This design comes from an exercise in tuning for small area and a short achievable clock period on the open sky130 flow, not from production work. At most, simulation tests tie the RTL to the original design; equivalence was not proved. Not every run is shown, and edits may drop behaviour that the tests do not exercise. For runs 2 and 3, only the layout was checked, not whether the RTL still works. Power figures rest on the tool's default switching activity, not on a simulated workload.

**flow/run.sh**
```bash
#!/bin/bash
# synth_recipe.tcl (not shown) runs the flow's synth.tcl, then flattens the netlist and writes it again
# the make line also repeats each setting of config.mk as NAME=value (left out here)
make -C /OpenROAD-flow-scripts/flow DESIGN_CONFIG=/design/flow/config.mk WORK_HOME=/design/flow/orfs CLKGATE_MAP_FILE= SYNTH_SCRIPT=/design/flow/synth_recipe.tcl finish
```
**flow/config.mk**
```make
export PLATFORM = sky130hd
export DESIGN_NAME = RV32I_Top
export DESIGN_NICKNAME = RV32I_Top
export VERILOG_FILES = /design/flow/design.v
export SDC_FILE = /design/flow/constraint.sdc
export NUM_CORES = 4
export LEC_CHECK = 0
export CAP_MARGIN = 20
export CORE_MARGIN = 2
export CORE_UTILIZATION = 40
export SLEW_MARGIN = 20
```
**flow/constraint.sdc**
```tcl
create_clock -name core_clock -period 12.5 [get_ports {clk}]
set_input_delay 2.5000 -clock core_clock [delete_from_list [all_inputs] [get_ports {clk}]]
set_output_delay 2.5000 -clock core_clock [all_outputs]
set_load 0.01 [all_outputs]
```
**flow/design.v**
```verilog
module ALU_RV32I #(parameter n = 32) 
	(input [n-1:0] op1, op2,
     input [3:0] op_code,
	 output reg [n-1:0] dout,
	 output zero_flag, sign_out,
	 output reg cry_out);
	wire [4:0] shift_amount = op2[4:0];
	wire [n-1:0] shift_l_1, shift_l_2, shift_l_4, shift_l_8, shift_l;
	wire [n-1:0] shift_r_1, shift_r_2, shift_r_4, shift_r_8, shift_r;
  always@(op1, op2, op_code, shift_l, shift_r) begin
		cry_out = 0;
		case (op_code)
			4'b0000: dout = op1 & op2;	 
			4'b0001: dout = op1 | op2;	 
			4'b0010: dout = op1 ^ op2;	 
			4'b0011: dout = $signed(op1) < $signed(op2) ;	 
			4'b0100: {cry_out, dout} = op1 + op2;	 
			4'b0101: {cry_out, dout} = op1 - op2;	 
			4'b0110: dout = shift_l;	 
			4'b0111: dout = shift_r;	 
			4'b1000: dout = op1 < op2;	 
			default: dout = op1;	
		endcase	
	end
	assign shift_l_1 = shift_amount[0]? {op1[30:0],1'b0} : op1;
	assign shift_l_2 = shift_amount[1]? {op1[29:0],2'b00} : shift_l_1;
	assign shift_l_4 = shift_amount[2]? {op1[27:0],4'b0000} : shift_l_2;
	assign shift_l_8 = shift_amount[3]? {op1[23:0],8'b0000_0000} : shift_l_4;
	assign shift_l = shift_amount[4]? {op1[15:0],16'b0000_0000_0000_0000} : shift_l_8;
	assign shift_r_1 = shift_amount[0]? {1'b0,op1[31:1]} : op1;
	assign shift_r_2 = shift_amount[1]? {2'b00,op1[31:2]} : shift_r_1;
	assign shift_r_4 = shift_amount[2]? {4'b0000,op1[31:4]} : shift_r_2;
	assign shift_r_8 = shift_amount[3]? {8'b0000_0000,op1[31:8]} : shift_r_4;
	assign shift_r = shift_amount[4]? {16'b0000_0000_0000_0000,op1[31:16]} : shift_r_8;
	assign zero_flag = dout ? 0 : 1;
	assign sign_out = dout[31];
endmodule
module Branch_CTLR
	(input [2:0] branch_in,
	 input zero_flag, sign_flag,
	 output reg pc_src);
	wire BEQ, BNQ, BLT, BGT;
	always@(branch_in, BEQ, BNQ, BLT, BGT) begin
		case (branch_in)
			3'b001: pc_src = BEQ;  
			3'b010: pc_src = BNQ;  
			3'b011: pc_src = BLT;  
			3'b100: pc_src = BGT;  
			3'b101: pc_src = 1'b1;	 
			3'b110: pc_src= 1'b1;	 
			default: pc_src = 1'b0;	
		endcase	
	end
	assign BEQ = zero_flag? 1'b1 : 1'b0;
	assign BNQ = zero_flag? 1'b0 : 1'b1;
	assign BLT = sign_flag? 1'b1 : 1'b0;
	assign BGT = sign_flag? 1'b0 : 1'b1;
endmodule
module CTLR_Unit_RV32I
	(input [6:0] op_code, func7,
	 input [2:0] func3,
	 output reg jump, mem_wr, stor_sel, alu_src, wr_reg, jalr_ctl,
	 output reg [2:0] to_reg, branch,
	 output reg [3:0]alu_op);
	always@(op_code, func3, func7) begin
		case (op_code)
			7'b0110011: 	 
				case (func3)
					3'b000:
						case (func7)
							7'b0000000: begin	 
								jump = 1'b0;
								mem_wr = 1'b0;
								stor_sel = 1'b0;
								alu_src = 1'b1;
								jalr_ctl = 1'b0;
								wr_reg = 1'b1;
								branch = 3'b000;
								to_reg = 3'b000;
								alu_op = 4'b0100;	
							end
							7'b0100000: begin	 
								jump = 1'b0;
								mem_wr = 1'b0;
								stor_sel = 1'b0;
								alu_src = 1'b1;
								jalr_ctl = 1'b0;
								wr_reg = 1'b1;
								branch = 3'b000;
								to_reg = 3'b000;
								alu_op = 4'b0101;
							end
							default: begin	 
								jump = 1'b0;
								mem_wr = 1'b0;
								stor_sel = 1'b0;
								alu_src = 1'b0;
								jalr_ctl = 1'b0;
								wr_reg = 1'b0;
								branch = 3'b000;
								to_reg = 3'b000;
								alu_op = 4'b0000;								
							end
						endcase
					3'b001:begin	 
						jump = 1'b0;
						mem_wr = 1'b0;
						stor_sel = 1'b0;
						alu_src = 1'b1;
						jalr_ctl = 1'b0;
						wr_reg = 1'b1;
						branch = 3'b000;
						to_reg = 3'b000;
						alu_op = 4'b0110;						
					end
					3'b010:begin	 
						jump = 1'b0;
						mem_wr = 1'b0;
						stor_sel = 1'b0;
						alu_src = 1'b1;
						jalr_ctl = 1'b0;
						wr_reg = 1'b1;
						branch = 3'b000;
						to_reg = 3'b000;
						alu_op = 4'b0011;						
					end
					3'b011:begin	 
						jump = 1'b0;
						mem_wr = 1'b0;
						stor_sel = 1'b0;
						alu_src = 1'b1;
						jalr_ctl = 1'b0;
						wr_reg = 1'b1;
						branch = 3'b000;
						to_reg = 3'b000;
						alu_op = 4'b1000;						
					end
					3'b100:begin	 
						jump = 1'b0;
						mem_wr = 1'b0;
						stor_sel = 1'b0;
						alu_src = 1'b1;
						jalr_ctl = 1'b0;
						wr_reg = 1'b1;
						branch = 3'b000;
						to_reg = 3'b000;
						alu_op = 4'b0010;						
					end
					3'b101:begin	 
						jump = 1'b0;
						mem_wr = 1'b0;
						stor_sel = 1'b0;
						alu_src = 1'b1;
						jalr_ctl = 1'b0;
						wr_reg = 1'b1;
						branch = 3'b000;
						to_reg = 3'b000;
						alu_op = 4'b0111;						
					end
					3'b110:begin	 
						jump = 1'b0;
						mem_wr = 1'b0;
						stor_sel = 1'b0;
						alu_src = 1'b1;
						jalr_ctl = 1'b0;
						wr_reg = 1'b1;
						branch = 3'b000;
						to_reg = 3'b000;
						alu_op = 4'b0001;						
					end
					3'b111:begin	 
						jump = 1'b0;
						mem_wr = 1'b0;
						stor_sel = 1'b0;
						alu_src = 1'b1;
						jalr_ctl = 1'b0;
						wr_reg = 1'b1;
						branch = 3'b000;
						to_reg = 3'b000;
						alu_op = 4'b0000;						
					end
					default: begin	 
						jump = 1'b0;
						mem_wr = 1'b0;
						stor_sel = 1'b0;
						alu_src = 1'b0;
						jalr_ctl = 1'b0;
						wr_reg = 1'b0;
						branch = 3'b000;
						to_reg = 3'b000;
						alu_op = 4'b0000;						
					end	
				endcase
			7'b0010011:		 
				case (func3)
					3'b000:begin	 
						jump = 1'b0;
						mem_wr = 1'b0;
						stor_sel = 1'b0;
						alu_src = 1'b0;
						jalr_ctl = 1'b0;
						wr_reg = 1'b1;
						branch = 3'b000;
						to_reg = 3'b000;
						alu_op = 4'b0100;						
					end
					3'b111:begin	 
						jump = 1'b0;
						mem_wr = 1'b0;
						stor_sel = 1'b0;
						alu_src = 1'b0;
						jalr_ctl = 1'b0;
						wr_reg = 1'b1;
						branch = 3'b000;
						to_reg = 3'b000;
						alu_op = 4'b0000;						
					end
					3'b100:begin	 
						jump = 1'b0;
						mem_wr = 1'b0;
						stor_sel = 1'b0;
						alu_src = 1'b0;
						jalr_ctl = 1'b0;
						wr_reg = 1'b1;
						branch = 3'b000;
						to_reg = 3'b000;
						alu_op = 4'b0010;						
					end	
					3'b110:begin	 
						jump = 1'b0;
						mem_wr = 1'b0;
						stor_sel = 1'b0;
						alu_src = 1'b0;
						jalr_ctl = 1'b0;
						wr_reg = 1'b1;
						branch = 3'b000;
						to_reg = 3'b000;
						alu_op = 4'b0001;						
					end	
					3'b010:begin	 
						jump = 1'b0;
						mem_wr = 1'b0;
						stor_sel = 1'b0;
						alu_src = 1'b0;
						jalr_ctl = 1'b0;
						wr_reg = 1'b1;
						branch = 3'b000;
						to_reg = 3'b000;
						alu_op = 4'b0011; 
					end	
					3'b011:begin	 
						jump = 1'b0;
						mem_wr = 1'b0;
						stor_sel = 1'b0;
						alu_src = 1'b0;
						jalr_ctl = 1'b0;
						wr_reg = 1'b1;
						branch = 3'b000;
						to_reg = 3'b000;
						alu_op = 4'b1000;  
					end												
					default: begin	 
						jump = 1'b0;
						mem_wr = 1'b0;
						stor_sel = 1'b0;
						alu_src = 1'b0;
						jalr_ctl = 1'b0;
						wr_reg = 1'b0;
						branch = 3'b000;
						to_reg = 3'b000;
						alu_op = 4'b0000;						
					end
				endcase
			7'b0000011:		 
				case (func3)
					3'b000:begin	 
						jump = 1'b0;
						mem_wr = 1'b0;
						stor_sel = 1'b0;
						alu_src = 1'b0;
						jalr_ctl = 1'b0;
						wr_reg = 1'b1;
						branch = 3'b000;
						to_reg = 3'b001;
						alu_op = 4'b0100;						
					end	
					3'b010:begin	 
						jump = 1'b0;
						mem_wr = 1'b0;
						stor_sel = 1'b0;
						alu_src = 1'b0;
						jalr_ctl = 1'b0;
						wr_reg = 1'b1;
						branch = 3'b000;
						to_reg = 3'b010;
						alu_op = 4'b0100;						
					end	
					default: begin	 
						jump = 1'b0;
						mem_wr = 1'b0;
						stor_sel = 1'b0;
						alu_src = 1'b0;
						jalr_ctl = 1'b0;
						wr_reg = 1'b0;
						branch = 3'b000;
						to_reg = 3'b000;
						alu_op = 4'b0000;						
					end					
				endcase
			7'b0100011:		 
				case (func3)
					3'b000:begin	 
						jump = 1'b0;
						mem_wr = 1'b1;
						stor_sel = 1'b1;
						alu_src = 1'b0;
						jalr_ctl = 1'b0;
						wr_reg = 1'b0;
						branch = 3'b000;
						to_reg = 3'b000;
						alu_op = 4'b0100;						
					end	
					3'b010:begin	 
						jump = 1'b0;
						mem_wr = 1'b1;
						stor_sel = 1'b0;
						alu_src = 1'b0;
						jalr_ctl = 1'b0;
						wr_reg = 1'b0;
						branch = 3'b000;
						to_reg = 3'b000;
						alu_op = 4'b0100;						
					end	
					default: begin	 
						jump = 1'b0;
						mem_wr = 1'b0;
						stor_sel = 1'b0;
						alu_src = 1'b0;
						jalr_ctl = 1'b0;
						wr_reg = 1'b0;
						branch = 3'b000;
						to_reg = 3'b000;
						alu_op = 4'b0000;						
					end					
				endcase				
			7'b1100011:		 
				case (func3)
					3'b000:begin	 
						jump = 1'b0;
						mem_wr = 1'b0;
						stor_sel = 1'b0;
						alu_src = 1'b1;
						jalr_ctl = 1'b0;
						wr_reg = 1'b0;
						branch = 3'b001;
						to_reg = 3'b000;
						alu_op = 4'b0101;						
					end	
					3'b001:begin	 
						jump = 1'b0;
						mem_wr = 1'b0;
						stor_sel = 1'b0;
						alu_src = 1'b1;
						jalr_ctl = 1'b0;
						wr_reg = 1'b0;
						branch = 3'b010;
						to_reg = 3'b000;
						alu_op = 4'b0101;						
					end	
					3'b100:begin	 
						jump = 1'b0;
						mem_wr = 1'b0;
						stor_sel = 1'b0;
						alu_src = 1'b1;
						jalr_ctl = 1'b0;
						wr_reg = 1'b0;
						branch = 3'b011;
						to_reg = 3'b000;
						alu_op = 4'b0101;						
					end	
					3'b101:begin	 
						jump = 1'b0;
						mem_wr = 1'b0;
						stor_sel = 1'b0;
						alu_src = 1'b1;
						jalr_ctl = 1'b0;
						wr_reg = 1'b0;
						branch = 3'b100;
						to_reg = 3'b000;
						alu_op = 4'b0101;						
					end						
					default: begin	 
						jump = 1'b0;
						mem_wr = 1'b0;
						stor_sel = 1'b0;
						alu_src = 1'b0;
						jalr_ctl = 1'b0;
						wr_reg = 1'b0;
						branch = 3'b000;
						to_reg = 3'b000;
						alu_op = 4'b0000;						
					end					
				endcase					
			7'b1100111: begin	 
				jump = 1'b1;
				mem_wr = 1'b0;
				stor_sel = 1'b0;
				alu_src = 1'b1;
				jalr_ctl = 1'b1;
				wr_reg = 1'b1;
				branch = 3'b101;
				to_reg = 3'b101;  
				alu_op = 4'b0100;  
			end
			7'b1101111:begin	 
				jump = 1'b0;
				mem_wr = 1'b0;
				stor_sel = 1'b0;
				alu_src = 1'b1;
				jalr_ctl = 1'b1;
				wr_reg = 1'b1;
				branch = 3'b110;
				to_reg = 3'b101;	 
				alu_op = 4'b0100;	 
			end
			7'b0110111: begin	 
				jump = 1'b0;
				mem_wr = 1'b0;
				stor_sel = 1'b0;
				alu_src = 1'b0;
				jalr_ctl = 1'b0;
				wr_reg = 1'b1;
				branch = 3'b000;
				to_reg = 3'b110;
				alu_op = 4'b0000;						
			end		
			7'b0010111: begin	 
				jump = 1'b0;
				mem_wr = 1'b0;
				stor_sel = 1'b0;
				alu_src = 1'b0;
				jalr_ctl = 1'b0;
				wr_reg = 1'b1;
				branch = 3'b000;
				to_reg = 3'b111;
				alu_op = 4'b0000;						
			end						
			default: begin	 
				jump = 1'b0;
				mem_wr = 1'b0;
				stor_sel = 1'b0;
				alu_src = 1'b0;
				jalr_ctl = 1'b0;
				wr_reg = 1'b0;
				branch = 3'b000;
				to_reg = 3'b000;
				alu_op = 4'b0000;						
			end			
		endcase	
	end
endmodule
module Immediate_Gen #(parameter n = 32) 
	(input [n-1:0] instruct,
	 output reg [n-1:0] immediate);
	wire [6:0] op_code = instruct[6:0];
	wire [n-1:0] I_type_imm, S_type_imm, SB_type_imm, UJ_type_imm, I_type_LUI, I_type_AUIPC;
	always@(op_code, I_type_imm, S_type_imm, SB_type_imm, UJ_type_imm) begin
		case (op_code)
			7'b0010011: immediate = I_type_imm;		 
			7'b0000011: immediate = I_type_imm;
			7'b0100011: immediate = S_type_imm;		 
			7'b1100011: immediate = SB_type_imm;	 
			7'b1100111: immediate = I_type_imm;		 
			7'b1101111: immediate = UJ_type_imm;	 
			7'b0110111: immediate = I_type_LUI;	 
			7'b0010111: immediate = I_type_AUIPC;	 
			default: immediate = {n{1'b0}};	
		endcase	
	end
	assign I_type_imm = instruct[31]? {20'hfffff, instruct[31:20]} : {20'h00000, instruct[31:20]};
	assign S_type_imm = instruct[31]? {20'hfffff, instruct[31:25], instruct[11:7]} : {20'h00000, instruct[31:25], instruct[11:7]};
	assign SB_type_imm = instruct[31]? {20'hfffff, instruct[31], instruct[7], instruct[30:25], instruct[11:8]} : {20'h00000, instruct[31], instruct[7], instruct[30:25], instruct[11:8]};
	assign UJ_type_imm = instruct[31]? {20'hfff, instruct[31], instruct[19:12], instruct[20], instruct[30:21]} : {20'h000, instruct[31], instruct[19:12], instruct[20], instruct[30:21]};
    assign I_type_LUI = {instruct[31:12],12'h000};
    assign I_type_AUIPC = {instruct[31:12],12'h000};
endmodule
module MUX_to_Reg_File #(parameter n = 32, m=3) 
  (input [n-1:0] in1, in2, in3, in4, in5, in6, in7, in8,
   input [m-1:0] sel,
   output reg [n-1:0] out);
	wire [n-1:0] load_byte;  
	wire sign_flag;
	 always@(sel, in1, load_byte, in3, in4, in5, in6) begin
		case (sel)
			3'b000: out = in1;	 
			3'b001: out = load_byte;	 
			3'b010: out = in3;	 
			3'b011: out = in4;	 
			3'b100: out = in5;	 
			3'b101: out = in6;	 
			3'b110: out = in7;	 
			3'b111: out = in8;	 
			default : out = {n{1'b0}};
		endcase
	end
	assign sign_flag = in2[7];
	assign load_byte = sign_flag ? (in2 | 32'hffffff00) : (in2 | 32'h000000ff);  
endmodule
module PC #(parameter n = 32) 
	(input clk, rst, shift_done,
	 input [n-1:0] din,
	 output reg [n-1:0] dout);
    always @ (posedge clk) begin
        if (rst)
			dout <= {n{1'b0}};	
        else if (shift_done)		
		  dout <= din;
		else
			dout <= dout;
	end
endmodule
module Register_File #(parameter m = 5, n = 32) 
	(input clk, w_en, rst,
	 input [m-1:0] rs1, rs2, rd,
	 input [n-1:0] din,
	 output [n-1:0] read_data1, read_data2);
  reg [n-1:0] REG [0:n-1];  
  integer j;
	always @ (posedge clk) begin
		if (rst) begin
		  for (j = 0; j<32; j=j+1)
		      REG[j] <= 32'b0;
		end      
		else if (w_en)
			REG[rd] <= din;	
	end
	assign read_data1 = rs1 ? REG[rs1]:{n{1'b0}};  
	assign read_data2 = rs2 ? REG[rs2]:{n{1'b0}};
endmodule
module Data_Path_RV32I #(parameter n = 32)
	(input clk, rst, shift_done,
	 input jalr_ctl, jump, wr_mem, store_sel, alu_src, wr_reg,
	 input [2:0] mux_sel_reg_file, branch,
	 input [3:0] alu_opcode,
	 input [n-1:0] dataout_mem,  
	 input [n-1:0] instruction,  
	 output [6:0] op_code, func7,
	 output [2:0] func3,
	 output [n-1:0] alu_out_to_dmem, datain_mem, pc_out_to_imem);
	wire [n-1:0] pc_in, pc_out, pc_out4, pc_AUIPC, new_addr_for_pc_branch;  
	wire [n-1:0] reg_data1, reg_data2;  
	wire [n-1:0] alu_out; 
	wire [n-1:0] imm;  
	wire [n-1:0] data_in_reg, alu_op2;
	wire [n-1:0] offset, reg_data2_anded, new_addr_for_pc, shifted;
	wire sign_flag, zero_flag, carry_flag;
	wire pc_src;
	assign op_code = instruction[6:0];
	assign func7 = instruction[31:25];
	assign func3 = instruction[14:12];
	assign alu_out_to_dmem = alu_out;
	assign pc_out_to_imem = pc_out;
	PC pc (clk, rst, shift_done, pc_in, pc_out);
	Register_File reg_file (clk, wr_reg, rst, instruction[19:15], instruction[24:20], instruction[11:7], data_in_reg, reg_data1, reg_data2);
	ALU_RV32I alu_rv32i (reg_data1, alu_op2, alu_opcode, alu_out, zero_flag, sign_flag, carry_flag);
	assign alu_op2 = alu_src ? reg_data2 : imm;  
	assign datain_mem = store_sel ? reg_data2_anded : reg_data2;  
	MUX_to_Reg_File mux_to_reg (alu_out, dataout_mem, dataout_mem, pc_out, {n{1'b0}}, pc_out4, imm, pc_AUIPC, mux_sel_reg_file, data_in_reg);
	assign offset = jump ? alu_out : imm;  
	assign pc_in = pc_src ? new_addr_for_pc : pc_out4;  
	Branch_CTLR branch_ctlr (branch, zero_flag, sign_flag, pc_src);
	Immediate_Gen imm_gen (instruction, imm);
	assign reg_data2_anded = reg_data2 & 32'h000000ff;
	assign pc_out4 = pc_out + 4'b0100;  
	assign shifted = {offset[30:0], 1'b0};
	assign new_addr_for_pc_branch = pc_out + shifted;  
	assign new_addr_for_pc = jalr_ctl ? {offset[31:1], 1'b0} : new_addr_for_pc_branch;  
	assign pc_AUIPC = pc_out + imm;
endmodule
module RV32I_Top #(parameter n = 32) 
	(input clk, rst, shift_done,
	input [n-1:0] dmem_out, imem_out,
	output w_en_to_bus_for_dmem,
	output [n-1:0] addr_dmem,
	output [n-1:0] data_dmem,
	output [n-1:0] pc_to_imem);
	wire [6:0] op_code, func7;
	wire [2:0] func3;
	wire jump, stor_sel, alu_src, wr_reg, jalr_ctl_top;  
	wire [2:0] to_reg, branch;
	wire [3:0] alu_op;
	Data_Path_RV32I DUT_data_path (clk, rst, shift_done, jalr_ctl_top, jump, w_en_to_bus_for_dmem, stor_sel, alu_src, wr_reg, to_reg, branch, alu_op, dmem_out,imem_out, op_code, func7, func3, addr_dmem, data_dmem,pc_to_imem);
	CTLR_Unit_RV32I DUT_ctlr_unit (op_code, func7, func3, jump, w_en_to_bus_for_dmem, stor_sel, alu_src, wr_reg, jalr_ctl_top, to_reg, branch, alu_op);
endmodule
```
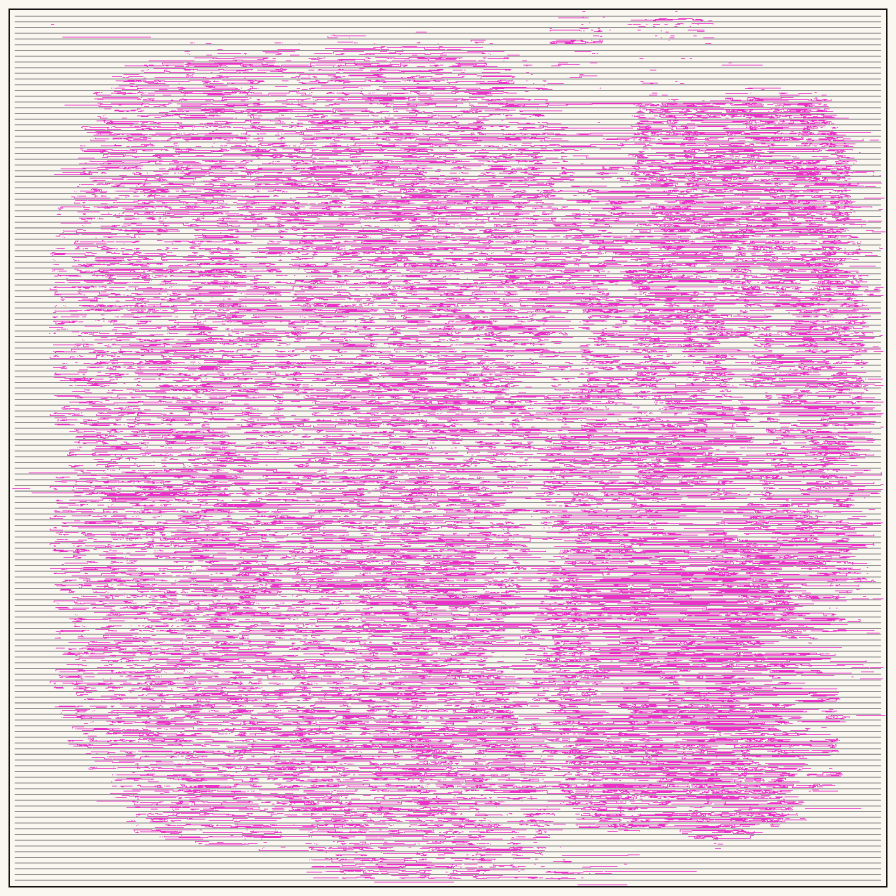
(run_1/m1.png)
Supply wires on this layer in gray.
longest straight run	115 um
nets with wire on the layer	6494
wire length on this layer	113 mm
main direction	horizontal
share of all routed wire	36%

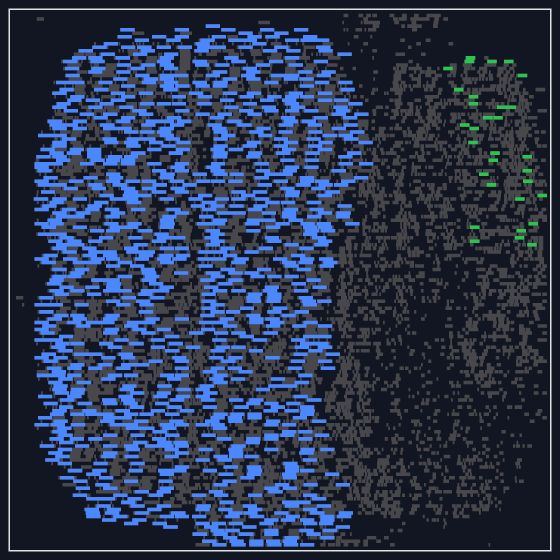
(run_1/ff_map.png)
Other cells in gray.
color	name in the netlist	placed flops
green	DUT_data_path.pc.dout	31
blue	DUT_data_path.reg_file.REG	1024

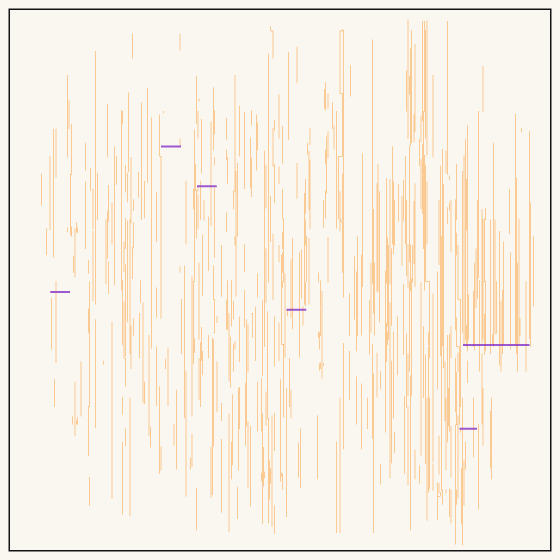
(run_1/layers.png)
Only two layers are drawn.
color	layer	wire length
orange	M4	22.9 mm
purple	M5	117 um

==> impl_metrics.toml, run 1 <==
[finish]
seq_area_sq_um = 31400
area_dominant_class = "multi-input combinational cells"
multi_input_area_share = 0.423
layout-drive-gt1-share = 0.251
multi_input_comb_cells = 4317
layout_commonest_cell = "nor2_1"
seq_area_frac = 0.390
antenna_cells = 1
nClkBuffers = 140
n_fill_cell = 15239
inverters_excl_clock = 149
final_cells = 8895
final_cell_mix = "1320 x nor2_1, 1024 x edfxtp_1, 737 x buf_4"
finalInstanceArea_sq_um = 80500
final_core_util = 0.476

[power_and_ir_drop]
p_leak_uw = 0.0295
power_frac_comb = 0.196
vdd_drop_max_mv = 0.127
maxPowerGroup = "sequential cells"
sw_frac_of_total = 0.292
seqPwrFrac = 0.435
intPower_uw = 6580
power.switching_uw = 2720
comb_cell_power_uw = 1820
pwr-share-clk = 0.369
power_uw = 9300
pg_clk_uw = 3430
powerDensity_nw_per_um2 = 116

[die]
num_io_pins = 164
die_w_um = 416
start_util = 0.402
die_area_sq_um = 173000
die_h_um = 416
taps = 2218
row_count = 151

[clocking]
clock_sinks = 1055
ctsResizeCount = 0
tritoncts = "done"
numCtsBuffers = 113
cts.root.buffer_cell = "clkbuf_16"
clk_pin_slew_ps = 60
htreeDepth = 3
clkLatencyLatePin_ps = 790
clk_path_buf_depth = 3
postCtsSetupBuffers = 0

[grt]
antenna_found_initial = 6
grt_start_max_net_pins = 69
grt_use_total = 0.359
grt_pass1_vias = 57190
grt-ovfl-total = 0
grt_pass1_wl_mm = 441

[critical_path]
endpoint = "addr_dmem[31]"
cp_max_fo = 25
crit_arrival_ps = 9680
crit_path_start = "imem_out[25]"
end_kind = "output pin"
startpoint_type = "primary input"
rr_startpoint = "DUT_data_path.reg_file.REG[13][0]"
cp.required_ps = 10000
r2r_slack_ps = 2420
r2r_end = "DUT_data_path.pc.dout[31]"
r2r.worst_path.cells = 41

[timing]
setup_viol = 0
rsz0062_at_grt = "false"
min_period_over_period = 0.974
fin_crit_ps = 12180
fin_worst_skew_ps = 46.7
fmax_mhz = 82.1
whs_ps = 628
tightest_slew_ps = 1300
drv_slew = 0
setup_slack_ps = 324
setup_tns_ps = 0

[synth]
synth.largest_area_cell = "edfxtp_1"
ys_top_cells_by_area = "edfxtp_1 45%, mux4_2 16%, nor2_1 7.3%"
ys_warn_count = 7
netlist_area_sq_um = 68000
synth-seq-cells = 1055
syn_area_per_cell_sq_um = 11.2
synth_cell_types = 118
syn_inst = 6079
synth_edf_count = 1024
async_reset_ff_frac = 0
synth_top_area_share = 0.452
synthTopCellsByCount = "1322 x nor2_1, 1024 x edfxtp_1, 483 x mux4_2, 420 x nand2_1, 402 x clkbuf_1"
yosysMostFrequentCell = "nor2_1"

[job]
max_cap_viol_count = 0

[drt]
firstDrtPassIters = 8
vias = 58652
postRouteAntennaNets = 0
drt_iter0_markers = 7981
viasPerCell = 6.59
drt_wl_total_mm = 317

[worst_hold_path]
whs_endpoint = "DUT_data_path.pc.dout[3]"
hp-start = "DUT_data_path.pc.dout[3]"

[status]
status = "complete, no violations"

[place]
placed_area_sq_um = 76700
[run 1: kinds of logic (layout without fill, tap and decap cells)]
kind of cell / Yosys count / after routing / synth area share
buf+inv: 708 / 1304 / 0.0449
compound gates: 1118 / 1118 / 0.115
xor+xnor: 95 / 95 / 0.0122
simple gates: 2217 / 2217 / 0.140
fa+ha+maj: 165 / 165 / 0.0308
mux: 720 / 720 / 0.195
other cells: 1 / 3 / 0.0000551
flops: 1055 / 1055 / 0.461
[run 1: sequential cells by signal, summed over array words and instances (netlist names)]
name / cells
DUT_data_path.reg_file.REG: 1024
DUT_data_path.pc.dout: 31
[run 1: worst max-delay path, cell delays in order]
cell and delay (ps):
clkdlybuf4s50_1 550, nor4_1 370, buf_4 190, a21oi_2 80, o221ai_4 350, buf_4 290, nor2_1 80, a21oi_2 170
buf_4 420, ha_1 370, or2_2 360, a2111oi_0 380, buf_4 210, o21ai_1 90, a211oi_1 420, nor3_1 240
nor3_1 410, nor4_1 140, o31a_1 320, o41ai_1 540, nor4b_1 290, or3_1 240, clkdlybuf4s50_1 640
[run 1: per-layer routing]
layer / track usage / wire, um
met5: 0 / 116
met4: 0.212 / 22900
met3: 0.0885 / 37200
met2: 0.564 / 144000
met1: 0.449 / 113000
--- run 2 (changed files replaced; the others as in run 1) ---
==> flow/design.v <==
module Addr_Add
	(input [31:0] a_n, b,
	 output [31:0] s);
	wire [31:0] g0, p0;
	genvar i, l;
	generate
		for (i = 0; i < 32; i = i + 1) begin : g_pg
			g_nor2b  ug (.a(a_n[i]), .bn(b[i]), .y(g0[i]));    
			g_xnor2  up (.a(a_n[i]), .b(b[i]), .y(p0[i]));     
		end
	endgenerate
	wire [31:0] gg [0:5];
	wire [31:0] pp [0:5];
	assign gg[0] = g0;
	assign pp[0] = p0;
	generate
		for (l = 1; l <= 5; l = l + 1) begin : g_lvl
			localparam integer d = 1 << (l - 1);
			for (i = 0; i < 32; i = i + 1) begin : g_node
				if (i < d) begin : g_pass
					g_inv ug (.a(gg[l-1][i]), .y(gg[l][i]));
					assign pp[l][i] = 1'b0;
				end else if (l % 2 == 1) begin : g_odd
					g_a21oi ug (.a1(pp[l-1][i]), .a2(gg[l-1][i-d]), .b1(gg[l-1][i]), .y(gg[l][i]));
					if (i >= 2*d) begin : g_p
						g_nand2 up (.a(pp[l-1][i]), .b(pp[l-1][i-d]), .y(pp[l][i]));
					end else begin : g_np
						assign pp[l][i] = 1'b1;
					end
				end else begin : g_even
					g_o21ai ug (.a1(pp[l-1][i]), .a2(gg[l-1][i-d]), .b1(gg[l-1][i]), .y(gg[l][i]));
					if (i >= 2*d) begin : g_p
						g_nor2 up (.a(pp[l-1][i]), .b(pp[l-1][i-d]), .y(pp[l][i]));
					end else begin : g_np
						assign pp[l][i] = 1'b0;
					end
				end
			end
		end
	endgenerate
	assign s[0] = p0[0];
	generate
		for (i = 1; i < 32; i = i + 1) begin : g_sum
			g_xnor2 us (.a(p0[i]), .b(gg[5][i-1]), .y(s[i]));
		end
	endgenerate
endmodule
module g_o22ai (input a1, a2, b1, b2, output y); assign y = ~((a1 | a2) & (b1 | b2)); endmodule
module g_o21ai (input a1, a2, b1, output y); assign y = ~((a1 | a2) & b1); endmodule
module g_a21oi (input a1, a2, b1, output y); assign y = ~((a1 & a2) | b1); endmodule
module g_nor4 (input a, b, c, d, output y); assign y = ~(a | b | c | d); endmodule
module g_nand4 (input a, b, c, d, output y); assign y = ~(a & b & c & d); endmodule
module g_nand2 (input a, b, output y); assign y = ~(a & b); endmodule
module g_nor2 (input a, b, output y); assign y = ~(a | b); endmodule
module g_xor2 (input a, b, output y); assign y = a ^ b; endmodule
module g_xnor2 (input a, b, output y); assign y = ~(a ^ b); endmodule
module g_inv (input a, output y); assign y = ~a; endmodule
module g_or16 (input [15:0] a, output y); assign y = |a; endmodule
module g_nor2b (input a, bn, output y); assign y = ~a & bn; endmodule
module RF_Read
	(input [991:0] rf,
	 input [4:0] rs,
	 output [31:0] q_n);
	wire [3:0] lo;
	wire [7:0] hi;
	assign lo[0] = ~rs[1] & ~rs[0];
	assign lo[1] = ~rs[1] &  rs[0];
	assign lo[2] =  rs[1] & ~rs[0];
	assign lo[3] =  rs[1] &  rs[0];
	genvar gi, gb, gj;
	generate
		for (gi = 0; gi < 8; gi = gi + 1) begin : g_hi
			assign hi[gi] = (rs[4:2] == gi);
		end
	endgenerate
	wire [31:0] sn;
	generate
		for (gi = 0; gi < 32; gi = gi + 1) begin : g_sel
			g_nand2 u (.a(lo[gi % 4]), .b(hi[gi / 4]), .y(sn[gi]));
		end
	endgenerate
	generate
		for (gb = 0; gb < 32; gb = gb + 1) begin : g_bit
			wire [15:0] y;
			g_o21ai u0 (.a1(sn[1]), .a2(rf[gb]), .b1(sn[0]), .y(y[0]));
			for (gj = 1; gj < 16; gj = gj + 1) begin : g_pair
				g_o22ai u (.a1(sn[2*gj]), .a2(rf[32*(2*gj-1) + gb]),
				           .b1(sn[2*gj+1]), .b2(rf[32*(2*gj) + gb]), .y(y[gj]));
			end
			g_or16 un (.a(y), .y(q_n[gb]));
		end
	endgenerate
endmodule
module RV32I_Top #(parameter n = 32)
	(input clk, rst, shift_done,
	input [n-1:0] dmem_out, imem_out,
	output w_en_to_bus_for_dmem,
	output [n-1:0] addr_dmem,
	output [n-1:0] data_dmem,
	output [n-1:0] pc_to_imem);
	wire [31:0] in = imem_out;
	wire [6:0] op = in[6:0];
	wire [2:0] f3 = in[14:12];
	wire [6:0] f7 = in[31:25];
	wire [4:0] rs1 = in[19:15];
	wire [4:0] rs2 = in[24:20];
	wire [4:0] rd  = in[11:7];
	wire op_r     = op == 7'b0110011;
	wire op_i     = op == 7'b0010011;
	wire op_ld    = op == 7'b0000011;
	wire op_st    = op == 7'b0100011;
	wire op_br    = op == 7'b1100011;
	wire op_jalr  = op == 7'b1100111;
	wire op_jal   = op == 7'b1101111;
	wire op_lui   = op == 7'b0110111;
	wire op_auipc = op == 7'b0010111;
	wire r_ok  = op_r & ((f3 != 3'b000) | (f7 == 7'b0000000) | (f7 == 7'b0100000));
	wire i_ok  = op_i & (f3 != 3'b001) & (f3 != 3'b101);
	wire ld_ok = op_ld & ~f3[2] & ~f3[0];           
	wire st_ok = op_st & ~f3[2] & ~f3[0];           
	wire wr_reg = r_ok | i_ok | ld_ok | op_jalr | op_jal | op_lui | op_auipc;
	wire br_eq  = op_br & (f3 == 3'b000);
	wire br_ne  = op_br & (f3 == 3'b001);
	wire br_lt  = op_br & (f3 == 3'b100);
	wire br_ge  = op_br & (f3 == 3'b101);
	wire [31:0] immI = {{20{in[31]}}, in[31:20]};
	wire [31:0] immLS = {{20{in[31]}}, in[31:25], in[5] ? in[11:7] : in[24:20]};
	wire [31:0] immB = {{19{in[31]}}, in[31], in[7], in[30:25], in[11:8], 1'b0};
	wire [31:0] immU = {in[31:12], 12'h000};
	wire [31:0] immJ = {{12{in[31]}}, in[31], in[19:12], in[20], in[30:21]};
	reg [31:0] rf [1:31];
	wire [31:0] wdata;
	wire [31:0] wdata_r = wdata & {32{~rst}};
	wire [31:1] wen;
	wire [991:0] rf_flat;
	genvar gi;
	generate
		for (gi = 1; gi < 32; gi = gi + 1) begin : g_rf
			assign wen[gi] = rst | (wr_reg & (rd == gi));
			always @(posedge clk)
				if (wen[gi]) rf[gi] <= wdata_r;
			assign rf_flat[32*gi-1 -: 32] = rf[gi];
		end
	endgenerate
	wire [31:0] a_n, b_n;
	RF_Read rd1 (.rf(rf_flat), .rs(rs1), .q_n(a_n));
	RF_Read rd2 (.rf(rf_flat), .rs(rs2), .q_n(b_n));
	wire [31:0] a = ~a_n;
	wire [31:0] b = ~b_n;
	reg [31:0] pc;
	wire [31:0] pc4 = pc + 32'd4;
	wire [31:0] sum_ls;
	Addr_Add addr_add (.a_n(a_n), .b(immLS), .s(sum_ls));
	wire use_b = op_r | op_br | op_jalr;
	wire [31:0] op2 = use_b ? b : immI;
	wire sub = op_br | ((op_r | op_i) & (f3[2:1] == 2'b01)) | (op_r & (f3 == 3'b000) & in[30]);
	wire [32:0] sum_ab = {1'b0, a} + {1'b0, op2 ^ {32{sub}}} + {32'b0, sub};
	wire [31:0] res_as = sum_ab[31:0];
	wire carry = sum_ab[32];
	wire lt_s = (a[31] ^ op2[31]) ? a[31] : res_as[31];
	wire lt_u = ~carry;
	wire [31:0] sll = b[4] ? {a[15:0], 16'b0} : b[3] ? {a[23:0], 8'b0} : b[2] ? {a[27:0], 4'b0} :
	                  b[1] ? {a[29:0], 2'b0} : b[0] ? {a[30:0], 1'b0} : a;
	wire [31:0] srl = b[4] ? {16'b0, a[31:16]} : b[3] ? {8'b0, a[31:8]} : b[2] ? {4'b0, a[31:4]} :
	                  b[1] ? {2'b0, a[31:2]} : b[0] ? {1'b0, a[31:1]} : a;
	reg [31:0] alu;
	always @(*) begin
		case (f3)
			3'b000: alu = op_r ? res_as : sum_ls;
			3'b001: alu = sll;
			3'b010: alu = {31'b0, lt_s};
			3'b011: alu = {31'b0, lt_u};
			3'b100: alu = a ^ op2;
			3'b101: alu = srl;
			3'b110: alu = a | op2;
			default: alu = a & op2;
		endcase
	end
	wire [31:0] lb = dmem_out[7] ? (dmem_out | 32'hffffff00) : (dmem_out | 32'h000000ff);
	wire [31:0] pc_imm = pc + (op[6] ? immB : immU);
	assign wdata = op[2] ? (op[6] ? pc4 : (op[5] ? immU : pc_imm))
	                     : (op[4] ? alu : (f3[1] ? dmem_out : lb));
	wire eq = (a == b);
	wire taken = op_jal | op_jalr | (br_eq & eq) | (br_ne & ~eq) | (br_lt & res_as[31]) | (br_ge & ~res_as[31]);
	wire [31:0] tgt = op_jal ? {immJ[31:1], 1'b0} : op_jalr ? {res_as[31:1], 1'b0} : pc_imm;
	always @(posedge clk)
		if (rst) pc <= 32'b0;
		else if (shift_done) pc <= taken ? tgt : pc4;
	assign pc_to_imem = pc;
	assign w_en_to_bus_for_dmem = st_ok;
	assign addr_dmem = sum_ls;
	assign data_dmem = {in[13] ? b[31:8] : 24'b0, b[7:0]};
endmodule
==> flow/config.mk <==
export PLATFORM = sky130hd
export DESIGN_NAME = RV32I_Top
export DESIGN_NICKNAME = RV32I_Top
export VERILOG_FILES = /design/flow/design.v
export SDC_FILE = /design/flow/constraint.sdc
export NUM_CORES = 4
export LEC_CHECK = 0
export CAP_MARGIN = 20
export CORE_MARGIN = 2
export CORE_UTILIZATION = 40
export SLEW_MARGIN = 20
export SYNTH_HIERARCHICAL = 1
export SYNTH_MINIMUM_KEEP_SIZE = 0
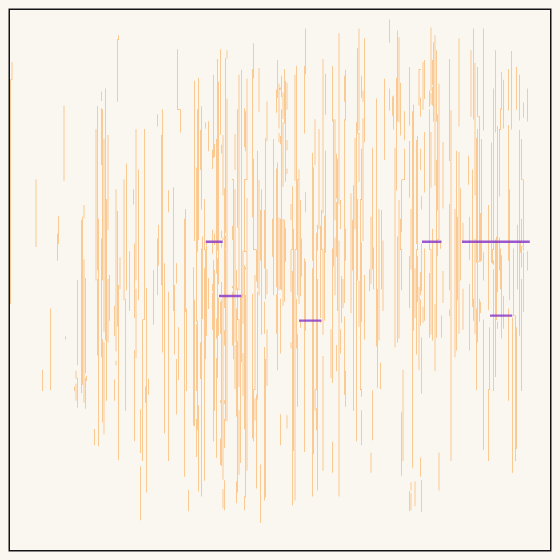
(run_2/layers.png)
Only two layers are drawn.
color	layer	wire length
purple	M5	109 um
orange	M4	26.6 mm

==> impl_metrics.toml, run 2 <==
[critical_path]
cpLargestDelayFamily = "simple AND/OR/NAND/NOR gates"
cp_max_fo = 18
startpoint_type = "primary input"
cp.required_ps = 10000
crit_arrival_ps = 9670
r2r_slack_ps = 5550
crit_chain = "clkdlybuf4s50_1 > nor3b_1 > nand2_1 > buf_4 > o22ai_1 > nor4_1 > nand4_1 > xnor2_1 > nand2_1 > nor2_1 > nand2_1 > o21ai_1 > inv_1 > xnor2_1 > clkdlybuf4s50_1"
path_common_cell = "nand2_1"
slowest_delay_ps = 990
slowest_stage = "nor4_1"
end_kind = "output pin"

[timing]
fin_worst_skew_ps = 80.8
fin_crit_ps = 12170
rsz0062_at_grt = "false"
min_period_over_period = 0.974
whs_ps = 553
setup_viol = 0
tightest_slew_ps = 1360
drv_slew = 0
setup_slack_ps = 326

[synth]
synth.largest_area_cell = "edfxtp_1"
syn_area_per_cell_sq_um = 11.1
ys_warn_count = 9
netlist_area_sq_um = 54200
yosysMostFrequentCell = "o22ai_1"
syn_inst = 4906
synth_top_area_share = 0.549
synthTopCellsByCount = "995 x o22ai_1, 992 x edfxtp_1, 308 x nand2_1, 265 x nor4_1, 256 x nor2_1"
synth_edf_count = 992
ys_top_cells_by_area = "edfxtp_1 55%, o22ai_1 11%, nor4_1 3.1%"
synth-seq-cells = 1023
async_reset_ff_frac = 0

[die]
taps = 1781
num_io_pins = 164
start_util = 0.402
die_h_um = 372

[power_and_ir_drop]
power_frac_comb = 0.281
vdd_drop_max_mv = 0.103
pwr-share-clk = 0.312
power.switching_uw = 3610
p_leak_uw = 0.0229
maxPowerGroup = "sequential cells"
intPower_uw = 6870
pg_clk_uw = 3270
sw_frac_of_total = 0.344
seqPwrFrac = 0.407
power_uw = 10500
powerDensity_nw_per_um2 = 161

[finish]
multi_input_comb_cells = 3560
final_cell_mix = "992 x edfxtp_1, 991 x o22ai_1, 381 x buf_4"
final_core_util = 0.482
layout_commonest_cell = "edfxtp_1"
multi_input_area_share = 0.360
top_regs = "rf (992), pc (31)"
antenna_cells = 11
n_fill_cell = 12246
seq_area_frac = 0.468
top_register = "rf"
area_dominant_class = "registers"
layout-drive-gt1-share = 0.154
nClkBuffers = 126
seq_area_sq_um = 30400
inverters_excl_clock = 148

[clocking]
clkLatencyLatePin_ps = 760
clk_pin_slew_ps = 60
clock_sinks = 1023
clk_path_buf_depth = 3
cts.root.buffer_cell = "clkbuf_16"
ctsResizeCount = 0
htreeDepth = 3
postCtsSetupBuffers = 0
tritoncts = "done"
numCtsBuffers = 106

[grt]
grt_use_total = 0.392
antenna_found_initial = 23
grt_pass1_wl_mm = 379
grt_start_max_net_pins = 70
grt_pass1_vias = 47514

[drt]
viasPerCell = 7.08
drt_wl_total_mm = 278
drt_iter0_markers = 8738
vias = 51590
firstDrtPassIters = 7
postRouteAntennaNets = 0
route.detailed.drc = 0

[job]
max_cap_viol_count = 0

[status]
status = "complete, no violations"
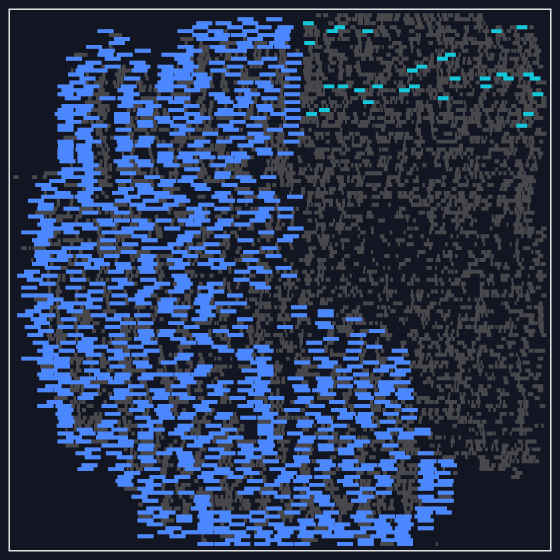
(run_2/ff_map.png)
Other cells in gray.
color	name in the netlist	placed flops
blue	rf	992
cyan	pc	31

-- run 2: final timing paths --
check	start	depth (start not counted)	end
min reg2reg	pc[1]	2	pc[1]
max reg2reg	rf[24][1]	19	rf[1][18]
min	pc[1]	2	pc[1]
max	imem_out[19]	15	addr_dmem[10]
-- run 2: metrics by stage --
step,area (sq um),cells
floorplan,54200,4906
global placement,61000,7063
detailed placement,61200,7072
CTS,64800,7268
global route,65000,7273
finish,65000,7284
-- run 2: kinds of logic (layout without fill, tap and decap cells) --
| logic type | Yosys count | count (layout) | synth area share |
|---|---|---|---|
| other | 1 | 12 | 0.0000691 |
| and+or+nand+nor | 1171 | 1171 | 0.114 |
| buffers and inverters | 323 | 909 | 0.0235 |
| adders and majority gates | 129 | 129 | 0.0300 |
| muxes | 23 | 23 | 0.00438 |
| AOI/OAI and AO/OA | 2024 | 2024 | 0.233 |
| DFF | 1023 | 1023 | 0.561 |
| xor gates and xnor gates | 212 | 212 | 0.0342 |
-- run 2: metal layers --
metal / up-vias / track usage / wire length [um]
met5: - / 0 / 108
met3: 963 / 0.129 / 36900
met1: 25251 / 0.480 / 97700
li1: 21025 / - / -
met2: 4339 / 0.565 / 117000
met4: 12 / 0.311 / 26600
==> inputs of run 3 (changes only) <==
--- a/flow/config.mk
+++ b/flow/config.mk
@@ -8,6 +8,8 @@
 export CAP_MARGIN = 20
 export CORE_MARGIN = 2
 export CORE_UTILIZATION = 40
+export SETUP_SLACK_MARGIN = 4.5
 export SLEW_MARGIN = 20
 export SYNTH_HIERARCHICAL = 1
 export SYNTH_MINIMUM_KEEP_SIZE = 0
+export TNS_END_PERCENT = 10
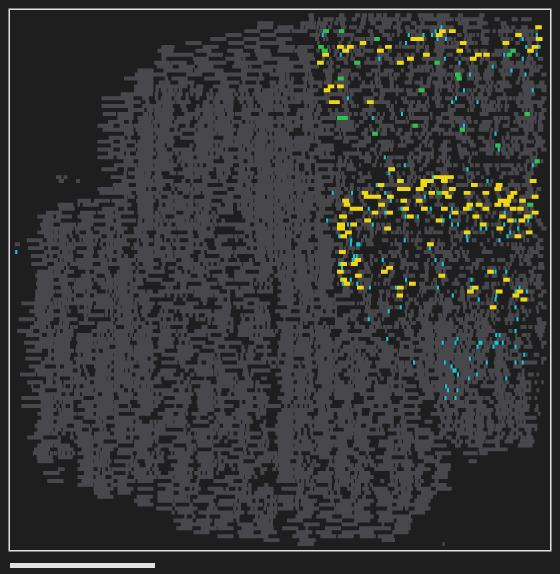
(run_3/gates.png)
Scale bar: 100 um.
color	family	cells
yellow	fa/ha/maj cells	129
cyan	inv cells	148
green	mux cells	23

==> impl_metrics.toml, run 3 <==
[status]
status = "complete, no violations"

[synth]
ys_top_cells_by_area = "edfxtp_1 55%, o22ai_1 11%, nor4_1 3.1%"
synthAdderAreaFrac = 0.0300
syn_inst = 4906
synth.largest_area_cell = "edfxtp_1"
synth_top_family_by_area = "compound AO/OA/AOI/OAI gates"
synthTopCellsByCount = "995 x o22ai_1, 992 x edfxtp_1, 308 x nand2_1, 265 x nor4_1, 256 x nor2_1"
syn_area_per_cell_sq_um = 11.1
synthSimpleGateAreaFrac = 0.114

[drt]
postRouteAntennaNets = 0
route.detailed.drc = 0
drt_wl_total_mm = 285
viasPerCell = 7.24
drt_iter0_markers = 9918
firstDrtPassIters = 9

[grt]
grt_start_max_net_pins = 68
grt_use_total = 0.396
grt_pass1_vias = 50505
antenna_found_initial = 24
grt_pass1_wl_mm = 387

[power_and_ir_drop]
power.switching_uw = 3900
pwr-share-clk = 0.302
vdd_drop_max_mv = 0.121
seqPwrFrac = 0.381
sw_frac_of_total = 0.347
intPower_uw = 7330
powerDensity_nw_per_um2 = 152
power_uw = 11200
pg_clk_uw = 3390

[timing]
min_period_over_period = 0.687
drv_slew = 0
setup_slack_ps = 3910
fin_crit_ps = 8590
whs_ps = 569
setup_viol = 0
fin_worst_skew_ps = 76.0

[finish]
final_cells = 7556
multi_input_comb_cells = 3561
final_cell_mix = "992 x edfxtp_1, 929 x o22ai_1, 433 x buf_4"
nClkBuffers = 126
final_core_util = 0.547
seq_area_frac = 0.412
layout_commonest_cell = "edfxtp_1"
antenna_cells = 11
multi_input_area_share = 0.377

[job]
max_cap_viol_count = 0

[clocking]
clk_path_buf_depth = 3
clkLatencyLatePin_ps = 790
postCtsSetupBuffers = 241
clock_sinks = 1023
htreeDepth = 3
ctsResizeCount = 1160

[critical_path]
end_kind = "output pin"
crit_arrival_ps = 6090
cpLargestDelayFamily = "simple AND/OR/NAND/NOR gates"
cp.required_ps = 10000
slowest_delay_ps = 590
rr_startpoint = "rf[30][0]"
slowest_stage = "nor4_4"

[place]
dp.cells = 7007
placed_area_sq_um = 60700

[die]
num_io_pins = 164
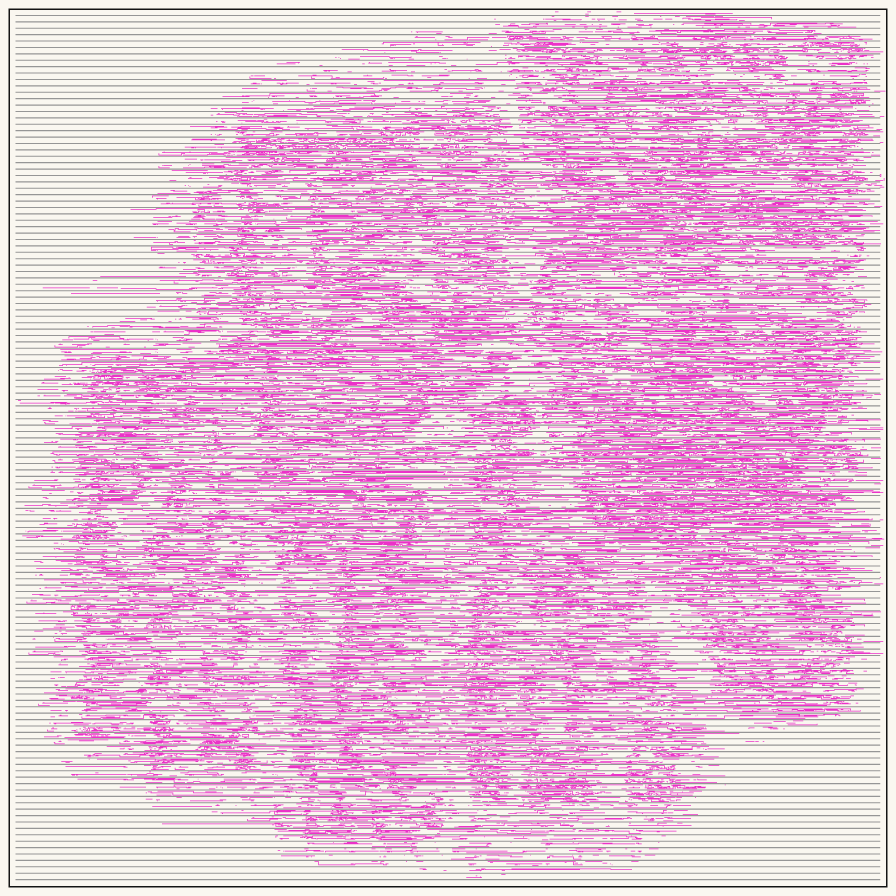
(run_3/m1.png)
Supply wires on this layer in gray.
nets with wire on the layer	5557
share of all routed wire	33%
longest straight run	66.7 um
main direction	horizontal

## run 3: cell counts after synthesis
No cell type changed its count.
## run 3: layer usage
metal | GRT usage | vias to the layer above | share of wire
met3 | 0.164 | 1292 | 0.16
met5 | 0 | - | 0.00048
met4 | 0.291 | 20 | 0.094
li1 | - | 21620 | -
met2 | 0.574 | 5162 | 0.41
met1 | 0.470 | 26636 | 0.33
## run 3: worst paths after layout
path | end | slack, ps | cells past startpoint
worst max-delay path | addr_dmem[10] | 3910 | 18
worst min-delay path | pc[1] | 570 | 2
worst max register to register | rf[5][4] | 6790 | 21
worst min register to register | pc[1] | 570 | 2
## run 3: per-module statistics from Yosys, one instance, submodules excluded
| module | flops+latches | area [sq um] |
|---|---|---|
| g_a21oi | 0 | 8.76 |
| g_inv | 0 | 3.75 |
| Addr_Add | 0 | 7.51 |
| g_nor2b | 0 | 13.8 |
| g_xnor2 | 0 | 8.76 |
| g_or16 | 0 | 31.3 |
| RV32I_Top | 1023 | 43100 |
| RF_Read | 0 | 87.6 |
| g_o22ai | 0 | 6.26 |
| g_nand2 | 0 | 3.75 |
| g_nor2 | 0 | 3.75 |
| g_o21ai | 0 | 5.00 |
==> inputs of run 4 (changes only) <==
--- a/flow/design.v
+++ b/flow/design.v
@@ -1,12 +1,13 @@
 module Addr_Add
-	(input [31:0] a_n, b,
+	(input [31:0] a, b,
 	 output [31:0] s);
 	wire [31:0] g0, p0;
+	wire [31:0] b_n = ~b;
 	genvar i, l;
 	generate
 		for (i = 0; i < 32; i = i + 1) begin : g_pg
-			g_nor2b  ug (.a(a_n[i]), .bn(b[i]), .y(g0[i]));    
-			g_xnor2  up (.a(a_n[i]), .b(b[i]), .y(p0[i]));     
+			g_nor2b  ug (.a(b_n[i]), .bn(a[i]), .y(g0[i]));    
+			g_xor2   up (.a(a[i]), .b(b[i]), .y(p0[i]));
 		end
 	endgenerate
 	wire [31:0] gg [0:5];
@@ -42,6 +43,68 @@
 	generate
 		for (i = 1; i < 32; i = i + 1) begin : g_sum
 			g_xnor2 us (.a(p0[i]), .b(gg[5][i-1]), .y(s[i]));
+		end
+	endgenerate
+endmodule
+module Pfx32
+	(input [31:0] g, p,
+	 output [31:0] gn);
+	wire [31:0] gg [0:5];
+	wire [31:0] pp [0:5];
+	assign gg[0] = g;
+	assign pp[0] = p;
+	genvar i, l;
+	generate
+		for (l = 1; l <= 5; l = l + 1) begin : g_lvl
+			localparam integer d = 1 << (l - 1);
+			for (i = 0; i < 32; i = i + 1) begin : g_node
+				if (i < d) begin : g_pass
+					g_inv ug (.a(gg[l-1][i]), .y(gg[l][i]));
+					assign pp[l][i] = 1'b0;
+				end else if (l % 2 == 1) begin : g_odd
+					g_a21oi ug (.a1(pp[l-1][i]), .a2(gg[l-1][i-d]), .b1(gg[l-1][i]), .y(gg[l][i]));
+					if (i >= 2*d) begin : g_p
+						g_nand2 up (.a(pp[l-1][i]), .b(pp[l-1][i-d]), .y(pp[l][i]));
+					end else begin : g_np
+						assign pp[l][i] = 1'b1;
+					end
+				end else begin : g_even
+					g_o21ai ug (.a1(pp[l-1][i]), .a2(gg[l-1][i-d]), .b1(gg[l-1][i]), .y(gg[l][i]));
+					if (i >= 2*d) begin : g_p
+						g_nor2 up (.a(pp[l-1][i]), .b(pp[l-1][i-d]), .y(pp[l][i]));
+					end else begin : g_np
+						assign pp[l][i] = 1'b0;
+					end
+				end
+			end
+		end
+	endgenerate
+	assign gn = gg[5];
+endmodule
+module Inc30
+	(input [31:0] x,
+	 output [31:0] y);
+	wire [29:0] v = x[31:2];
+	wire [29:0] c [0:5];    
+	assign c[0] = v;
+	genvar i, l;
+	generate
+		for (l = 1; l <= 5; l = l + 1) begin : g_lvl
+			localparam integer d = 1 << (l - 1);
+			for (i = 0; i < 30; i = i + 1) begin : g_n
+				if ((i / d) % 2 == 1) begin : g_and
+					assign c[l][i] = c[l-1][i] & c[l-1][(i / d) * d - 1];
+				end else begin : g_keep
+					assign c[l][i] = c[l-1][i];
+				end
+			end
+		end
+	endgenerate
+	assign y[1:0] = x[1:0];
+	assign y[2] = ~v[0];
+	generate
+		for (i = 1; i < 30; i = i + 1) begin : g_s
+			assign y[i+2] = v[i] ^ c[5][i-1];
 		end
 	endgenerate
 endmodule
@@ -60,7 +123,7 @@
 module RF_Read
 	(input [991:0] rf,
 	 input [4:0] rs,
-	 output [31:0] q_n);
+	 output [31:0] q);
 	wire [3:0] lo;
 	wire [7:0] hi;
 	assign lo[0] = ~rs[1] & ~rs[0];
@@ -87,7 +150,14 @@
 				g_o22ai u (.a1(sn[2*gj]), .a2(rf[32*(2*gj-1) + gb]),
 				           .b1(sn[2*gj+1]), .b2(rf[32*(2*gj) + gb]), .y(y[gj]));
 			end
-			g_or16 un (.a(y), .y(q_n[gb]));
+			wire [7:0] z;
+			wire [1:0] w;
+			for (gj = 0; gj < 8; gj = gj + 1) begin : g_z
+				g_nor2 u (.a(y[2*gj]), .b(y[2*gj+1]), .y(z[gj]));
+			end
+			g_nand4 uw0 (.a(z[0]), .b(z[1]), .c(z[2]), .d(z[3]), .y(w[0]));
+			g_nand4 uw1 (.a(z[4]), .b(z[5]), .c(z[6]), .d(z[7]), .y(w[1]));
+			g_nor2 uq (.a(w[0]), .b(w[1]), .y(q[gb]));
 		end
 	endgenerate
 endmodule
@@ -142,21 +212,24 @@
 			assign rf_flat[32*gi-1 -: 32] = rf[gi];
 		end
 	endgenerate
-	wire [31:0] a_n, b_n;
-	RF_Read rd1 (.rf(rf_flat), .rs(rs1), .q_n(a_n));
-	RF_Read rd2 (.rf(rf_flat), .rs(rs2), .q_n(b_n));
-	wire [31:0] a = ~a_n;
-	wire [31:0] b = ~b_n;
+	wire [31:0] a, b;
+	RF_Read rd1 (.rf(rf_flat), .rs(rs1), .q(a));
+	RF_Read rd2 (.rf(rf_flat), .rs(rs2), .q(b));
 	reg [31:0] pc;
-	wire [31:0] pc4 = pc + 32'd4;
+	wire [31:0] pc4;
+	Inc30 inc (.x(pc), .y(pc4));
 	wire [31:0] sum_ls;
-	Addr_Add addr_add (.a_n(a_n), .b(immLS), .s(sum_ls));
+	Addr_Add addr_add (.a(a), .b(immLS), .s(sum_ls));
 	wire use_b = op_r | op_br | op_jalr;
 	wire [31:0] op2 = use_b ? b : immI;
 	wire sub = op_br | ((op_r | op_i) & (f3[2:1] == 2'b01)) | (op_r & (f3 == 3'b000) & in[30]);
-	wire [32:0] sum_ab = {1'b0, a} + {1'b0, op2 ^ {32{sub}}} + {32'b0, sub};
-	wire [31:0] res_as = sum_ab[31:0];
-	wire carry = sum_ab[32];
+	wire [31:0] x = op2 ^ {32{sub}};
+	wire [31:0] g_ab = a & x;
+	wire [31:0] p_ab = a ^ x;
+	wire [31:0] gn_ab;
+	Pfx32 pfx_ab (.g({g_ab[31:1], g_ab[0] | (p_ab[0] & sub)}), .p(p_ab), .gn(gn_ab));
+	wire [31:0] res_as = p_ab ^ {~gn_ab[30:0], sub};
+	wire carry = ~gn_ab[31];
 	wire lt_s = (a[31] ^ op2[31]) ? a[31] : res_as[31];
 	wire lt_u = ~carry;
 	wire [31:0] sll = b[4] ? {a[15:0], 16'b0} : b[3] ? {a[23:0], 8'b0} : b[2] ? {a[27:0], 4'b0} :
@@ -177,7 +250,10 @@
 		endcase
 	end
 	wire [31:0] lb = dmem_out[7] ? (dmem_out | 32'hffffff00) : (dmem_out | 32'h000000ff);
-	wire [31:0] pc_imm = pc + (op[6] ? immB : immU);
+	wire [31:0] imm_pc = op[6] ? immB : immU;
+	wire [31:0] gn_pc;
+	Pfx32 pfx_pc (.g(pc & imm_pc), .p(pc ^ imm_pc), .gn(gn_pc));
+	wire [31:0] pc_imm = (pc ^ imm_pc) ^ {~gn_pc[30:0], 1'b0};
 	assign wdata = op[2] ? (op[6] ? pc4 : (op[5] ? immU : pc_imm))
 	                     : (op[4] ? alu : (f3[1] ? dmem_out : lb));
 	wire eq = (a == b);
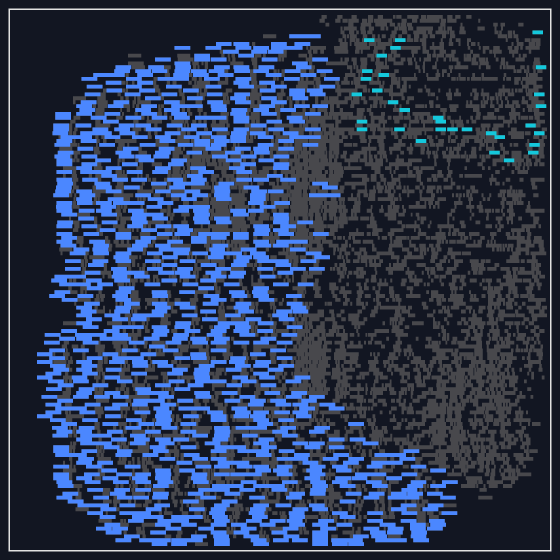
(run_4/ff_map.png)
Other cells in gray.
color	name in the netlist	placed flops
cyan	pc	32
blue	rf	992

==> impl_metrics.toml, run 4 <==
[finish]
final_cells = 8041
layout_commonest_cell = "edfxtp_1"
final_cell_mix = "992 x edfxtp_1, 965 x o22ai_1, 767 x nor2_1"
layout-drive-gt1-share = 0.237
finalInstanceArea_sq_um = 72700
final_core_util = 0.521
top_register = "rf"

[synth]
ys_warn_count = 11
netlist_area_sq_um = 56200
syn_area_per_cell_sq_um = 10.4
syn_inst = 5426

[clocking]
tritoncts = "done"
cts_hold_buf = 0
htreeDepth = 3
clk_pin_slew_ps = 60
ctsResizeCount = 864
clock_sinks = 1024
postCtsSetupBuffers = 199
clkLatencyLatePin_ps = 770
clk_path_buf_depth = 3
numCtsBuffers = 107

[timing]
whs_ps = 564
drv_slew = 0
setup_viol = 0
fin_crit_ps = 8860
fmax_mhz = 113
setup_slack_ps = 3640
fin_worst_skew_ps = 66.3
min_period_over_period = 0.709

[critical_path]
endpoint = "addr_dmem[26]"
r2r_end = "rf[12][16]"
crit_arrival_ps = 6360
cp.required_ps = 10000
crit_path_start = "imem_out[18]"
end_kind = "output pin"
r2r_slack_ps = 6620
r2r.worst_path.cells = 20
rr_startpoint = "rf[20][9]"

[power_and_ir_drop]
powerDensity_nw_per_um2 = 153
power_uw = 11100
vdd_drop_max_mv = 0.119

[drt]
firstDrtPassIters = 7
wl_met3_mm = 41.8
postRouteAntennaNets = 0
top_layer = "met5"
routed-wl-met2_mm = 121
wl_per_cell_um = 35.9
drt_iter0_markers = 9240
drt_wl_total_mm = 289
wl_met1_mm = 101
route.detailed.drc = 0
vias = 54912
viasPerCell = 6.83

[job]
max_cap_viol_count = 0

[worst_hold_path]
hp-start = "pc[3]"
whs_endpoint = "pc[3]"
holdPathStages = 2

[grt]
antenna_found_initial = 10
grt-ovfl-total = 0
grt_pass1_wl_mm = 392
grt_use_total = 0.390
grt_pass1_vias = 51147
grt_start_max_net_pins = 65

[die]
core_area_sq_um = 140000
die_h_um = 379
row_count = 137
num_io_pins = 164

[place]
dp.cells = 7532
placed_area_sq_um = 62100

[status]
status = "complete, no violations"
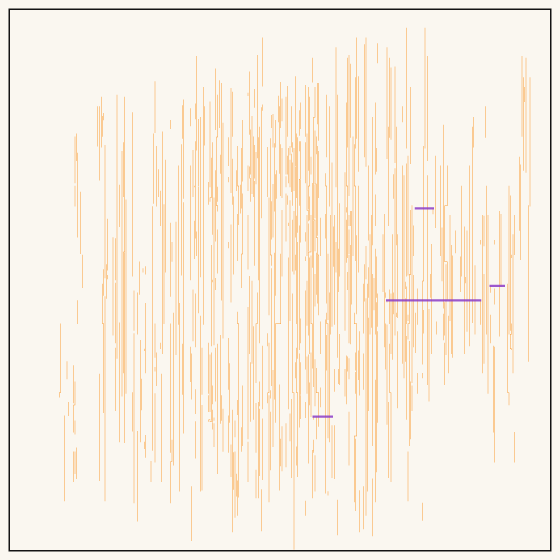
(run_4/layers.png)
Only two layers are drawn.
color	layer	wire length
purple	M5	99.4 um
orange	M4	25.7 mm

[run 4: per-layer routing]
layer	GRT usage	vias up
li1	-	22337
met1	0.482	26662
met2	0.568	4758
met3	0.134	1147
met4	0.277	8
met5	0.00343	-
[run 4: area by class of cell]
class | count | area (sq um)
fill | 12166 | 66800
sequential | 1024 | 30400
multi-input combinational | 4007 | 27900
timing repair buffer | 714 | 7800
clock buffer | 132 | 2770
tap | 1876 | 2350
inverter | 216 | 811
clock inverter | 67 | 681
antenna | 5 | 12.5
[run 4: power breakdown]
group	switching [uW]	leakage (uW)	internal (uW)
sequential	154	0.0104	4120
combinational	2430	0.0143	1250
clock	1420	0.00167	1770
total	4000	0.0264	7140
[run 4: worst max-delay path, stage by stage]
cell	delay, ps
buf_16	120
buf_12	140
nor3b_4	60
buf_6	150
nand2_8	120
buf_12	170
o22ai_1	90
nor2_1	160
nand4_1	820
nor2_4	340
buf_6	180
xor2_4	310
nand2_4	130
nor2_4	180
nand2_2	90
o21ai_4	170
a21oi_2	90
xnor2_2	310
buf_2	200
==> inputs of run 5 (changes only) <==
--- a/flow/design.v
+++ b/flow/design.v
@@ -136,19 +136,21 @@
 			assign hi[gi] = (rs[4:2] == gi);
 		end
 	endgenerate
-	wire [31:0] sn;
-	generate
-		for (gi = 0; gi < 32; gi = gi + 1) begin : g_sel
-			g_nand2 u (.a(lo[gi % 4]), .b(hi[gi / 4]), .y(sn[gi]));
+	wire [31:0] sn [0:1];
+	generate
+		for (gj = 0; gj < 2; gj = gj + 1) begin : g_half
+			for (gi = 0; gi < 32; gi = gi + 1) begin : g_sel
+				g_nand2 u (.a(lo[gi % 4]), .b(hi[gi / 4]), .y(sn[gj][gi]));
+			end
 		end
 	endgenerate
 	generate
 		for (gb = 0; gb < 32; gb = gb + 1) begin : g_bit
 			wire [15:0] y;
-			g_o21ai u0 (.a1(sn[1]), .a2(rf[gb]), .b1(sn[0]), .y(y[0]));
+			g_o21ai u0 (.a1(sn[gb / 16][1]), .a2(rf[gb]), .b1(sn[gb / 16][0]), .y(y[0]));
 			for (gj = 1; gj < 16; gj = gj + 1) begin : g_pair
-				g_o22ai u (.a1(sn[2*gj]), .a2(rf[32*(2*gj-1) + gb]),
-				           .b1(sn[2*gj+1]), .b2(rf[32*(2*gj) + gb]), .y(y[gj]));
+				g_o22ai u (.a1(sn[gb / 16][2*gj]), .a2(rf[32*(2*gj-1) + gb]),
+				           .b1(sn[gb / 16][2*gj+1]), .b2(rf[32*(2*gj) + gb]), .y(y[gj]));
 			end
 			wire [7:0] z;
 			wire [1:0] w;
@@ -215,7 +217,8 @@
 	wire [31:0] a, b;
 	RF_Read rd1 (.rf(rf_flat), .rs(rs1), .q(a));
 	RF_Read rd2 (.rf(rf_flat), .rs(rs2), .q(b));
-	reg [31:0] pc;
+	reg [31:1] pc_r;
+	wire [31:0] pc = {pc_r, 1'b0};
 	wire [31:0] pc4;
 	Inc30 inc (.x(pc), .y(pc4));
 	wire [31:0] sum_ls;
@@ -260,8 +263,8 @@
 	wire taken = op_jal | op_jalr | (br_eq & eq) | (br_ne & ~eq) | (br_lt & res_as[31]) | (br_ge & ~res_as[31]);
 	wire [31:0] tgt = op_jal ? {immJ[31:1], 1'b0} : op_jalr ? {res_as[31:1], 1'b0} : pc_imm;
 	always @(posedge clk)
-		if (rst) pc <= 32'b0;
-		else if (shift_done) pc <= taken ? tgt : pc4;
+		if (rst) pc_r <= 31'b0;
+		else if (shift_done) pc_r <= taken ? tgt[31:1] : pc4[31:1];
 	assign pc_to_imem = pc;
 	assign w_en_to_bus_for_dmem = st_ok;
 	assign addr_dmem = sum_ls;
--- a/flow/config.mk
+++ b/flow/config.mk
@@ -12,4 +12,4 @@
 export SLEW_MARGIN = 20
 export SYNTH_HIERARCHICAL = 1
 export SYNTH_MINIMUM_KEEP_SIZE = 0
-export TNS_END_PERCENT = 10
+export TNS_END_PERCENT = 0
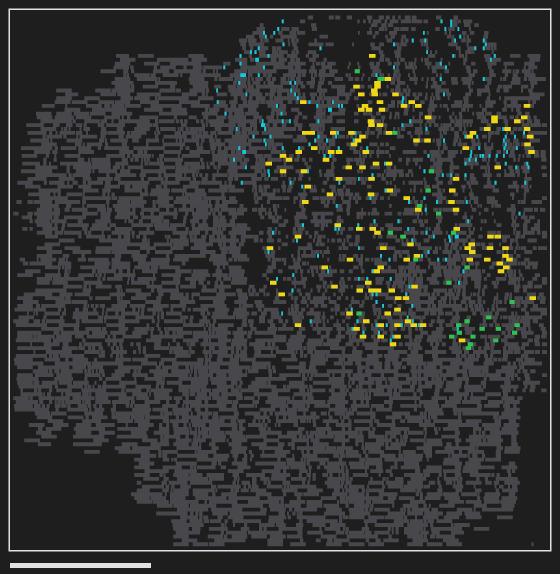
(run_5/gates.png)
Scale bar: 100 um.
color	family	cells
cyan	inv cells	214
green	mux cells	28
yellow	fa/ha/maj cells	132

==> impl_metrics.toml, run 5 <==
[status]
status = "complete, no violations"

[power_and_ir_drop]
pg_clk_uw = 3180
sw_frac_of_total = 0.367
powerDensity_nw_per_um2 = 158
pwr-share-clk = 0.285
seq_power_uw = 4300
maxPowerGroup = "sequential cells"
seqPwrFrac = 0.385
power_uw = 11200
comb_cell_power_uw = 3690
intPower_uw = 7070
power.switching_uw = 4100

[place]
dp.cells = 7662

[drt]
postRouteAntennaNets = 0
routed-wl-met2_mm = 119
viasPerCell = 6.88
vias = 55248
wl_met1_mm = 104
drt_wl_total_mm = 282
firstDrtPassIters = 11
wl_per_cell_um = 35.2

[clocking]
clk_pin_slew_ps = 60
htreeDepth = 3
clock_sinks = 1023
tritoncts = "done"
clkLatencyLatePin_ps = 770

[critical_path]
r2r.worst_path.cells = 18
cp.required_ps = 13000

[grt]
antenna_found_initial = 13
top_usage_layer = "met2"
grt_util_met1 = 0.494
grtUsageMet2 = 0.545
grt_pass1_wl_mm = 390
grt_pass1_vias = 50947

[timing]
drv_slew = 0
setup_slack_ps = 3800
fin_crit_ps = 8700
fin_worst_skew_ps = 50.5
whs_ps = 692
fmax_mhz = 115
setup_viol = 0

[finish]
top_register = "rf"
layout-drive-gt1-share = 0.203
final_cell_mix = "1069 x o22ai_1, 992 x edfxtp_1, 744 x nor2_1"
layout_commonest_cell = "o22ai_1"

[die]
die_h_um = 382
num_io_pins = 164
core_area_sq_um = 142000

[synth]
syn_area_per_cell_sq_um = 10.2
syn_inst = 5630
netlist_area_sq_um = 57200
ys_warn_count = 12

[worst_hold_path]
holdPathStages = 4

[job]
max_cap_viol_count = 0
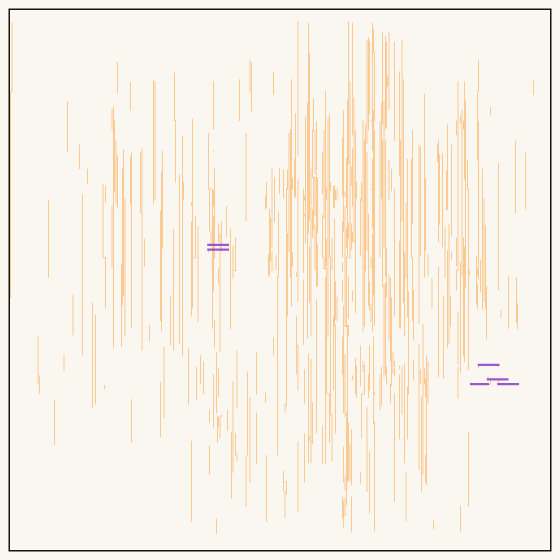
(run_5/layers.png)
Only two layers are drawn.
color	layer	wire length
purple	M5	81.0 um
orange	M4	18800 um

run 5: path summary, 6_finish.rpt:
check	end	from	slack, ps
max	rf[8][18]	imem_out[23]	3800
min	pc_r[10]	pc_r[10]	690
max reg2reg	rf[6][28]	rf[10][5]	6640
min reg2reg	pc_r[10]	pc_r[10]	690
run 5: critical path, cell delays in order:
cell and delay, ps:
clkdlybuf4s18_2 520, buf_4 270, and3b_4 320, nand2_2 380, o22ai_1 140, nor2_1 370
nand4_1 150, nor2_1 630, a21oi_1 130, buf_4 220, xnor2_1 130, ha_1 480
nand2_1 140, nor2_1 250, nand2_1 150, o21ai_1 170, a21oi_2 70, xnor2_2 380
nand2_1 200, a21oi_2 450, nor4_1 270, a2111oi_2 340, buf_4 460
run 5: final cells by class:
type                    count  area (sq um)
clock buffers             128          2780
inverters                 214           803
clock inverters            70           674
multi-input cells        4199         28700
fillers                 12684         71100
well taps                1890          2360
diodes                     10          25.0
repair buffers            499          4920
flip-flops and latches   1023         30400
run 5: timing repair:
action,in CTS,in global routing
cloned,6,1
gates resized for setup,792,72
hold endpoints to repair,0,0
pin swaps,147,65
endpoints found under the setup margin,1087,932
setup buffers,137,16
==> inputs of run 6 (changes only) <==
--- a/flow/config.mk
+++ b/flow/config.mk
@@ -8,7 +8,7 @@
 export CAP_MARGIN = 20
 export CORE_MARGIN = 2
 export CORE_UTILIZATION = 40
-export SETUP_SLACK_MARGIN = 4.5
+export SETUP_SLACK_MARGIN = 5.0
 export SLEW_MARGIN = 20
 export SYNTH_HIERARCHICAL = 1
 export SYNTH_MINIMUM_KEEP_SIZE = 0
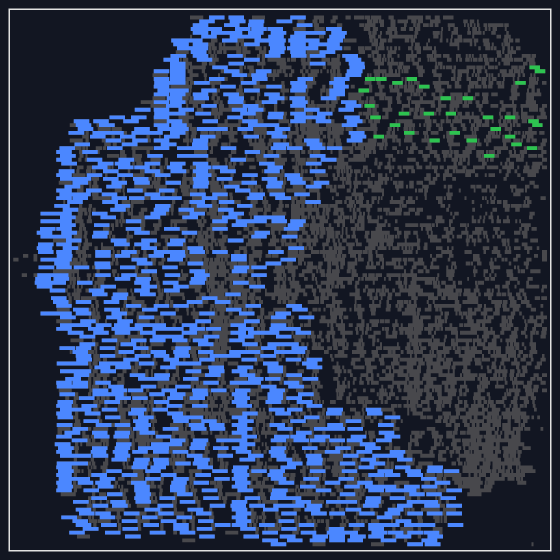
(run_6/ff_map.png)
Other cells in gray.
color	name in the netlist	placed flops
blue	rf	992
green	pc_r	31

==> impl_metrics.toml, run 6 <==
[drt]
drt_wl_total_mm = 280
wl_met1_mm = 102
viasPerCell = 6.79
firstDrtPassIters = 10
vias = 55367
routed-wl-met2_mm = 119
wl_per_cell_um = 34.4

[critical_path]
crit_path_start = "imem_out[21]"
crit_chain = "dlygate4sd2_1 > nor2_4 > nand2_1 > o21ai_1 > nor2_1 > nand4_1 > nor2_4 > buf_4 > a21oi_1 > xnor2_1 > ha_1 > nand2_1 > nor2_1 > nand2_1 > o21ai_1 > inv_1 > xnor2_1 > nand2_1 > a21oi_1 > nor3_1 > a2111oi_4 > buf_6"
r2r.worst_path.cells = 18
r2r_end = "rf[31][15]"
cp.required_ps = 12950
path_common_cell = "nand2_1"
slowest_delay_ps = 640
endpoint = "rf[31][15]"
path_depth = 22
cp_num_buf_inv = 4

[synth]
ys_warn_count = 12
netlist_area_sq_um = 57200
syn_inst = 5630
syn_area_per_cell_sq_um = 10.2

[die]
core_area_sq_um = 142000
num_io_pins = 164

[timing]
fmax_mhz = 117
drv_slew = 0

[grt]
top_usage_layer = "met2"
grt_util_met1 = 0.467
antenna_found_initial = 11
grtUsageMet2 = 0.541
grt_pass1_wl_mm = 382

[power_and_ir_drop]
sw_frac_of_total = 0.354
seq_power_uw = 4300
powerDensity_nw_per_um2 = 157
seqPwrFrac = 0.376

[finish]
top_register = "rf"
layout_commonest_cell = "o22ai_1"
layout-drive-gt1-share = 0.229

[status]
status = "complete, no violations"

[clocking]
tritoncts = "done"

[worst_hold_path]
hp-start = "pc_r[30]"
whs_endpoint = "pc_r[30]"
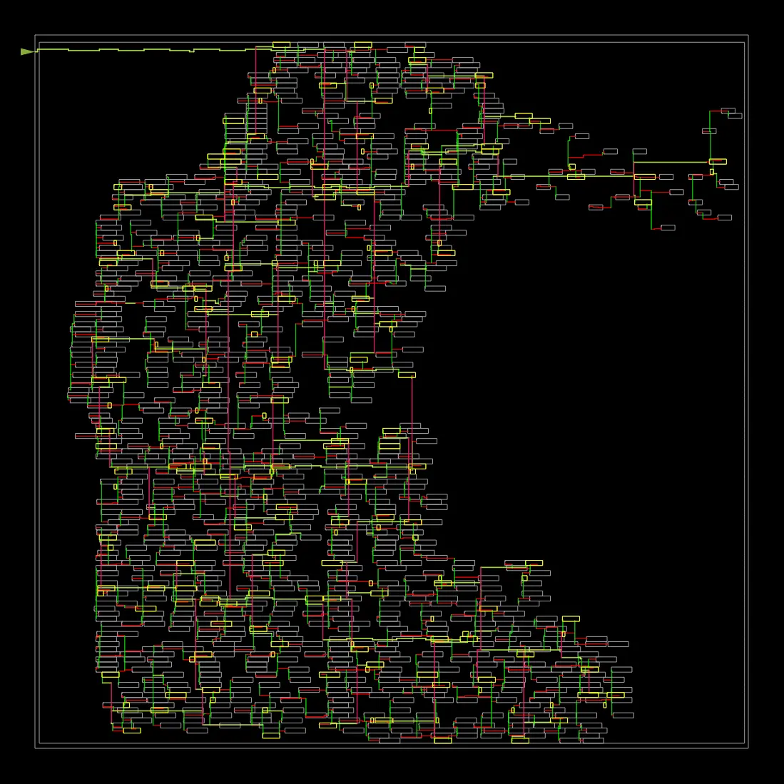
(run_6/clock_nets.png)
Clock net power: 3430 uW
skew final: 61.0 ps
Worst-Skew Late Latency: 750 ps
CTS Sinks: 1023

-- run 6: changes by cell type in the layout (fill, tap and decap cells not counted), moves of 17 or more --
cell and change:
buf_4 +38, buf_6 +36, nor2_1 -27, buf_12 +26, nand2_4 +18, buf_8 +17
-- run 6: metrics by stage --
| step | setup WS [ps] | cells | hold slack, ps |
|---|---|---|---|
| final | 3980 | 8154 | 701 |
| after global routing | 3960 | 8151 | 698 |
| after CTS | 4240 | 8055 | 678 |
| after detailed placement | 1610 | 7702 | 670 |
| after global placement | 1390 | 7701 | 657 |
| after floorplan | 4590 | 5633 | 585 |
-- run 6: final cells by class --
class / count / area (sq um) / share of cell area
Tap cell: 1890 / 2360 / 0.0325
Clock buffer: 124 / 2760 / 0.0379
Multi-Input combinational cell: 4202 / 29000 / 0.398
Sequential cell: 1023 / 30400 / 0.417
Timing Repair Buffer: 624 / 6480 / 0.0889
Inverter: 214 / 803 / 0.0110
Antenna cell: 3 / 7.51 / 0.000103
Clock inverter: 74 / 1030 / 0.0141
-- run 6: what timing repair did --
item,4_1_cts,5_1_grt
resized for setup,881,188
setup buffers,142,87
setup endpoints to repair,1087,1087
gates cloned,13,6
pin swaps,177,121
==> inputs of run 7 (changes only) <==
--- a/flow/config.mk
+++ b/flow/config.mk
@@ -7,8 +7,9 @@
 export LEC_CHECK = 0
 export CAP_MARGIN = 20
 export CORE_MARGIN = 2
-export CORE_UTILIZATION = 40
-export SETUP_SLACK_MARGIN = 5.0
+export CORE_UTILIZATION = 45
+export PLACE_DENSITY = 0.7
+export SETUP_SLACK_MARGIN = 4.5
 export SLEW_MARGIN = 20
 export SYNTH_HIERARCHICAL = 1
 export SYNTH_MINIMUM_KEEP_SIZE = 0
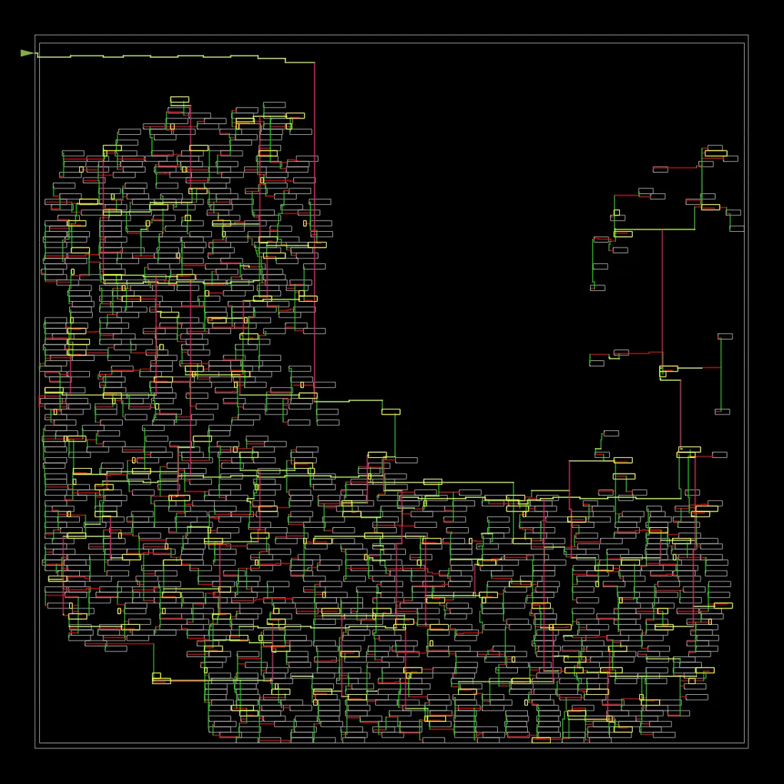
(run_7/clock_nets.png)
Seq Cell Count: 1023
Clock net power: 3090 uW

==> impl_metrics.toml, run 7 <==
[drt]
routed-wl-met2_mm = 116
drt_wl_total_mm = 281
viasPerCell = 7.12
wl_per_cell_um = 35.9
firstDrtPassIters = 10
vias = 55759
drt_iter0_markers = 10029
wl_met1_mm = 98.6

[finish]
seq_area_frac = 0.427
area_dominant_class = "registers"
nClkBuffers = 125
top_register = "rf"
nonClockBufferCount = 537
inverters_excl_clock = 214
multi_input_comb_cells = 4208
clk_share = 0.0469
seq_area_sq_um = 30400
final-nonclk-buf-share = 0.0762
multi_input_area_sq_um = 29100

[worst_hold_path]
hp-start = "pc_r[10]"
whs_endpoint = "pc_r[10]"

[job]
max_cap_viol_count = 0

[die]
die_h_um = 360
core_area_sq_um = 126000
taps = 1650
num_io_pins = 164

[critical_path]
r2r_slack_ps = 6720
path_depth = 25
cp_num_buf_inv = 6
r2r_end = "rf[20][26]"
endpoint = "rf[20][26]"
slowest_delay_ps = 570
r2r.worst_path.cells = 18
cp.required_ps = 12910

[clocking]
clock_sinks = 1023
tritoncts = "done"

[timing]
drv_slew = 0
fin_worst_skew_ps = 67.4
fmax_mhz = 116

[place]
gp_routability_congestion = 1.12

[power_and_ir_drop]
powerDensity_nw_per_um2 = 156

[status]
status = "complete, no violations"

[synth]
syn_inst = 5630
syn_area_per_cell_sq_um = 10.2
netlist_area_sq_um = 57200

[grt]
grt_start_max_net_pins = 67
grt_pass1_wl_mm = 385
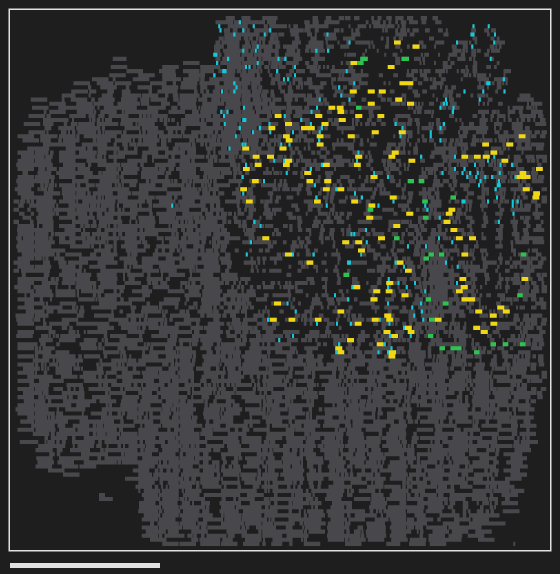
(run_7/gates.png)
Scale bar: 100 um.
color	family	cells
cyan	inv cells	214
green	mux cells	28
yellow	fa/ha/maj cells	132

## run 7: where the power goes
part | leakage, uW | total, uW | internal (uW) | switching, uW
registers | 0.0104 | 4300 | 4140 | 161
logic | 0.0131 | 3680 | 1160 | 2530
clock network | 0.00160 | 3090 | 1690 | 1390
total | 0.0250 | 11100 | 6980 | 4080
## run 7: routing by layer
| metal | GRT usage | vias to the layer above |
|---|---|---|
| met5 | 0 | - |
| met2 | 0.602 | 4854 |
| met1 | 0.524 | 26941 |
| li1 | - | 22805 |
| met3 | 0.159 | 1129 |
| met4 | 0.249 | 30 |
## run 7: repair_timing
action	4_1_cts	5_1_grt
cloned	13	3
hold endpoints to repair	0	0
setup endpoints to repair	1087	963
gates resized for setup	836	109
setup buffers	121	55
pin swaps	141	95
## run 7: metrics by stage
step	hold slack [ps]	cell area (sq um)	cells	util	setup slack [ps]
after floorplan	584	57200	5633	-	3620
after global placement	650	61800	7434	0.491	368
after detailed placement	669	61900	7437	0.492	1470
after CTS	682	69900	7762	0.555	4270
after global routing	739	71100	7823	0.565	4060
final	684	71100	7827	0.565	3890
==> inputs of run 8 (changes only) <==
--- a/flow/design.v
+++ b/flow/design.v
@@ -235,10 +235,17 @@
 	wire carry = ~gn_ab[31];
 	wire lt_s = (a[31] ^ op2[31]) ? a[31] : res_as[31];
 	wire lt_u = ~carry;
-	wire [31:0] sll = b[4] ? {a[15:0], 16'b0} : b[3] ? {a[23:0], 8'b0} : b[2] ? {a[27:0], 4'b0} :
-	                  b[1] ? {a[29:0], 2'b0} : b[0] ? {a[30:0], 1'b0} : a;
-	wire [31:0] srl = b[4] ? {16'b0, a[31:16]} : b[3] ? {8'b0, a[31:8]} : b[2] ? {4'b0, a[31:4]} :
-	                  b[1] ? {2'b0, a[31:2]} : b[0] ? {1'b0, a[31:1]} : a;
+	reg [31:0] a_rev, shr_rev;
+	integer k;
+	always @(*)
+		for (k = 0; k < 32; k = k + 1) a_rev[k] = a[31-k];
+	wire [31:0] shr_in = f3[2] ? a : a_rev;
+	wire [31:0] shr = b[4] ? {16'b0, shr_in[31:16]} : b[3] ? {8'b0, shr_in[31:8]} : b[2] ? {4'b0, shr_in[31:4]} :
+	                  b[1] ? {2'b0, shr_in[31:2]} : b[0] ? {1'b0, shr_in[31:1]} : shr_in;
+	always @(*)
+		for (k = 0; k < 32; k = k + 1) shr_rev[k] = shr[31-k];
+	wire [31:0] sll = shr_rev;
+	wire [31:0] srl = shr;
 	reg [31:0] alu;
 	always @(*) begin
 		case (f3)
@@ -259,7 +266,7 @@
 	wire [31:0] pc_imm = (pc ^ imm_pc) ^ {~gn_pc[30:0], 1'b0};
 	assign wdata = op[2] ? (op[6] ? pc4 : (op[5] ? immU : pc_imm))
 	                     : (op[4] ? alu : (f3[1] ? dmem_out : lb));
-	wire eq = (a == b);
+	wire eq = &p_ab;
 	wire taken = op_jal | op_jalr | (br_eq & eq) | (br_ne & ~eq) | (br_lt & res_as[31]) | (br_ge & ~res_as[31]);
 	wire [31:0] tgt = op_jal ? {immJ[31:1], 1'b0} : op_jalr ? {res_as[31:1], 1'b0} : pc_imm;
 	always @(posedge clk)
--- a/flow/config.mk
+++ b/flow/config.mk
@@ -7,9 +7,8 @@
 export LEC_CHECK = 0
 export CAP_MARGIN = 20
 export CORE_MARGIN = 2
-export CORE_UTILIZATION = 45
-export PLACE_DENSITY = 0.7
-export SETUP_SLACK_MARGIN = 4.5
+export CORE_UTILIZATION = 40
+export SETUP_SLACK_MARGIN = 4.0
 export SLEW_MARGIN = 20
 export SYNTH_HIERARCHICAL = 1
 export SYNTH_MINIMUM_KEEP_SIZE = 0
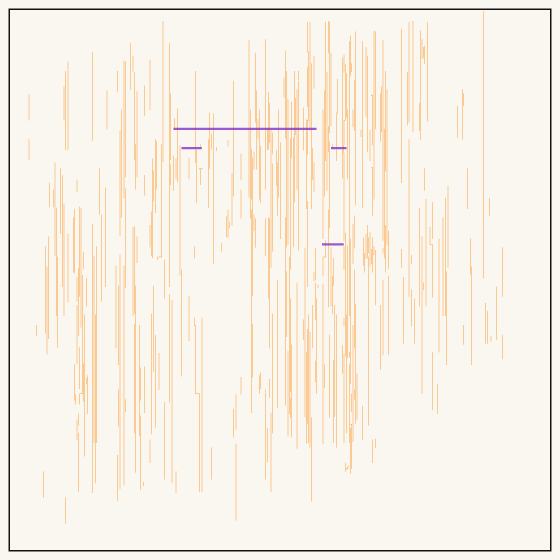
(run_8/layers.png)
Only two layers are drawn.
color	layer	wire length
orange	M4	17600 um
purple	M5	135 um

==> impl_metrics.toml, run 8 <==
[critical_path]
slowest_delay_ps = 970
path_common_cell = "nand2_1"
path_depth = 22
cp.required_ps = 12960
r2r_end = "rf[2][30]"
r2r.worst_path.cells = 18
r2r_slack_ps = 6500
startpoint_type = "primary input"
cp_max_fo = 31
cp_num_buf_inv = 3

[finish]
multi_input_area_sq_um = 27900
top_register = "rf"
final_cells = 7904
final_core_util = 0.491
seq_area_sq_um = 30400

[job]
max_cap_viol_count = 0

[timing]
rsz0062_at_grt = "true"
drv_slew = 0
min_period_over_period = 0.715
setup_tns_ps = 0
setup_slack_ps = 3570
fmax_mhz = 112
setup_viol = 0
fin_worst_skew_ps = 81.0

[power_and_ir_drop]
pwr-share-clk = 0.286
intPower_uw = 6960
power.switching_uw = 4000
seqPwrFrac = 0.391
p_leak_uw = 0.0247
seq_power_uw = 4290
pg_clk_uw = 3140
sw_frac_of_total = 0.365
maxPowerGroup = "sequential cells"
power_frac_comb = 0.322
vdd_drop_max_mv = 0.120
powerDensity_nw_per_um2 = 158
comb_cell_power_uw = 3540

[place]
dp.cells = 7563
gp_routability_congestion = 1.05
place_ws_ps = 1440
io_buffer_count = 162

[clocking]
cts.root.buffer_cell = "clkbuf_16"
ctsResizeCount = 614
postCtsSetupBuffers = 108
clock_sinks = 1023
clkLatencyLatePin_ps = 780
tritoncts = "done"

[synth]
syn_area_per_cell_sq_um = 10.4
netlist_area_sq_um = 57000
ys_warn_count = 12
syn_inst = 5473

[grt]
grt_pass1_wl_mm = 375
grt_start_max_net_pins = 62

[status]
status = "complete, no violations"

[drt]
wl_per_cell_um = 34.6
drt_iter0_markers = 8724
viasPerCell = 6.75
drt_wl_total_mm = 273
firstDrtPassIters = 8
vias = 53384

[worst_hold_path]
whs_endpoint = "pc_r[31]"
hp-start = "pc_r[31]"

[die]
die_h_um = 382
core_area_sq_um = 142000
num_io_pins = 164
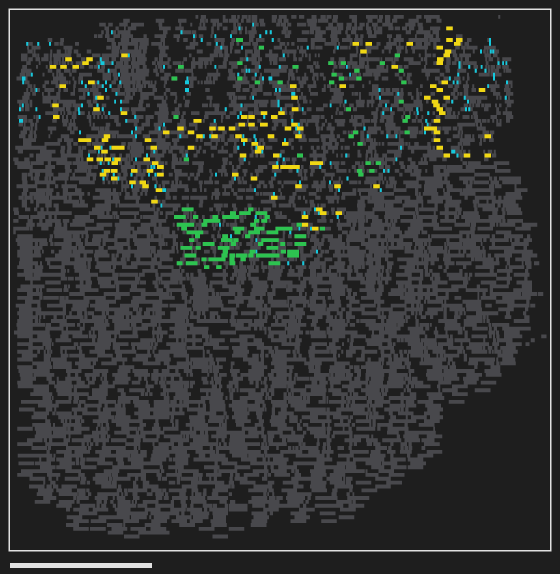
(run_8/gates.png)
Scale bar: 100 um.
color	family	cells
cyan	inv cells	228
yellow	fa/ha/maj cells	131
green	mux cells	110

run 8: worst max path at each step:
stage | start | to | slack [ps]
6_report | imem_out[24] | rf[1][28] | 3570
5_1_grt | imem_out[24] | rf[1][21] | 3750
4_1_cts | imem_out[16] | addr_dmem[26] | 3730
3_5_place_dp | imem_out[19] | addr_dmem[26] | 1440
3_3_place_gp | imem_out[19] | addr_dmem[26] | 1370
2_1_floorplan | imem_out[21] | rf[10][0] | 4230
run 8: area by class of cell:
cell class | count | share of cell area
clock buffers | 133 | 0.0406
flip-flops and latches | 1023 | 0.437
multi-input cells | 4070 | 0.401
diodes | 4 | 0.000144
repair buffers | 493 | 0.0662
clock inverters | 63 | 0.00894
inverters | 228 | 0.0123
well taps | 1890 | 0.0340
run 8: stage by stage:
step                area, sq um  hold WS [ps]
floorplan                 57000           533
global placement          62100           581
detailed placement        62200           582
CTS                       69100           593
global route              69600           624
finish                    69600           594
run 8: routing by layer:
layer | part of all wire | GRT usage | vias to the layer above
met4 | 0.064 | 0.185 | 8
met2 | 0.42 | 0.519 | 4240
met3 | 0.14 | 0.113 | 764
li1 | - | - | 22184
met1 | 0.38 | 0.489 | 26188
met5 | 0.00049 | 0 | -
==> inputs of run 9 (changes only) <==
--- a/flow/config.mk
+++ b/flow/config.mk
@@ -8,7 +8,9 @@
 export CAP_MARGIN = 20
 export CORE_MARGIN = 2
 export CORE_UTILIZATION = 40
-export SETUP_SLACK_MARGIN = 4.0
+export CTS_CLUSTER_DIAMETER = 100
+export CTS_CLUSTER_SIZE = 24
+export SETUP_SLACK_MARGIN = 4.5
 export SLEW_MARGIN = 20
 export SYNTH_HIERARCHICAL = 1
 export SYNTH_MINIMUM_KEEP_SIZE = 0
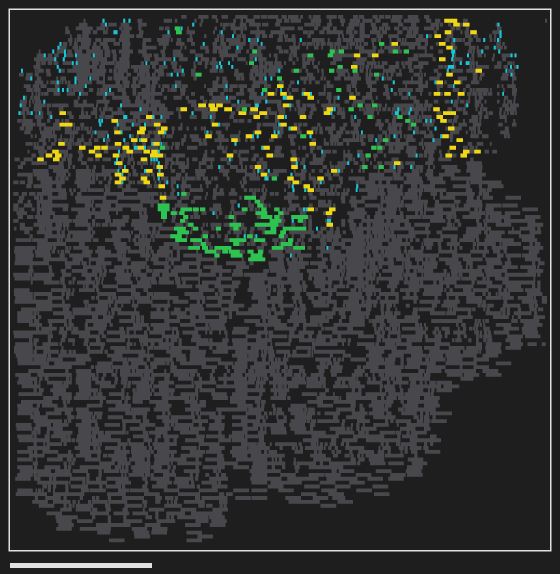
(run_9/gates.png)
Scale bar: 100 um.
color	family	cells
cyan	inv cells	228
green	mux cells	110
yellow	fa/ha/maj cells	131

==> impl_metrics.toml, run 9 <==
[status]
status = "complete, no violations"

[drt]
wl_per_cell_um = 35.1
firstDrtPassIters = 9
routed-wl-met2_mm = 113
wl_met1_mm = 105
viasPerCell = 6.83
drt_wl_total_mm = 276
top_layer = "met5"
drt_iter0_markers = 9950
vias = 53656
wl_met3_mm = 40.2

[clocking]
cts.root.buffer_cell = "clkbuf_16"
clock_sinks = 1023
clkLatencyLatePin_ps = 770
htreeDepth = 2
tritoncts = "done"

[critical_path]
slowest_delay_ps = 630
path_common_cell = "a21oi_2"
cpLargestDelayFamily = "compound AO/OA/AOI/OAI gates"
startpoint_type = "primary input"
cp.required_ps = 12850
cp_num_buf_inv = 3
crit_arrival_ps = 8900
worstSetupPathType = "primary input to register"
cp_max_fo = 31
r2r_slack_ps = 6720
r2r_end = "rf[28][10]"
r2r.worst_path.cells = 18

[place]
dp.cells = 7546
placed_area_sq_um = 62100
io_buffer_count = 162
gp_routability_congestion = 1.04
place_ws_ps = 1360

[timing]
fmax_mhz = 117
rsz0062_at_grt = "true"
drv_slew = 0
final_hold_viol_count = 0
setup_viol = 0
setup_tns_ps = 0
fin_worst_skew_ps = 107
setup_slack_ps = 3950
min_period_over_period = 0.684
tightest_slew_ps = 1200
whs_ps = 637

[finish]
final_cells = 7859
final_nets = 6151
final_core_util = 0.492
top_regs = "rf (992), pc_r (31)"
top_register = "rf"
finalInstanceArea_sq_um = 69700

[grt]
grtUsageMet2 = 0.500
grt_start_max_net_pins = 81
grtUsageMet3 = 0.109
top_usage_layer = "met2"
grt_pass1_wl_mm = 369
grt_util_met1 = 0.494

[die]
die_h_um = 382
core_area_sq_um = 142000
num_io_pins = 164
row_count = 138

[power_and_ir_drop]
seqPwrFrac = 0.434
sw_frac_of_total = 0.384
power.switching_uw = 3780
p_leak_uw = 0.0248
power_uw = 9860
vdd_drop_max_mv = 0.127
pwr-share-clk = 0.193
intPower_uw = 6080
power_frac_comb = 0.373
powerDensity_nw_per_um2 = 141

[synth]
syn_inst = 5473
syn_area_per_cell_sq_um = 10.4
netlist_area_sq_um = 57000
ys_warn_count = 12

[worst_hold_path]
hp-start = "pc_r[1]"
holdPathStages = 2
min_path_type = "register to register"
whs_endpoint = "pc_r[1]"

[job]
max_cap_viol_count = 0
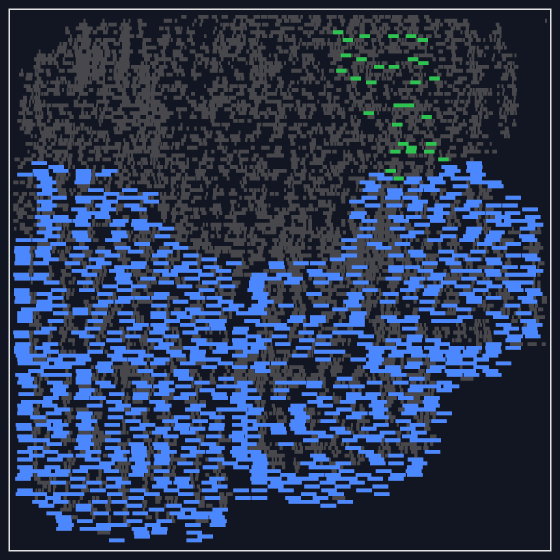
(run_9/ff_map.png)
Other cells in gray.
color	name in the netlist	placed flops
blue	rf	992
green	pc_r	31

run 9: power groups by stage:
stage	Sequential (uW)	Combinational, uW	Clock [uW]
2_1_floorplan	4310	1500	0
3_3_place_gp	4340	2930	0
3_5_place_dp	4350	2920	0
4_1_cts	4280	3220	1910
5_1_grt	4320	3720	2030
6_report	4280	3670	1900
run 9: worst max-delay path by stage:
| stage | slack [ps] | start | depth (start not counted) | endpoint |
|---|---|---|---|---|
| global placement | 1330 | imem_out[19] | 15 | addr_dmem[29] |
| CTS | 3780 | imem_out[16] | 21 | addr_dmem[30] |
| detailed placement | 1360 | imem_out[19] | 15 | addr_dmem[29] |
| floorplan | 4310 | imem_out[21] | 22 | rf[10][9] |
| global route | 4050 | imem_out[18] | 20 | addr_dmem[31] |
| finish | 3950 | imem_out[21] | 21 | rf[29][0] |
run 9: layout make-up:
cell class,instances,area (sq um)
antenna,2,5.00
clock buffer,55,1290
clock inverter,12,181
fill,12879,71900
inverter,228,856
multi-input combinational,4074,28700
sequential,1023,30400
tap,1890,2360
timing repair buffer,575,5850
run 9: repair_timing:
action,in CTS,in global routing
resized for setup,500,437
hold endpoints to repair,0,0
gates cloned,5,22
setup endpoints to repair,1070,1056
pin swaps,80,173
setup buffers,72,144
==> inputs of run 10 (changes only) <==
--- a/flow/config.mk
+++ b/flow/config.mk
@@ -9,7 +9,7 @@
 export CORE_MARGIN = 2
 export CORE_UTILIZATION = 40
 export CTS_CLUSTER_DIAMETER = 100
-export CTS_CLUSTER_SIZE = 24
+export CTS_CLUSTER_SIZE = 20
 export SETUP_SLACK_MARGIN = 4.5
 export SLEW_MARGIN = 20
 export SYNTH_HIERARCHICAL = 1
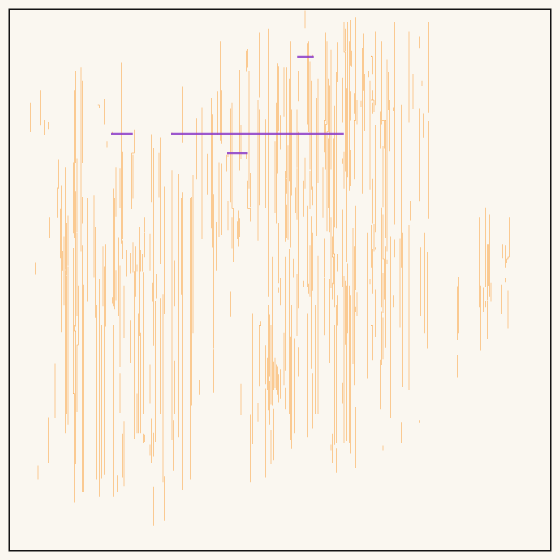
(run_10/layers.png)
Only two layers are drawn.
color	layer	wire length
purple	M5	157 um
orange	M4	18600 um

==> impl_metrics.toml, run 10 <==
[status]
status = "complete, no violations"

[worst_hold_path]
min_path_type = "register to register"
hp-start = "pc_r[1]"

[place]
io_buffer_count = 162
placed_area_sq_um = 62100
gp_routability_congestion = 1.04
place_ws_ps = 1360

[finish]
inverters_excl_clock = 228
multi_input_comb_cells = 4072
final_nets = 6121
top_regs = "rf (992), pc_r (31)"
n_fill_cell = 12943
nonClockBufferCount = 538
seq_cells = 1023
nClkBuffers = 67
final_core_util = 0.490
finalInstanceArea_sq_um = 69300
area_dominant_class = "registers"
antenna_cells = 1
seq_area_sq_um = 30400
top_register = "rf"
final_cells = 7829
final-nonclk-buf-share = 0.0777
clk_share = 0.0246

[clocking]
tritoncts = "done"
clkLatencyLatePin_ps = 760
htreeDepth = 2
cts.root.buffer_cell = "clkbuf_16"
clock_sinks = 1023

[power_and_ir_drop]
pwr-share-clk = 0.205
pg_clk_uw = 2040
power.switching_uw = 3800
vdd_drop_max_mv = 0.137
sw_frac_of_total = 0.381
seqPwrFrac = 0.429
p_leak_uw = 0.0245
maxPowerGroup = "sequential cells"
power_uw = 9980
power_frac_comb = 0.366
comb_cell_power_uw = 3650
seq_power_uw = 4280
intPower_uw = 6180

[timing]
fmax_mhz = 117
setup_tns_ps = 0
whs_ps = 631
min_period_over_period = 0.685
drv_slew = 0
tightest_slew_ps = 1190
fin_worst_skew_ps = 65.8
setup_viol = 0
rsz0062_at_grt = "true"
setup_slack_ps = 3940

[critical_path]
crit_arrival_ps = 8960
cp_max_fo = 31
slowest_delay_ps = 600
worstSetupPathType = "primary input to register"
startpoint_type = "primary input"
cp_num_buf_inv = 4
crit_path_start = "imem_out[23]"
cp.required_ps = 12910
r2r.worst_path.cells = 17
r2r_end = "rf[25][0]"
r2r_slack_ps = 6690
path_depth = 22
cpLargestDelayFamily = "compound AO/OA/AOI/OAI gates"
endpoint = "rf[1][21]"

[drt]
vias = 53436
drt_wl_total_mm = 274
drt_iter0_markers = 9432

[die]
num_io_pins = 164
core_area_sq_um = 142000
row_count = 138
die_h_um = 382

[grt]
grt_pass1_wl_mm = 374
grt_start_max_net_pins = 81
grtUsageMet2 = 0.509

[job]
max_cap_viol_count = 0

[synth]
netlist_area_sq_um = 57000
syn_inst = 5473
syn_area_per_cell_sq_um = 10.4
ys_warn_count = 12
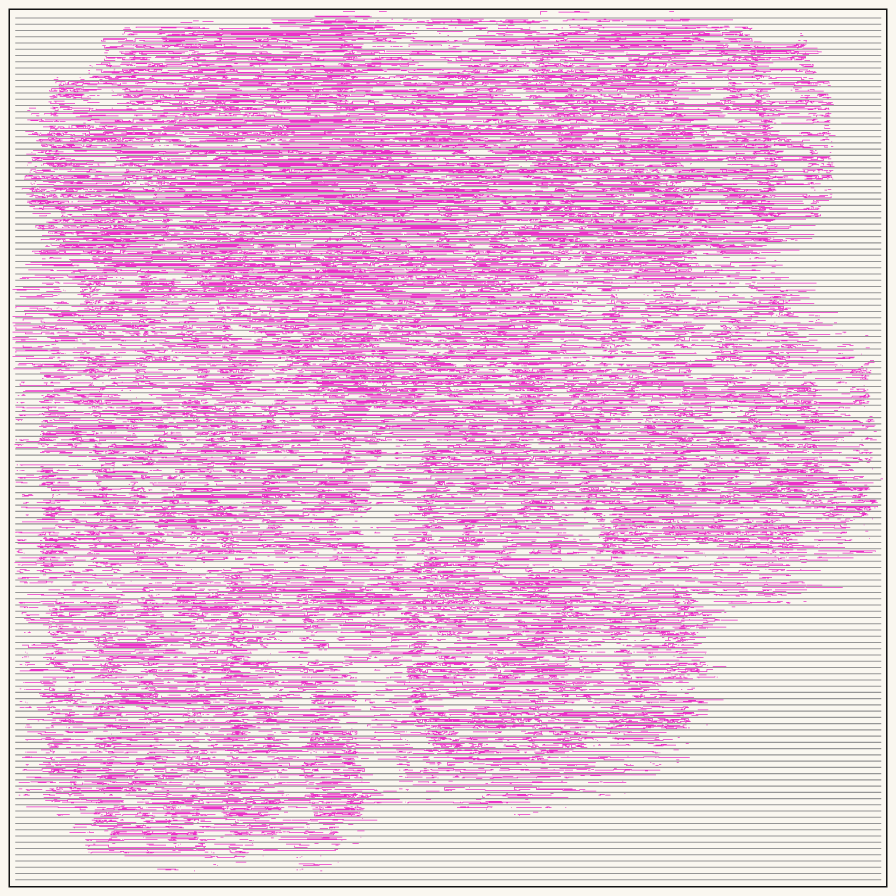
(run_10/m1.png)
Supply wires on this layer in gray.
main direction	horizontal
wire length on this layer	105 mm
longest straight run	95.2 um
share of all routed wire	38%

run 10: routing by layer:
| layer | up-vias | share of wire |
|---|---|---|
| met5 | - | 0.00057 |
| met4 | 8 | 0.068 |
| met3 | 760 | 0.14 |
| met2 | 4294 | 0.41 |
| met1 | 26301 | 0.38 |
| li1 | 22073 | - |
run 10: worst reg2reg max path, delay by kind of cell, from the launching register on:
kind	cells	cell delay (ps)
compound gates	8	2130
xor+xnor	1	230
fa+ha+maj	1	520
buf+inv	1	280
flops	1	410
simple gates	6	1860
run 10: worst min path at each step:
stage | slack, ps | depth (start not counted) | endpoint
floorplan | 530 | 2 | pc_r[1]
finish | 630 | 2 | pc_r[1]
global route | 640 | 2 | pc_r[31]
detailed placement | 600 | 2 | pc_r[31]
CTS | 620 | 2 | pc_r[31]
global placement | 590 | 2 | pc_r[31]
run 10: what timing repair did:
action / in CTS / in global routing
pin swaps: 150 / 109
hold buffers: 0 / 0
gates cloned: 12 / 4
gates resized for setup: 765 / 152
setup buffers: 147 / 41
setup endpoints to repair: 1072 / 1056
==> inputs of run 11 (changes only) <==
--- a/flow/config.mk
+++ b/flow/config.mk
@@ -9,7 +9,7 @@
 export CORE_MARGIN = 2
 export CORE_UTILIZATION = 40
 export CTS_CLUSTER_DIAMETER = 100
-export CTS_CLUSTER_SIZE = 20
+export CTS_CLUSTER_SIZE = 16
 export SETUP_SLACK_MARGIN = 4.5
 export SLEW_MARGIN = 20
 export SYNTH_HIERARCHICAL = 1
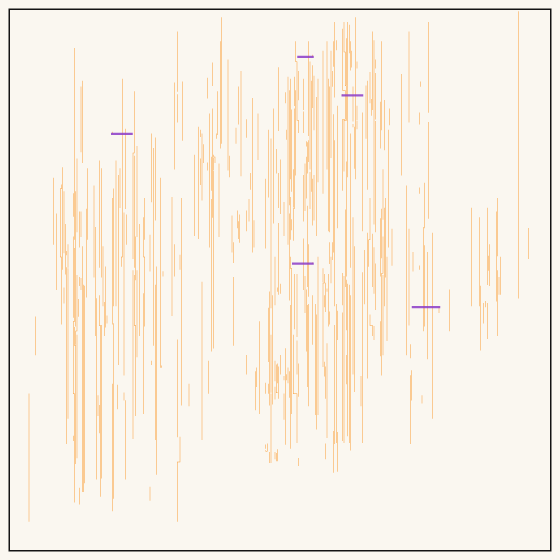
(run_11/layers.png)
Only two layers are drawn.
color	layer	wire length
purple	M5	69.9 um
orange	M4	18100 um

==> impl_metrics.toml, run 11 <==
[status]
status = "complete, no violations"

[finish]
final_cells = 7873
inverters_excl_clock = 228
top_regs = "rf (992), pc_r (31)"
final-nonclk-buf-share = 0.0823
nonClockBufferCount = 563
final_core_util = 0.497
area_dominant_class = "registers"
multi_input_comb_cells = 4075
final_nets = 6164
top_register = "rf"
seq_area_sq_um = 30400
nClkBuffers = 80
clk_share = 0.0294

[worst_hold_path]
min_path_type = "register to register"
hp-start = "pc_r[31]"
whs_endpoint = "pc_r[31]"
holdPathStages = 2

[critical_path]
r2r_end = "rf[27][0]"
cp_max_fo = 16
crit_path_start = "imem_out[17]"
cp.required_ps = 10000
worstSetupPathType = "primary input to output pin"
slowest_delay_ps = 360
r2r.worst_path.cells = 17
r2r_slack_ps = 6700
crit_arrival_ps = 6040

[die]
core_area_sq_um = 142000
row_count = 138
die_h_um = 382
num_io_pins = 164

[power_and_ir_drop]
powerDensity_nw_per_um2 = 147
intPower_uw = 6440
vdd_drop_max_mv = 0.128
seqPwrFrac = 0.415
power_frac_comb = 0.360
pg_clk_uw = 2320
maxPowerGroup = "sequential cells"
sw_frac_of_total = 0.377
p_leak_uw = 0.0249
comb_cell_power_uw = 3720

[synth]
netlist_area_sq_um = 57000
syn_inst = 5473
syn_area_per_cell_sq_um = 10.4
ys_warn_count = 12

[grt]
grt_pass1_wl_mm = 379
grt_start_max_net_pins = 81

[clocking]
cts.root.buffer_cell = "clkbuf_16"
clock_sinks = 1023
htreeDepth = 3
clkLatencyLatePin_ps = 730
ctsResizeCount = 903
tritoncts = "done"
cts_hold_buf = 0

[place]
gp_routability_congestion = 1.04

[timing]
fin_worst_skew_ps = 53.2
min_period_over_period = 0.683
setup_tns_ps = 0
rsz0062_at_grt = "true"

[job]
max_cap_viol_count = 0

[drt]
vias = 53725
drt_iter0_markers = 9470
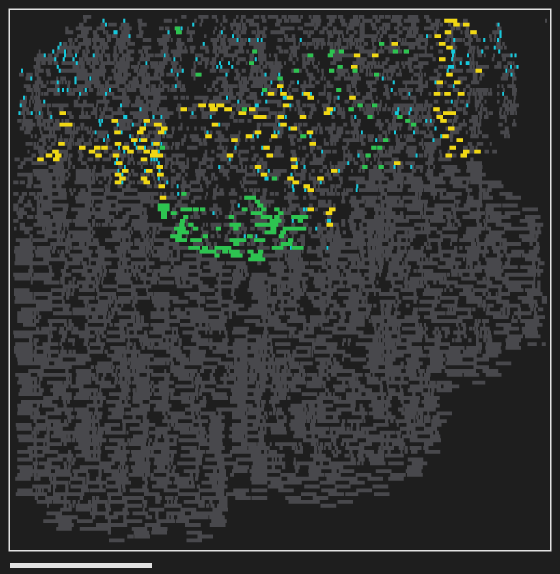
(run_11/gates.png)
Scale bar: 100 um.
color	family	cells
yellow	fa/ha/maj cells	131
cyan	inv cells	228
green	mux cells	110

run 11: worst max-delay path, delay by kind of cell:
kind	cells	cell delay [ps]
and+or+nand+nor	8	1740
buffers and inverters	5	820
AOI/OAI and AO/OA	3	360
xor gates and xnor gates	2	550
run 11: per-stage QoR:
| step | cell area (sq um) | hold WS [ps] | setup slack [ps] |
|---|---|---|---|
| floorplan | 57000 | 533 | 4310 |
| global placement | 62100 | 589 | 1330 |
| detailed placement | 62100 | 604 | 1360 |
| CTS | 69600 | 618 | 4260 |
| global route | 70300 | 641 | 4040 |
| finish | 70300 | 622 | 3960 |
run 11: per-layer routing:
metal,vias up,global-route usage,part of all wire
met5,-,0.000992,0.00025
met4,10,0.190,0.065
met3,787,0.126,0.15
met2,4405,0.514,0.41
met1,26316,0.495,0.38
li1,22207,-,-
run 11: worst max-delay path by stage:
| stage | slack, ps | to |
|---|---|---|
| global route | 4040 | addr_dmem[31] |
| floorplan | 4310 | rf[10][9] |
| finish | 3960 | addr_dmem[27] |
| global placement | 1330 | addr_dmem[29] |
| CTS | 4260 | addr_dmem[31] |
| detailed placement | 1360 | addr_dmem[29] |
==> inputs of run 12 (changes only) <==
--- a/flow/design.v
+++ b/flow/design.v
@@ -120,6 +120,7 @@
 module g_inv (input a, output y); assign y = ~a; endmodule
 module g_or16 (input [15:0] a, output y); assign y = |a; endmodule
 module g_nor2b (input a, bn, output y); assign y = ~a & bn; endmodule
+module g_and2n (input a, bn, output y); assign y = a & ~bn; endmodule
 module RF_Read
 	(input [991:0] rf,
 	 input [4:0] rs,
@@ -202,7 +203,15 @@
 	wire [31:0] immJ = {{12{in[31]}}, in[31], in[19:12], in[20], in[30:21]};
 	reg [31:0] rf [1:31];
 	wire [31:0] wdata;
-	wire [31:0] wdata_r = wdata & {32{~rst}};
+	wire [31:0] wdata_r [0:1];
+	genvar gw, gb;
+	generate
+		for (gw = 0; gw < 2; gw = gw + 1) begin : g_wd
+			for (gb = 0; gb < 32; gb = gb + 1) begin : g_b
+				g_and2n u (.a(wdata[gb]), .bn(rst), .y(wdata_r[gw][gb]));
+			end
+		end
+	endgenerate
 	wire [31:1] wen;
 	wire [991:0] rf_flat;
 	genvar gi;
@@ -210,7 +219,7 @@
 		for (gi = 1; gi < 32; gi = gi + 1) begin : g_rf
 			assign wen[gi] = rst | (wr_reg & (rd == gi));
 			always @(posedge clk)
-				if (wen[gi]) rf[gi] <= wdata_r;
+				if (wen[gi]) rf[gi] <= wdata_r[gi / 16];
 			assign rf_flat[32*gi-1 -: 32] = rf[gi];
 		end
 	endgenerate
--- a/flow/config.mk
+++ b/flow/config.mk
@@ -8,8 +8,6 @@
 export CAP_MARGIN = 20
 export CORE_MARGIN = 2
 export CORE_UTILIZATION = 40
-export CTS_CLUSTER_DIAMETER = 100
-export CTS_CLUSTER_SIZE = 16
 export SETUP_SLACK_MARGIN = 4.5
 export SLEW_MARGIN = 20
 export SYNTH_HIERARCHICAL = 1
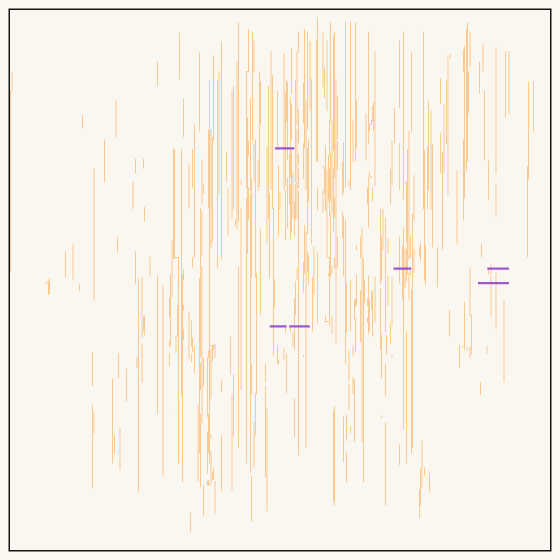
(run_12/layers.png)
Only two layers are drawn.
color	layer	wire length
orange	M4	16600 um
purple	M5	80.0 um

==> impl_metrics.toml, run 12 <==
[status]
status = "complete, no violations"

[clocking]
clk_path_buf_depth = 3
cts.root.buffer_cell = "clkbuf_16"
clock_sinks = 1023
htreeDepth = 3
tritoncts = "done"
clkLatencyLatePin_ps = 770
cts_hold_buf = 0

[critical_path]
end_kind = "register"
cp_num_buf_inv = 8
startpoint_type = "primary input"
r2r_slack_ps = 6520
cpLargestDelayFamily = "compound AO/OA/AOI/OAI gates"
path_common_cell = "buf_4"
r2r.worst_path.cells = 19
worstSetupPathType = "primary input to register"
slowest_stage = "a211oi_2"
slowest_delay_ps = 680
crit_arrival_ps = 9180
cp.required_ps = 12950
r2r_end = "rf[4][4]"
cp_max_fo = 22
crit_path_start = "imem_out[21]"
endpoint = "rf[4][4]"
path_depth = 25

[finish]
top_regs = "rf (992), pc_r (31)"
largest_reg_flops = 992
final_nets = 6118
finalInstanceArea_sq_um = 70700
top_register = "rf"

[drt]
firstDrtPassIters = 7
vias = 53508
drt_iter0_markers = 9095

[die]
num_io_pins = 164
core_area_sq_um = 142000
row_count = 138
die_h_um = 382

[power_and_ir_drop]
powerDensity_nw_per_um2 = 152
p_leak_uw = 0.0247
vdd_drop_max_mv = 0.118

[synth]
syn_inst = 5423
syn_area_per_cell_sq_um = 10.5
netlist_area_sq_um = 57100
ys_warn_count = 13

[timing]
fin_worst_skew_ps = 88.5
setup_tns_ps = 0
min_period_over_period = 0.698
slew_headroom = 0.196
rsz0062_at_grt = "true"
tightest_slew_ps = 1210
whs_ps = 596

[worst_hold_path]
whs_endpoint = "pc_r[3]"
holdPathStages = 1
hp-start = "pc_r[3]"
min_path_type = "register to register"

[place]
placed_area_sq_um = 62300
hpwl_mm = 187
gp_routability_congestion = 1.09

[grt]
grt_start_max_net_pins = 91
grt_pass1_wl_mm = 369
grt_use_total = 0.354
grt_pass1_vias = 48413

[job]
max_cap_viol_count = 0
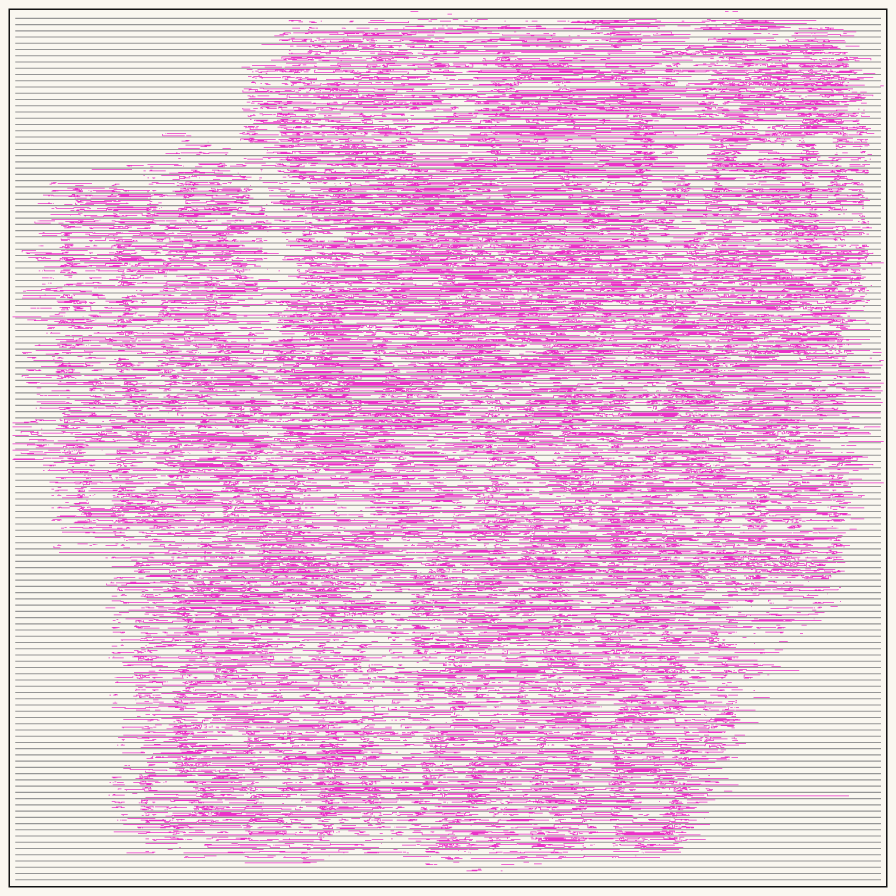
(run_12/m1.png)
Supply wires on this layer in gray.
main direction	horizontal
share of all routed wire	37%
longest straight run	89.7 um
nets with wire on the layer	5846
wire length on this layer	101 mm

==> run 12: metal layers <==
layer  vias up  track usage  part of all wire
li1      22069            -                 -
met1     26318        0.470              0.37
met2      4294        0.510              0.42
met3       815        0.122              0.15
met4        12        0.179             0.061
met5         -     0.000661           0.00029
==> run 12: where the power goes <==
part | total, uW | internal [uW] | switching [uW]
Clock | 3130 | 1720 | 1410
Combinational | 3370 | 1090 | 2280
Sequential | 4280 | 4120 | 153
==> run 12: repair_timing <==
action                      CTS  global route
pin swaps                    99           129
hold endpoints to repair      0             0
setup endpoints to repair  1087          1077
gates cloned                  3             6
gates resized for setup     640           262
setup buffers                80            80
==> run 12: stage by stage <==
step	instances	util	setup slack [ps]
2_1_floorplan	5426	-	4740
3_3_place_gp	7531	0.440	1330
3_5_place_dp	7531	0.440	1340
4_1_cts	7812	0.485	4110
5_1_grt	7899	0.499	3970
6_report	7909	0.500	3770
==> run 12: layout make-up <==
type	instances	area [sq um]
antenna	10	25.0
clock buffer	127	2750
multi-input combinational	4041	28500
clock inverter	71	626
fill	12626	70900
sequential	1023	30400
tap	1890	2360
timing repair buffer	533	5230
inverter	214	803
==> inputs of run 13 (changes only) <==
--- a/flow/config.mk
+++ b/flow/config.mk
@@ -8,6 +8,8 @@
 export CAP_MARGIN = 20
 export CORE_MARGIN = 2
 export CORE_UTILIZATION = 40
+export CTS_CLUSTER_DIAMETER = 100
+export CTS_CLUSTER_SIZE = 24
 export SETUP_SLACK_MARGIN = 4.5
 export SLEW_MARGIN = 20
 export SYNTH_HIERARCHICAL = 1
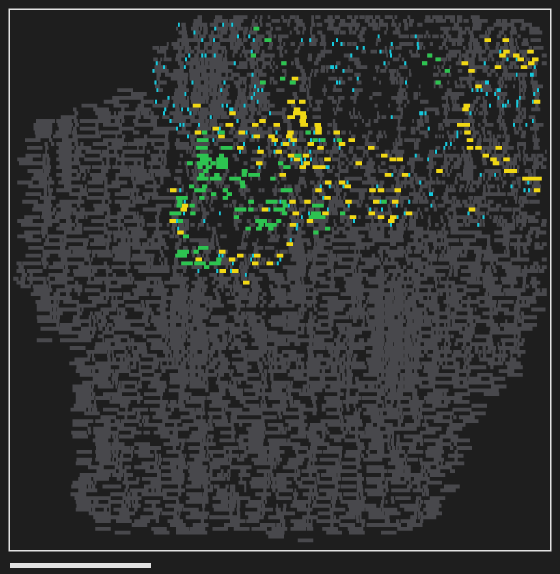
(run_13/gates.png)
Scale bar: 100 um.
color	family	cells
cyan	inv cells	214
yellow	fa/ha/maj cells	131
green	mux cells	99

==> impl_metrics.toml, run 13 <==
[critical_path]
r2r_slack_ps = 6740
crit_path_start = "imem_out[21]"
cp_num_buf_inv = 6
r2r.worst_path.cells = 19
slowest_stage = "a221o_1"
crit_arrival_ps = 8970
end_kind = "register"
slowest_delay_ps = 600
cp_max_fo = 22
startpoint_type = "primary input"
r2r_end = "rf[4][24]"
path_depth = 25
worstSetupPathType = "primary input to register"

[timing]
setup_tns_ps = 0
tightest_slew_ps = 1200
rsz0062_at_grt = "true"
whs_ps = 603
slew_headroom = 0.197
setup_slack_ps = 3910
fin_worst_skew_ps = 37.8

[power_and_ir_drop]
vdd_drop_max_mv = 0.129
p_leak_uw = 0.0243
powerDensity_nw_per_um2 = 139

[drt]
drt_iter0_markers = 9242
firstDrtPassIters = 7
vias = 53477

[clocking]
htreeDepth = 2
cts.root.buffer_cell = "clkbuf_16"
clk_path_buf_depth = 3
clock_sinks = 1023
tritoncts = "done"
clkLatencyLatePin_ps = 720

[finish]
top_register = "rf"
final_core_util = 0.492
finalInstanceArea_sq_um = 69600
final_cells = 7817
final_nets = 6106

[status]
status = "complete, no violations"

[place]
gp_routability_congestion = 1.09
dp.cells = 7531
placed_area_sq_um = 62300

[grt]
grt_use_total = 0.356
grt_start_max_net_pins = 91

[worst_hold_path]
holdPathStages = 1
whs_endpoint = "pc_r[3]"
min_path_type = "register to register"

[die]
core_area_sq_um = 142000
row_count = 138

[synth]
ys_warn_count = 13
syn_inst = 5423
syn_area_per_cell_sq_um = 10.5
netlist_area_sq_um = 57100
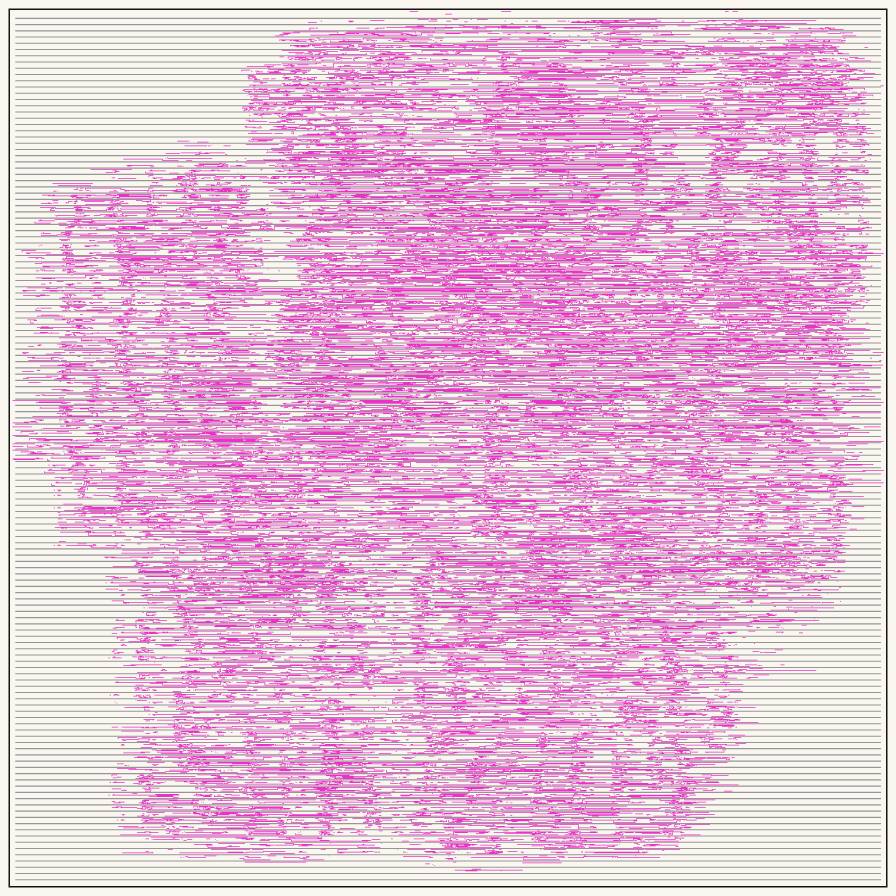
(run_13/m1.png)
Supply wires on this layer in gray.
wire length on this layer	101 mm
share of all routed wire	37%
nets with wire on the layer	5822
main direction	horizontal

[run 13: layer usage]
metal  vias to the layer above  wire length (um)  track usage
met5                         -               178            0
met4                        28             18200        0.186
met3                       876             39900        0.121
met2                      4278            113000        0.513
met1                     26331            101000        0.474
li1                      21964                 -            -
[run 13: report_power, final]
group | internal, uW | leakage, uW | total (uW) | switching, uW
Sequential | 4120 | 0.0100 | 4270 | 153
Combinational | 1130 | 0.0135 | 3430 | 2300
Clock | 810 | 0.000734 | 1960 | 1150
Total | 6060 | 0.0243 | 9660 | 3600
[run 13: cell type report]
class	count	area [sq um]	share of cell area
Sequential cell	1023	30400	0.437
Multi-Input combinational cell	4042	28600	0.412
Timing Repair Buffer	575	5860	0.0842
Tap cell	1890	2360	0.0340
Clock buffer	58	1350	0.0193
Inverter	214	803	0.0115
Clock inverter	11	164	0.00235
Antenna cell	4	10.0	0.000144
[run 13: repair_timing]
item	CTS	global route
setup buffers	157	43
setup endpoints to repair	1087	1054
gates cloned	10	1
endpoints found under the hold margin	0	0
gates resized for setup	866	72
pin swaps	162	56
hold buffers	0	0
==> inputs of run 14 (changes only) <==
--- a/flow/config.mk
+++ b/flow/config.mk
@@ -9,7 +9,7 @@
 export CORE_MARGIN = 2
 export CORE_UTILIZATION = 40
 export CTS_CLUSTER_DIAMETER = 100
-export CTS_CLUSTER_SIZE = 24
+export CTS_CLUSTER_SIZE = 20
 export SETUP_SLACK_MARGIN = 4.5
 export SLEW_MARGIN = 20
 export SYNTH_HIERARCHICAL = 1
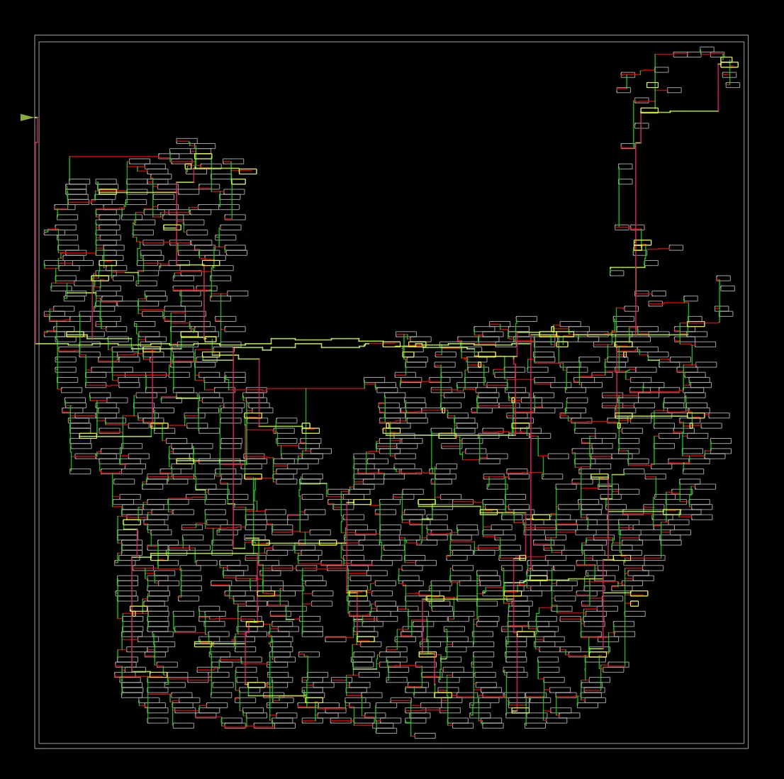
(run_14/clock_nets.png)
Clock net power: 2070 uW
skew final: 38.9 ps
Worst-Skew Late Latency: 740 ps
Num CTS Buffers: 61

==> impl_metrics.toml, run 14 <==
[status]
status = "complete, no violations"

[timing]
slew_headroom = 0.189
tightest_slew_ps = 1210
setup_tns_ps = 0
setup_slack_ps = 3830
min_period_over_period = 0.693
whs_ps = 600
rsz0062_at_grt = "true"

[grt]
grt-ovfl-total = 0
grt_pass1_wl_mm = 370
top_usage_layer = "met2"
grtUsageMet2 = 0.513
grt_use_total = 0.354
grtUsageMet3 = 0.114
grt_util_met1 = 0.474
grt_start_max_net_pins = 91

[synth]
netlist_area_sq_um = 57100
ys_warn_count = 13
syn_area_per_cell_sq_um = 10.5
syn_inst = 5423

[clocking]
cts.root.buffer_cell = "clkbuf_16"
clock_sinks = 1023
htreeDepth = 2
tritoncts = "done"
cts_hold_buf = 0
clk_path_buf_depth = 3

[drt]
wl_met1_mm = 99.7
vias = 53078
drt_iter0_markers = 9349
top_layer = "met5"
wl_met3_mm = 39.5
routed-wl-met2_mm = 112
firstDrtPassIters = 9
drt_wl_total_mm = 268

[power_and_ir_drop]
comb_cell_power_uw = 3320
power.switching_uw = 3570
sw_frac_of_total = 0.370
intPower_uw = 6090
powerDensity_nw_per_um2 = 141
power_frac_comb = 0.344
seqPwrFrac = 0.442
pwr-share-clk = 0.214
seq_power_uw = 4270
p_leak_uw = 0.0239

[finish]
final_nets = 6050
final_core_util = 0.485
final-nonclk-buf-share = 0.0743
top_register = "rf"
antenna_cells = 11
nonClockBufferCount = 512
nClkBuffers = 69
final_cells = 7771
seq_area_sq_um = 30400
finalInstanceArea_sq_um = 68600
multi_input_area_sq_um = 28200
clk_share = 0.0250
area_dominant_class = "registers"
inverters_excl_clock = 214
seq_area_frac = 0.443
multi_input_comb_cells = 4040
seq_cells = 1023

[critical_path]
r2r_end = "rf[1][24]"
cp_max_fo = 16
startpoint_type = "primary input"
r2r_slack_ps = 6730
worstSetupPathType = "primary input to register"
r2r.worst_path.cells = 19
slowest_delay_ps = 590
crit_arrival_ps = 9080
end_kind = "register"
slowest_stage = "ha_1"

[worst_hold_path]
min_path_type = "register to register"
whs_endpoint = "pc_r[3]"
holdPathStages = 1

[place]
dp.cells = 7531
place_ws_ps = 1340
gp_routability_congestion = 1.09
placed_area_sq_um = 62300

[die]
core_area_sq_um = 142000
row_count = 138
taps = 1890

[job]
max_cap_viol_count = 0
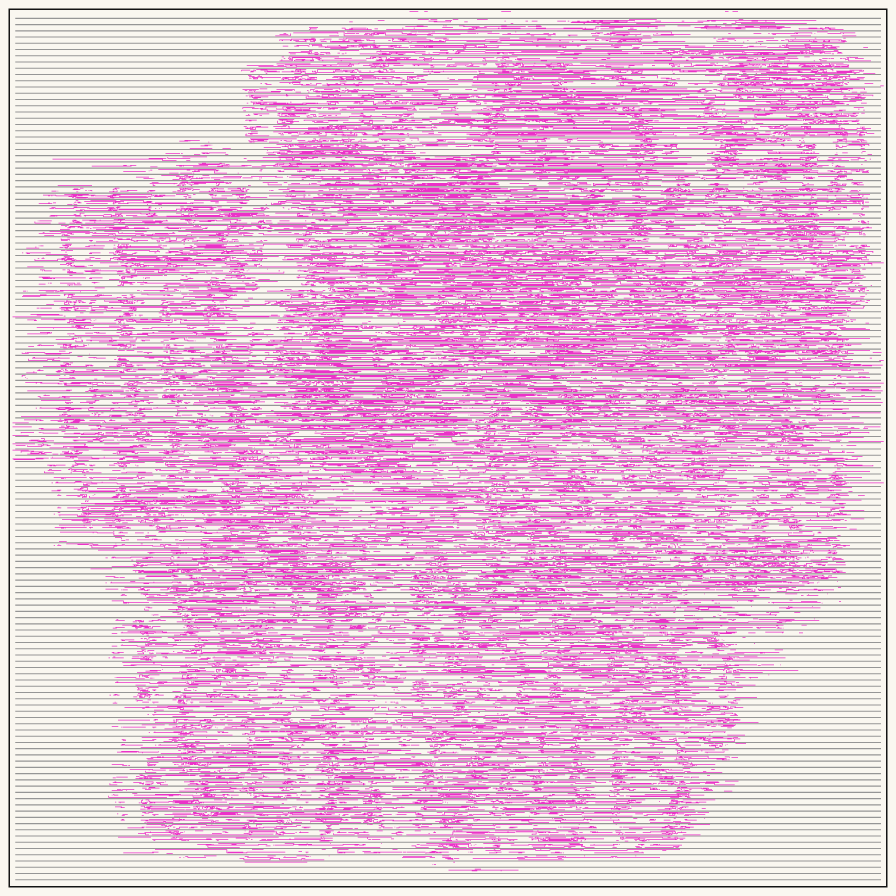
(run_14/m1.png)
Supply wires on this layer in gray.
wire length on this layer	99.7 mm
main direction	horizontal
longest straight run	113 um
nets with wire on the layer	5759
share of all routed wire	37%

[run 14: cell count changes in the layout (fill, tap and decap cells not counted), moves of 6 or more]
| cell | change |
|---|---|
| buf_4 | -38 |
| buf_12 | -15 |
| nor2_1 | +11 |
| nand2_8 | -9 |
| o22ai_1 | +8 |
| clkbuf_16 | +7 |
| diode_2 | +7 |
| nor2_2 | -7 |
| o22ai_2 | -7 |
| a21oi_4 | -6 |
[run 14: critical path, delay by kind of cell]
family	cells	cell delay [ps]
and+or+nand+nor	9	2900
AOI/OAI and AO/OA	6	1620
xor gates and xnor gates	2	660
adders and majority gates	1	590
buffers and inverters	2	560
muxes	1	190
[run 14: worst max path at each step]
stage	startpoint	end	slack (ps)	depth (start not counted)
floorplan	imem_out[16]	addr_dmem[29]	4740	13
global placement	imem_out[18]	addr_dmem[31]	1330	16
detailed placement	imem_out[18]	addr_dmem[31]	1340	15
CTS	imem_out[15]	addr_dmem[31]	4240	21
global route	imem_out[4]	rf[24][0]	3980	24
finish	imem_out[24]	rf[14][10]	3830	21
[run 14: timing repair]
action / 4_1_cts / 5_1_grt
gates resized for setup: 787 / 36
cloned: 7 / 0
setup endpoints to repair: 1087 / 1056
pin swaps: 136 / 28
buffers inserted: 118 / 22

==> port drivers added, routing unchanged <==
No port has a modelled driver above. Below, the same layouts with a new extraction and two added sets of constraints. Step 1 sets driving cells, clkbuf_16 on the clock port and buf_2 on the other inputs (assumed; they add their load-dependent delay and slew). Step 2 moves the port delays by t, midway between the first and last clock arrival at a register: inputs arrive t later, outputs are due t later. That takes back most of the time a late clock gives input paths. Three values: no drivers, after step 1, after step 2; two values: the first two.
run	shift t [ns]	setup WS [ns]	worst slew at a driven data input, ns
run 1	0.851	0.324 / 0.276 / -0.177	0.06
run 2	0.791	0.326 / 0.298 / 0.298	0.07
run 3	0.824	3.913 / 3.761 / 3.351	0.26
run 4	0.812	3.635 / 3.547 / 3.117	0.18
run 5	0.825	3.798 / 3.816 / 3.014	0.17
run 6	0.804	3.976 / 3.929 / 3.230	0.10
run 7	0.834	3.890 / 3.908 / 3.106	0.18
run 8	0.833	3.566 / 3.616 / 2.793	0.09
run 9	0.799	3.953 / 3.833 / 3.207	0.21
run 10	0.805	3.943 / 3.850 / 3.192	0.16
run 11	0.789	3.962 / 3.840 / 3.261	0.19
run 12	0.793	3.773 / 3.818 / 3.025	0.18
run 13	0.782	3.913 / 3.934 / 3.184	0.09
run 14	0.788	3.835 / 3.883 / 3.096	0.09
With both steps, setup timing fails in run 1, where it was met with ideal ports.
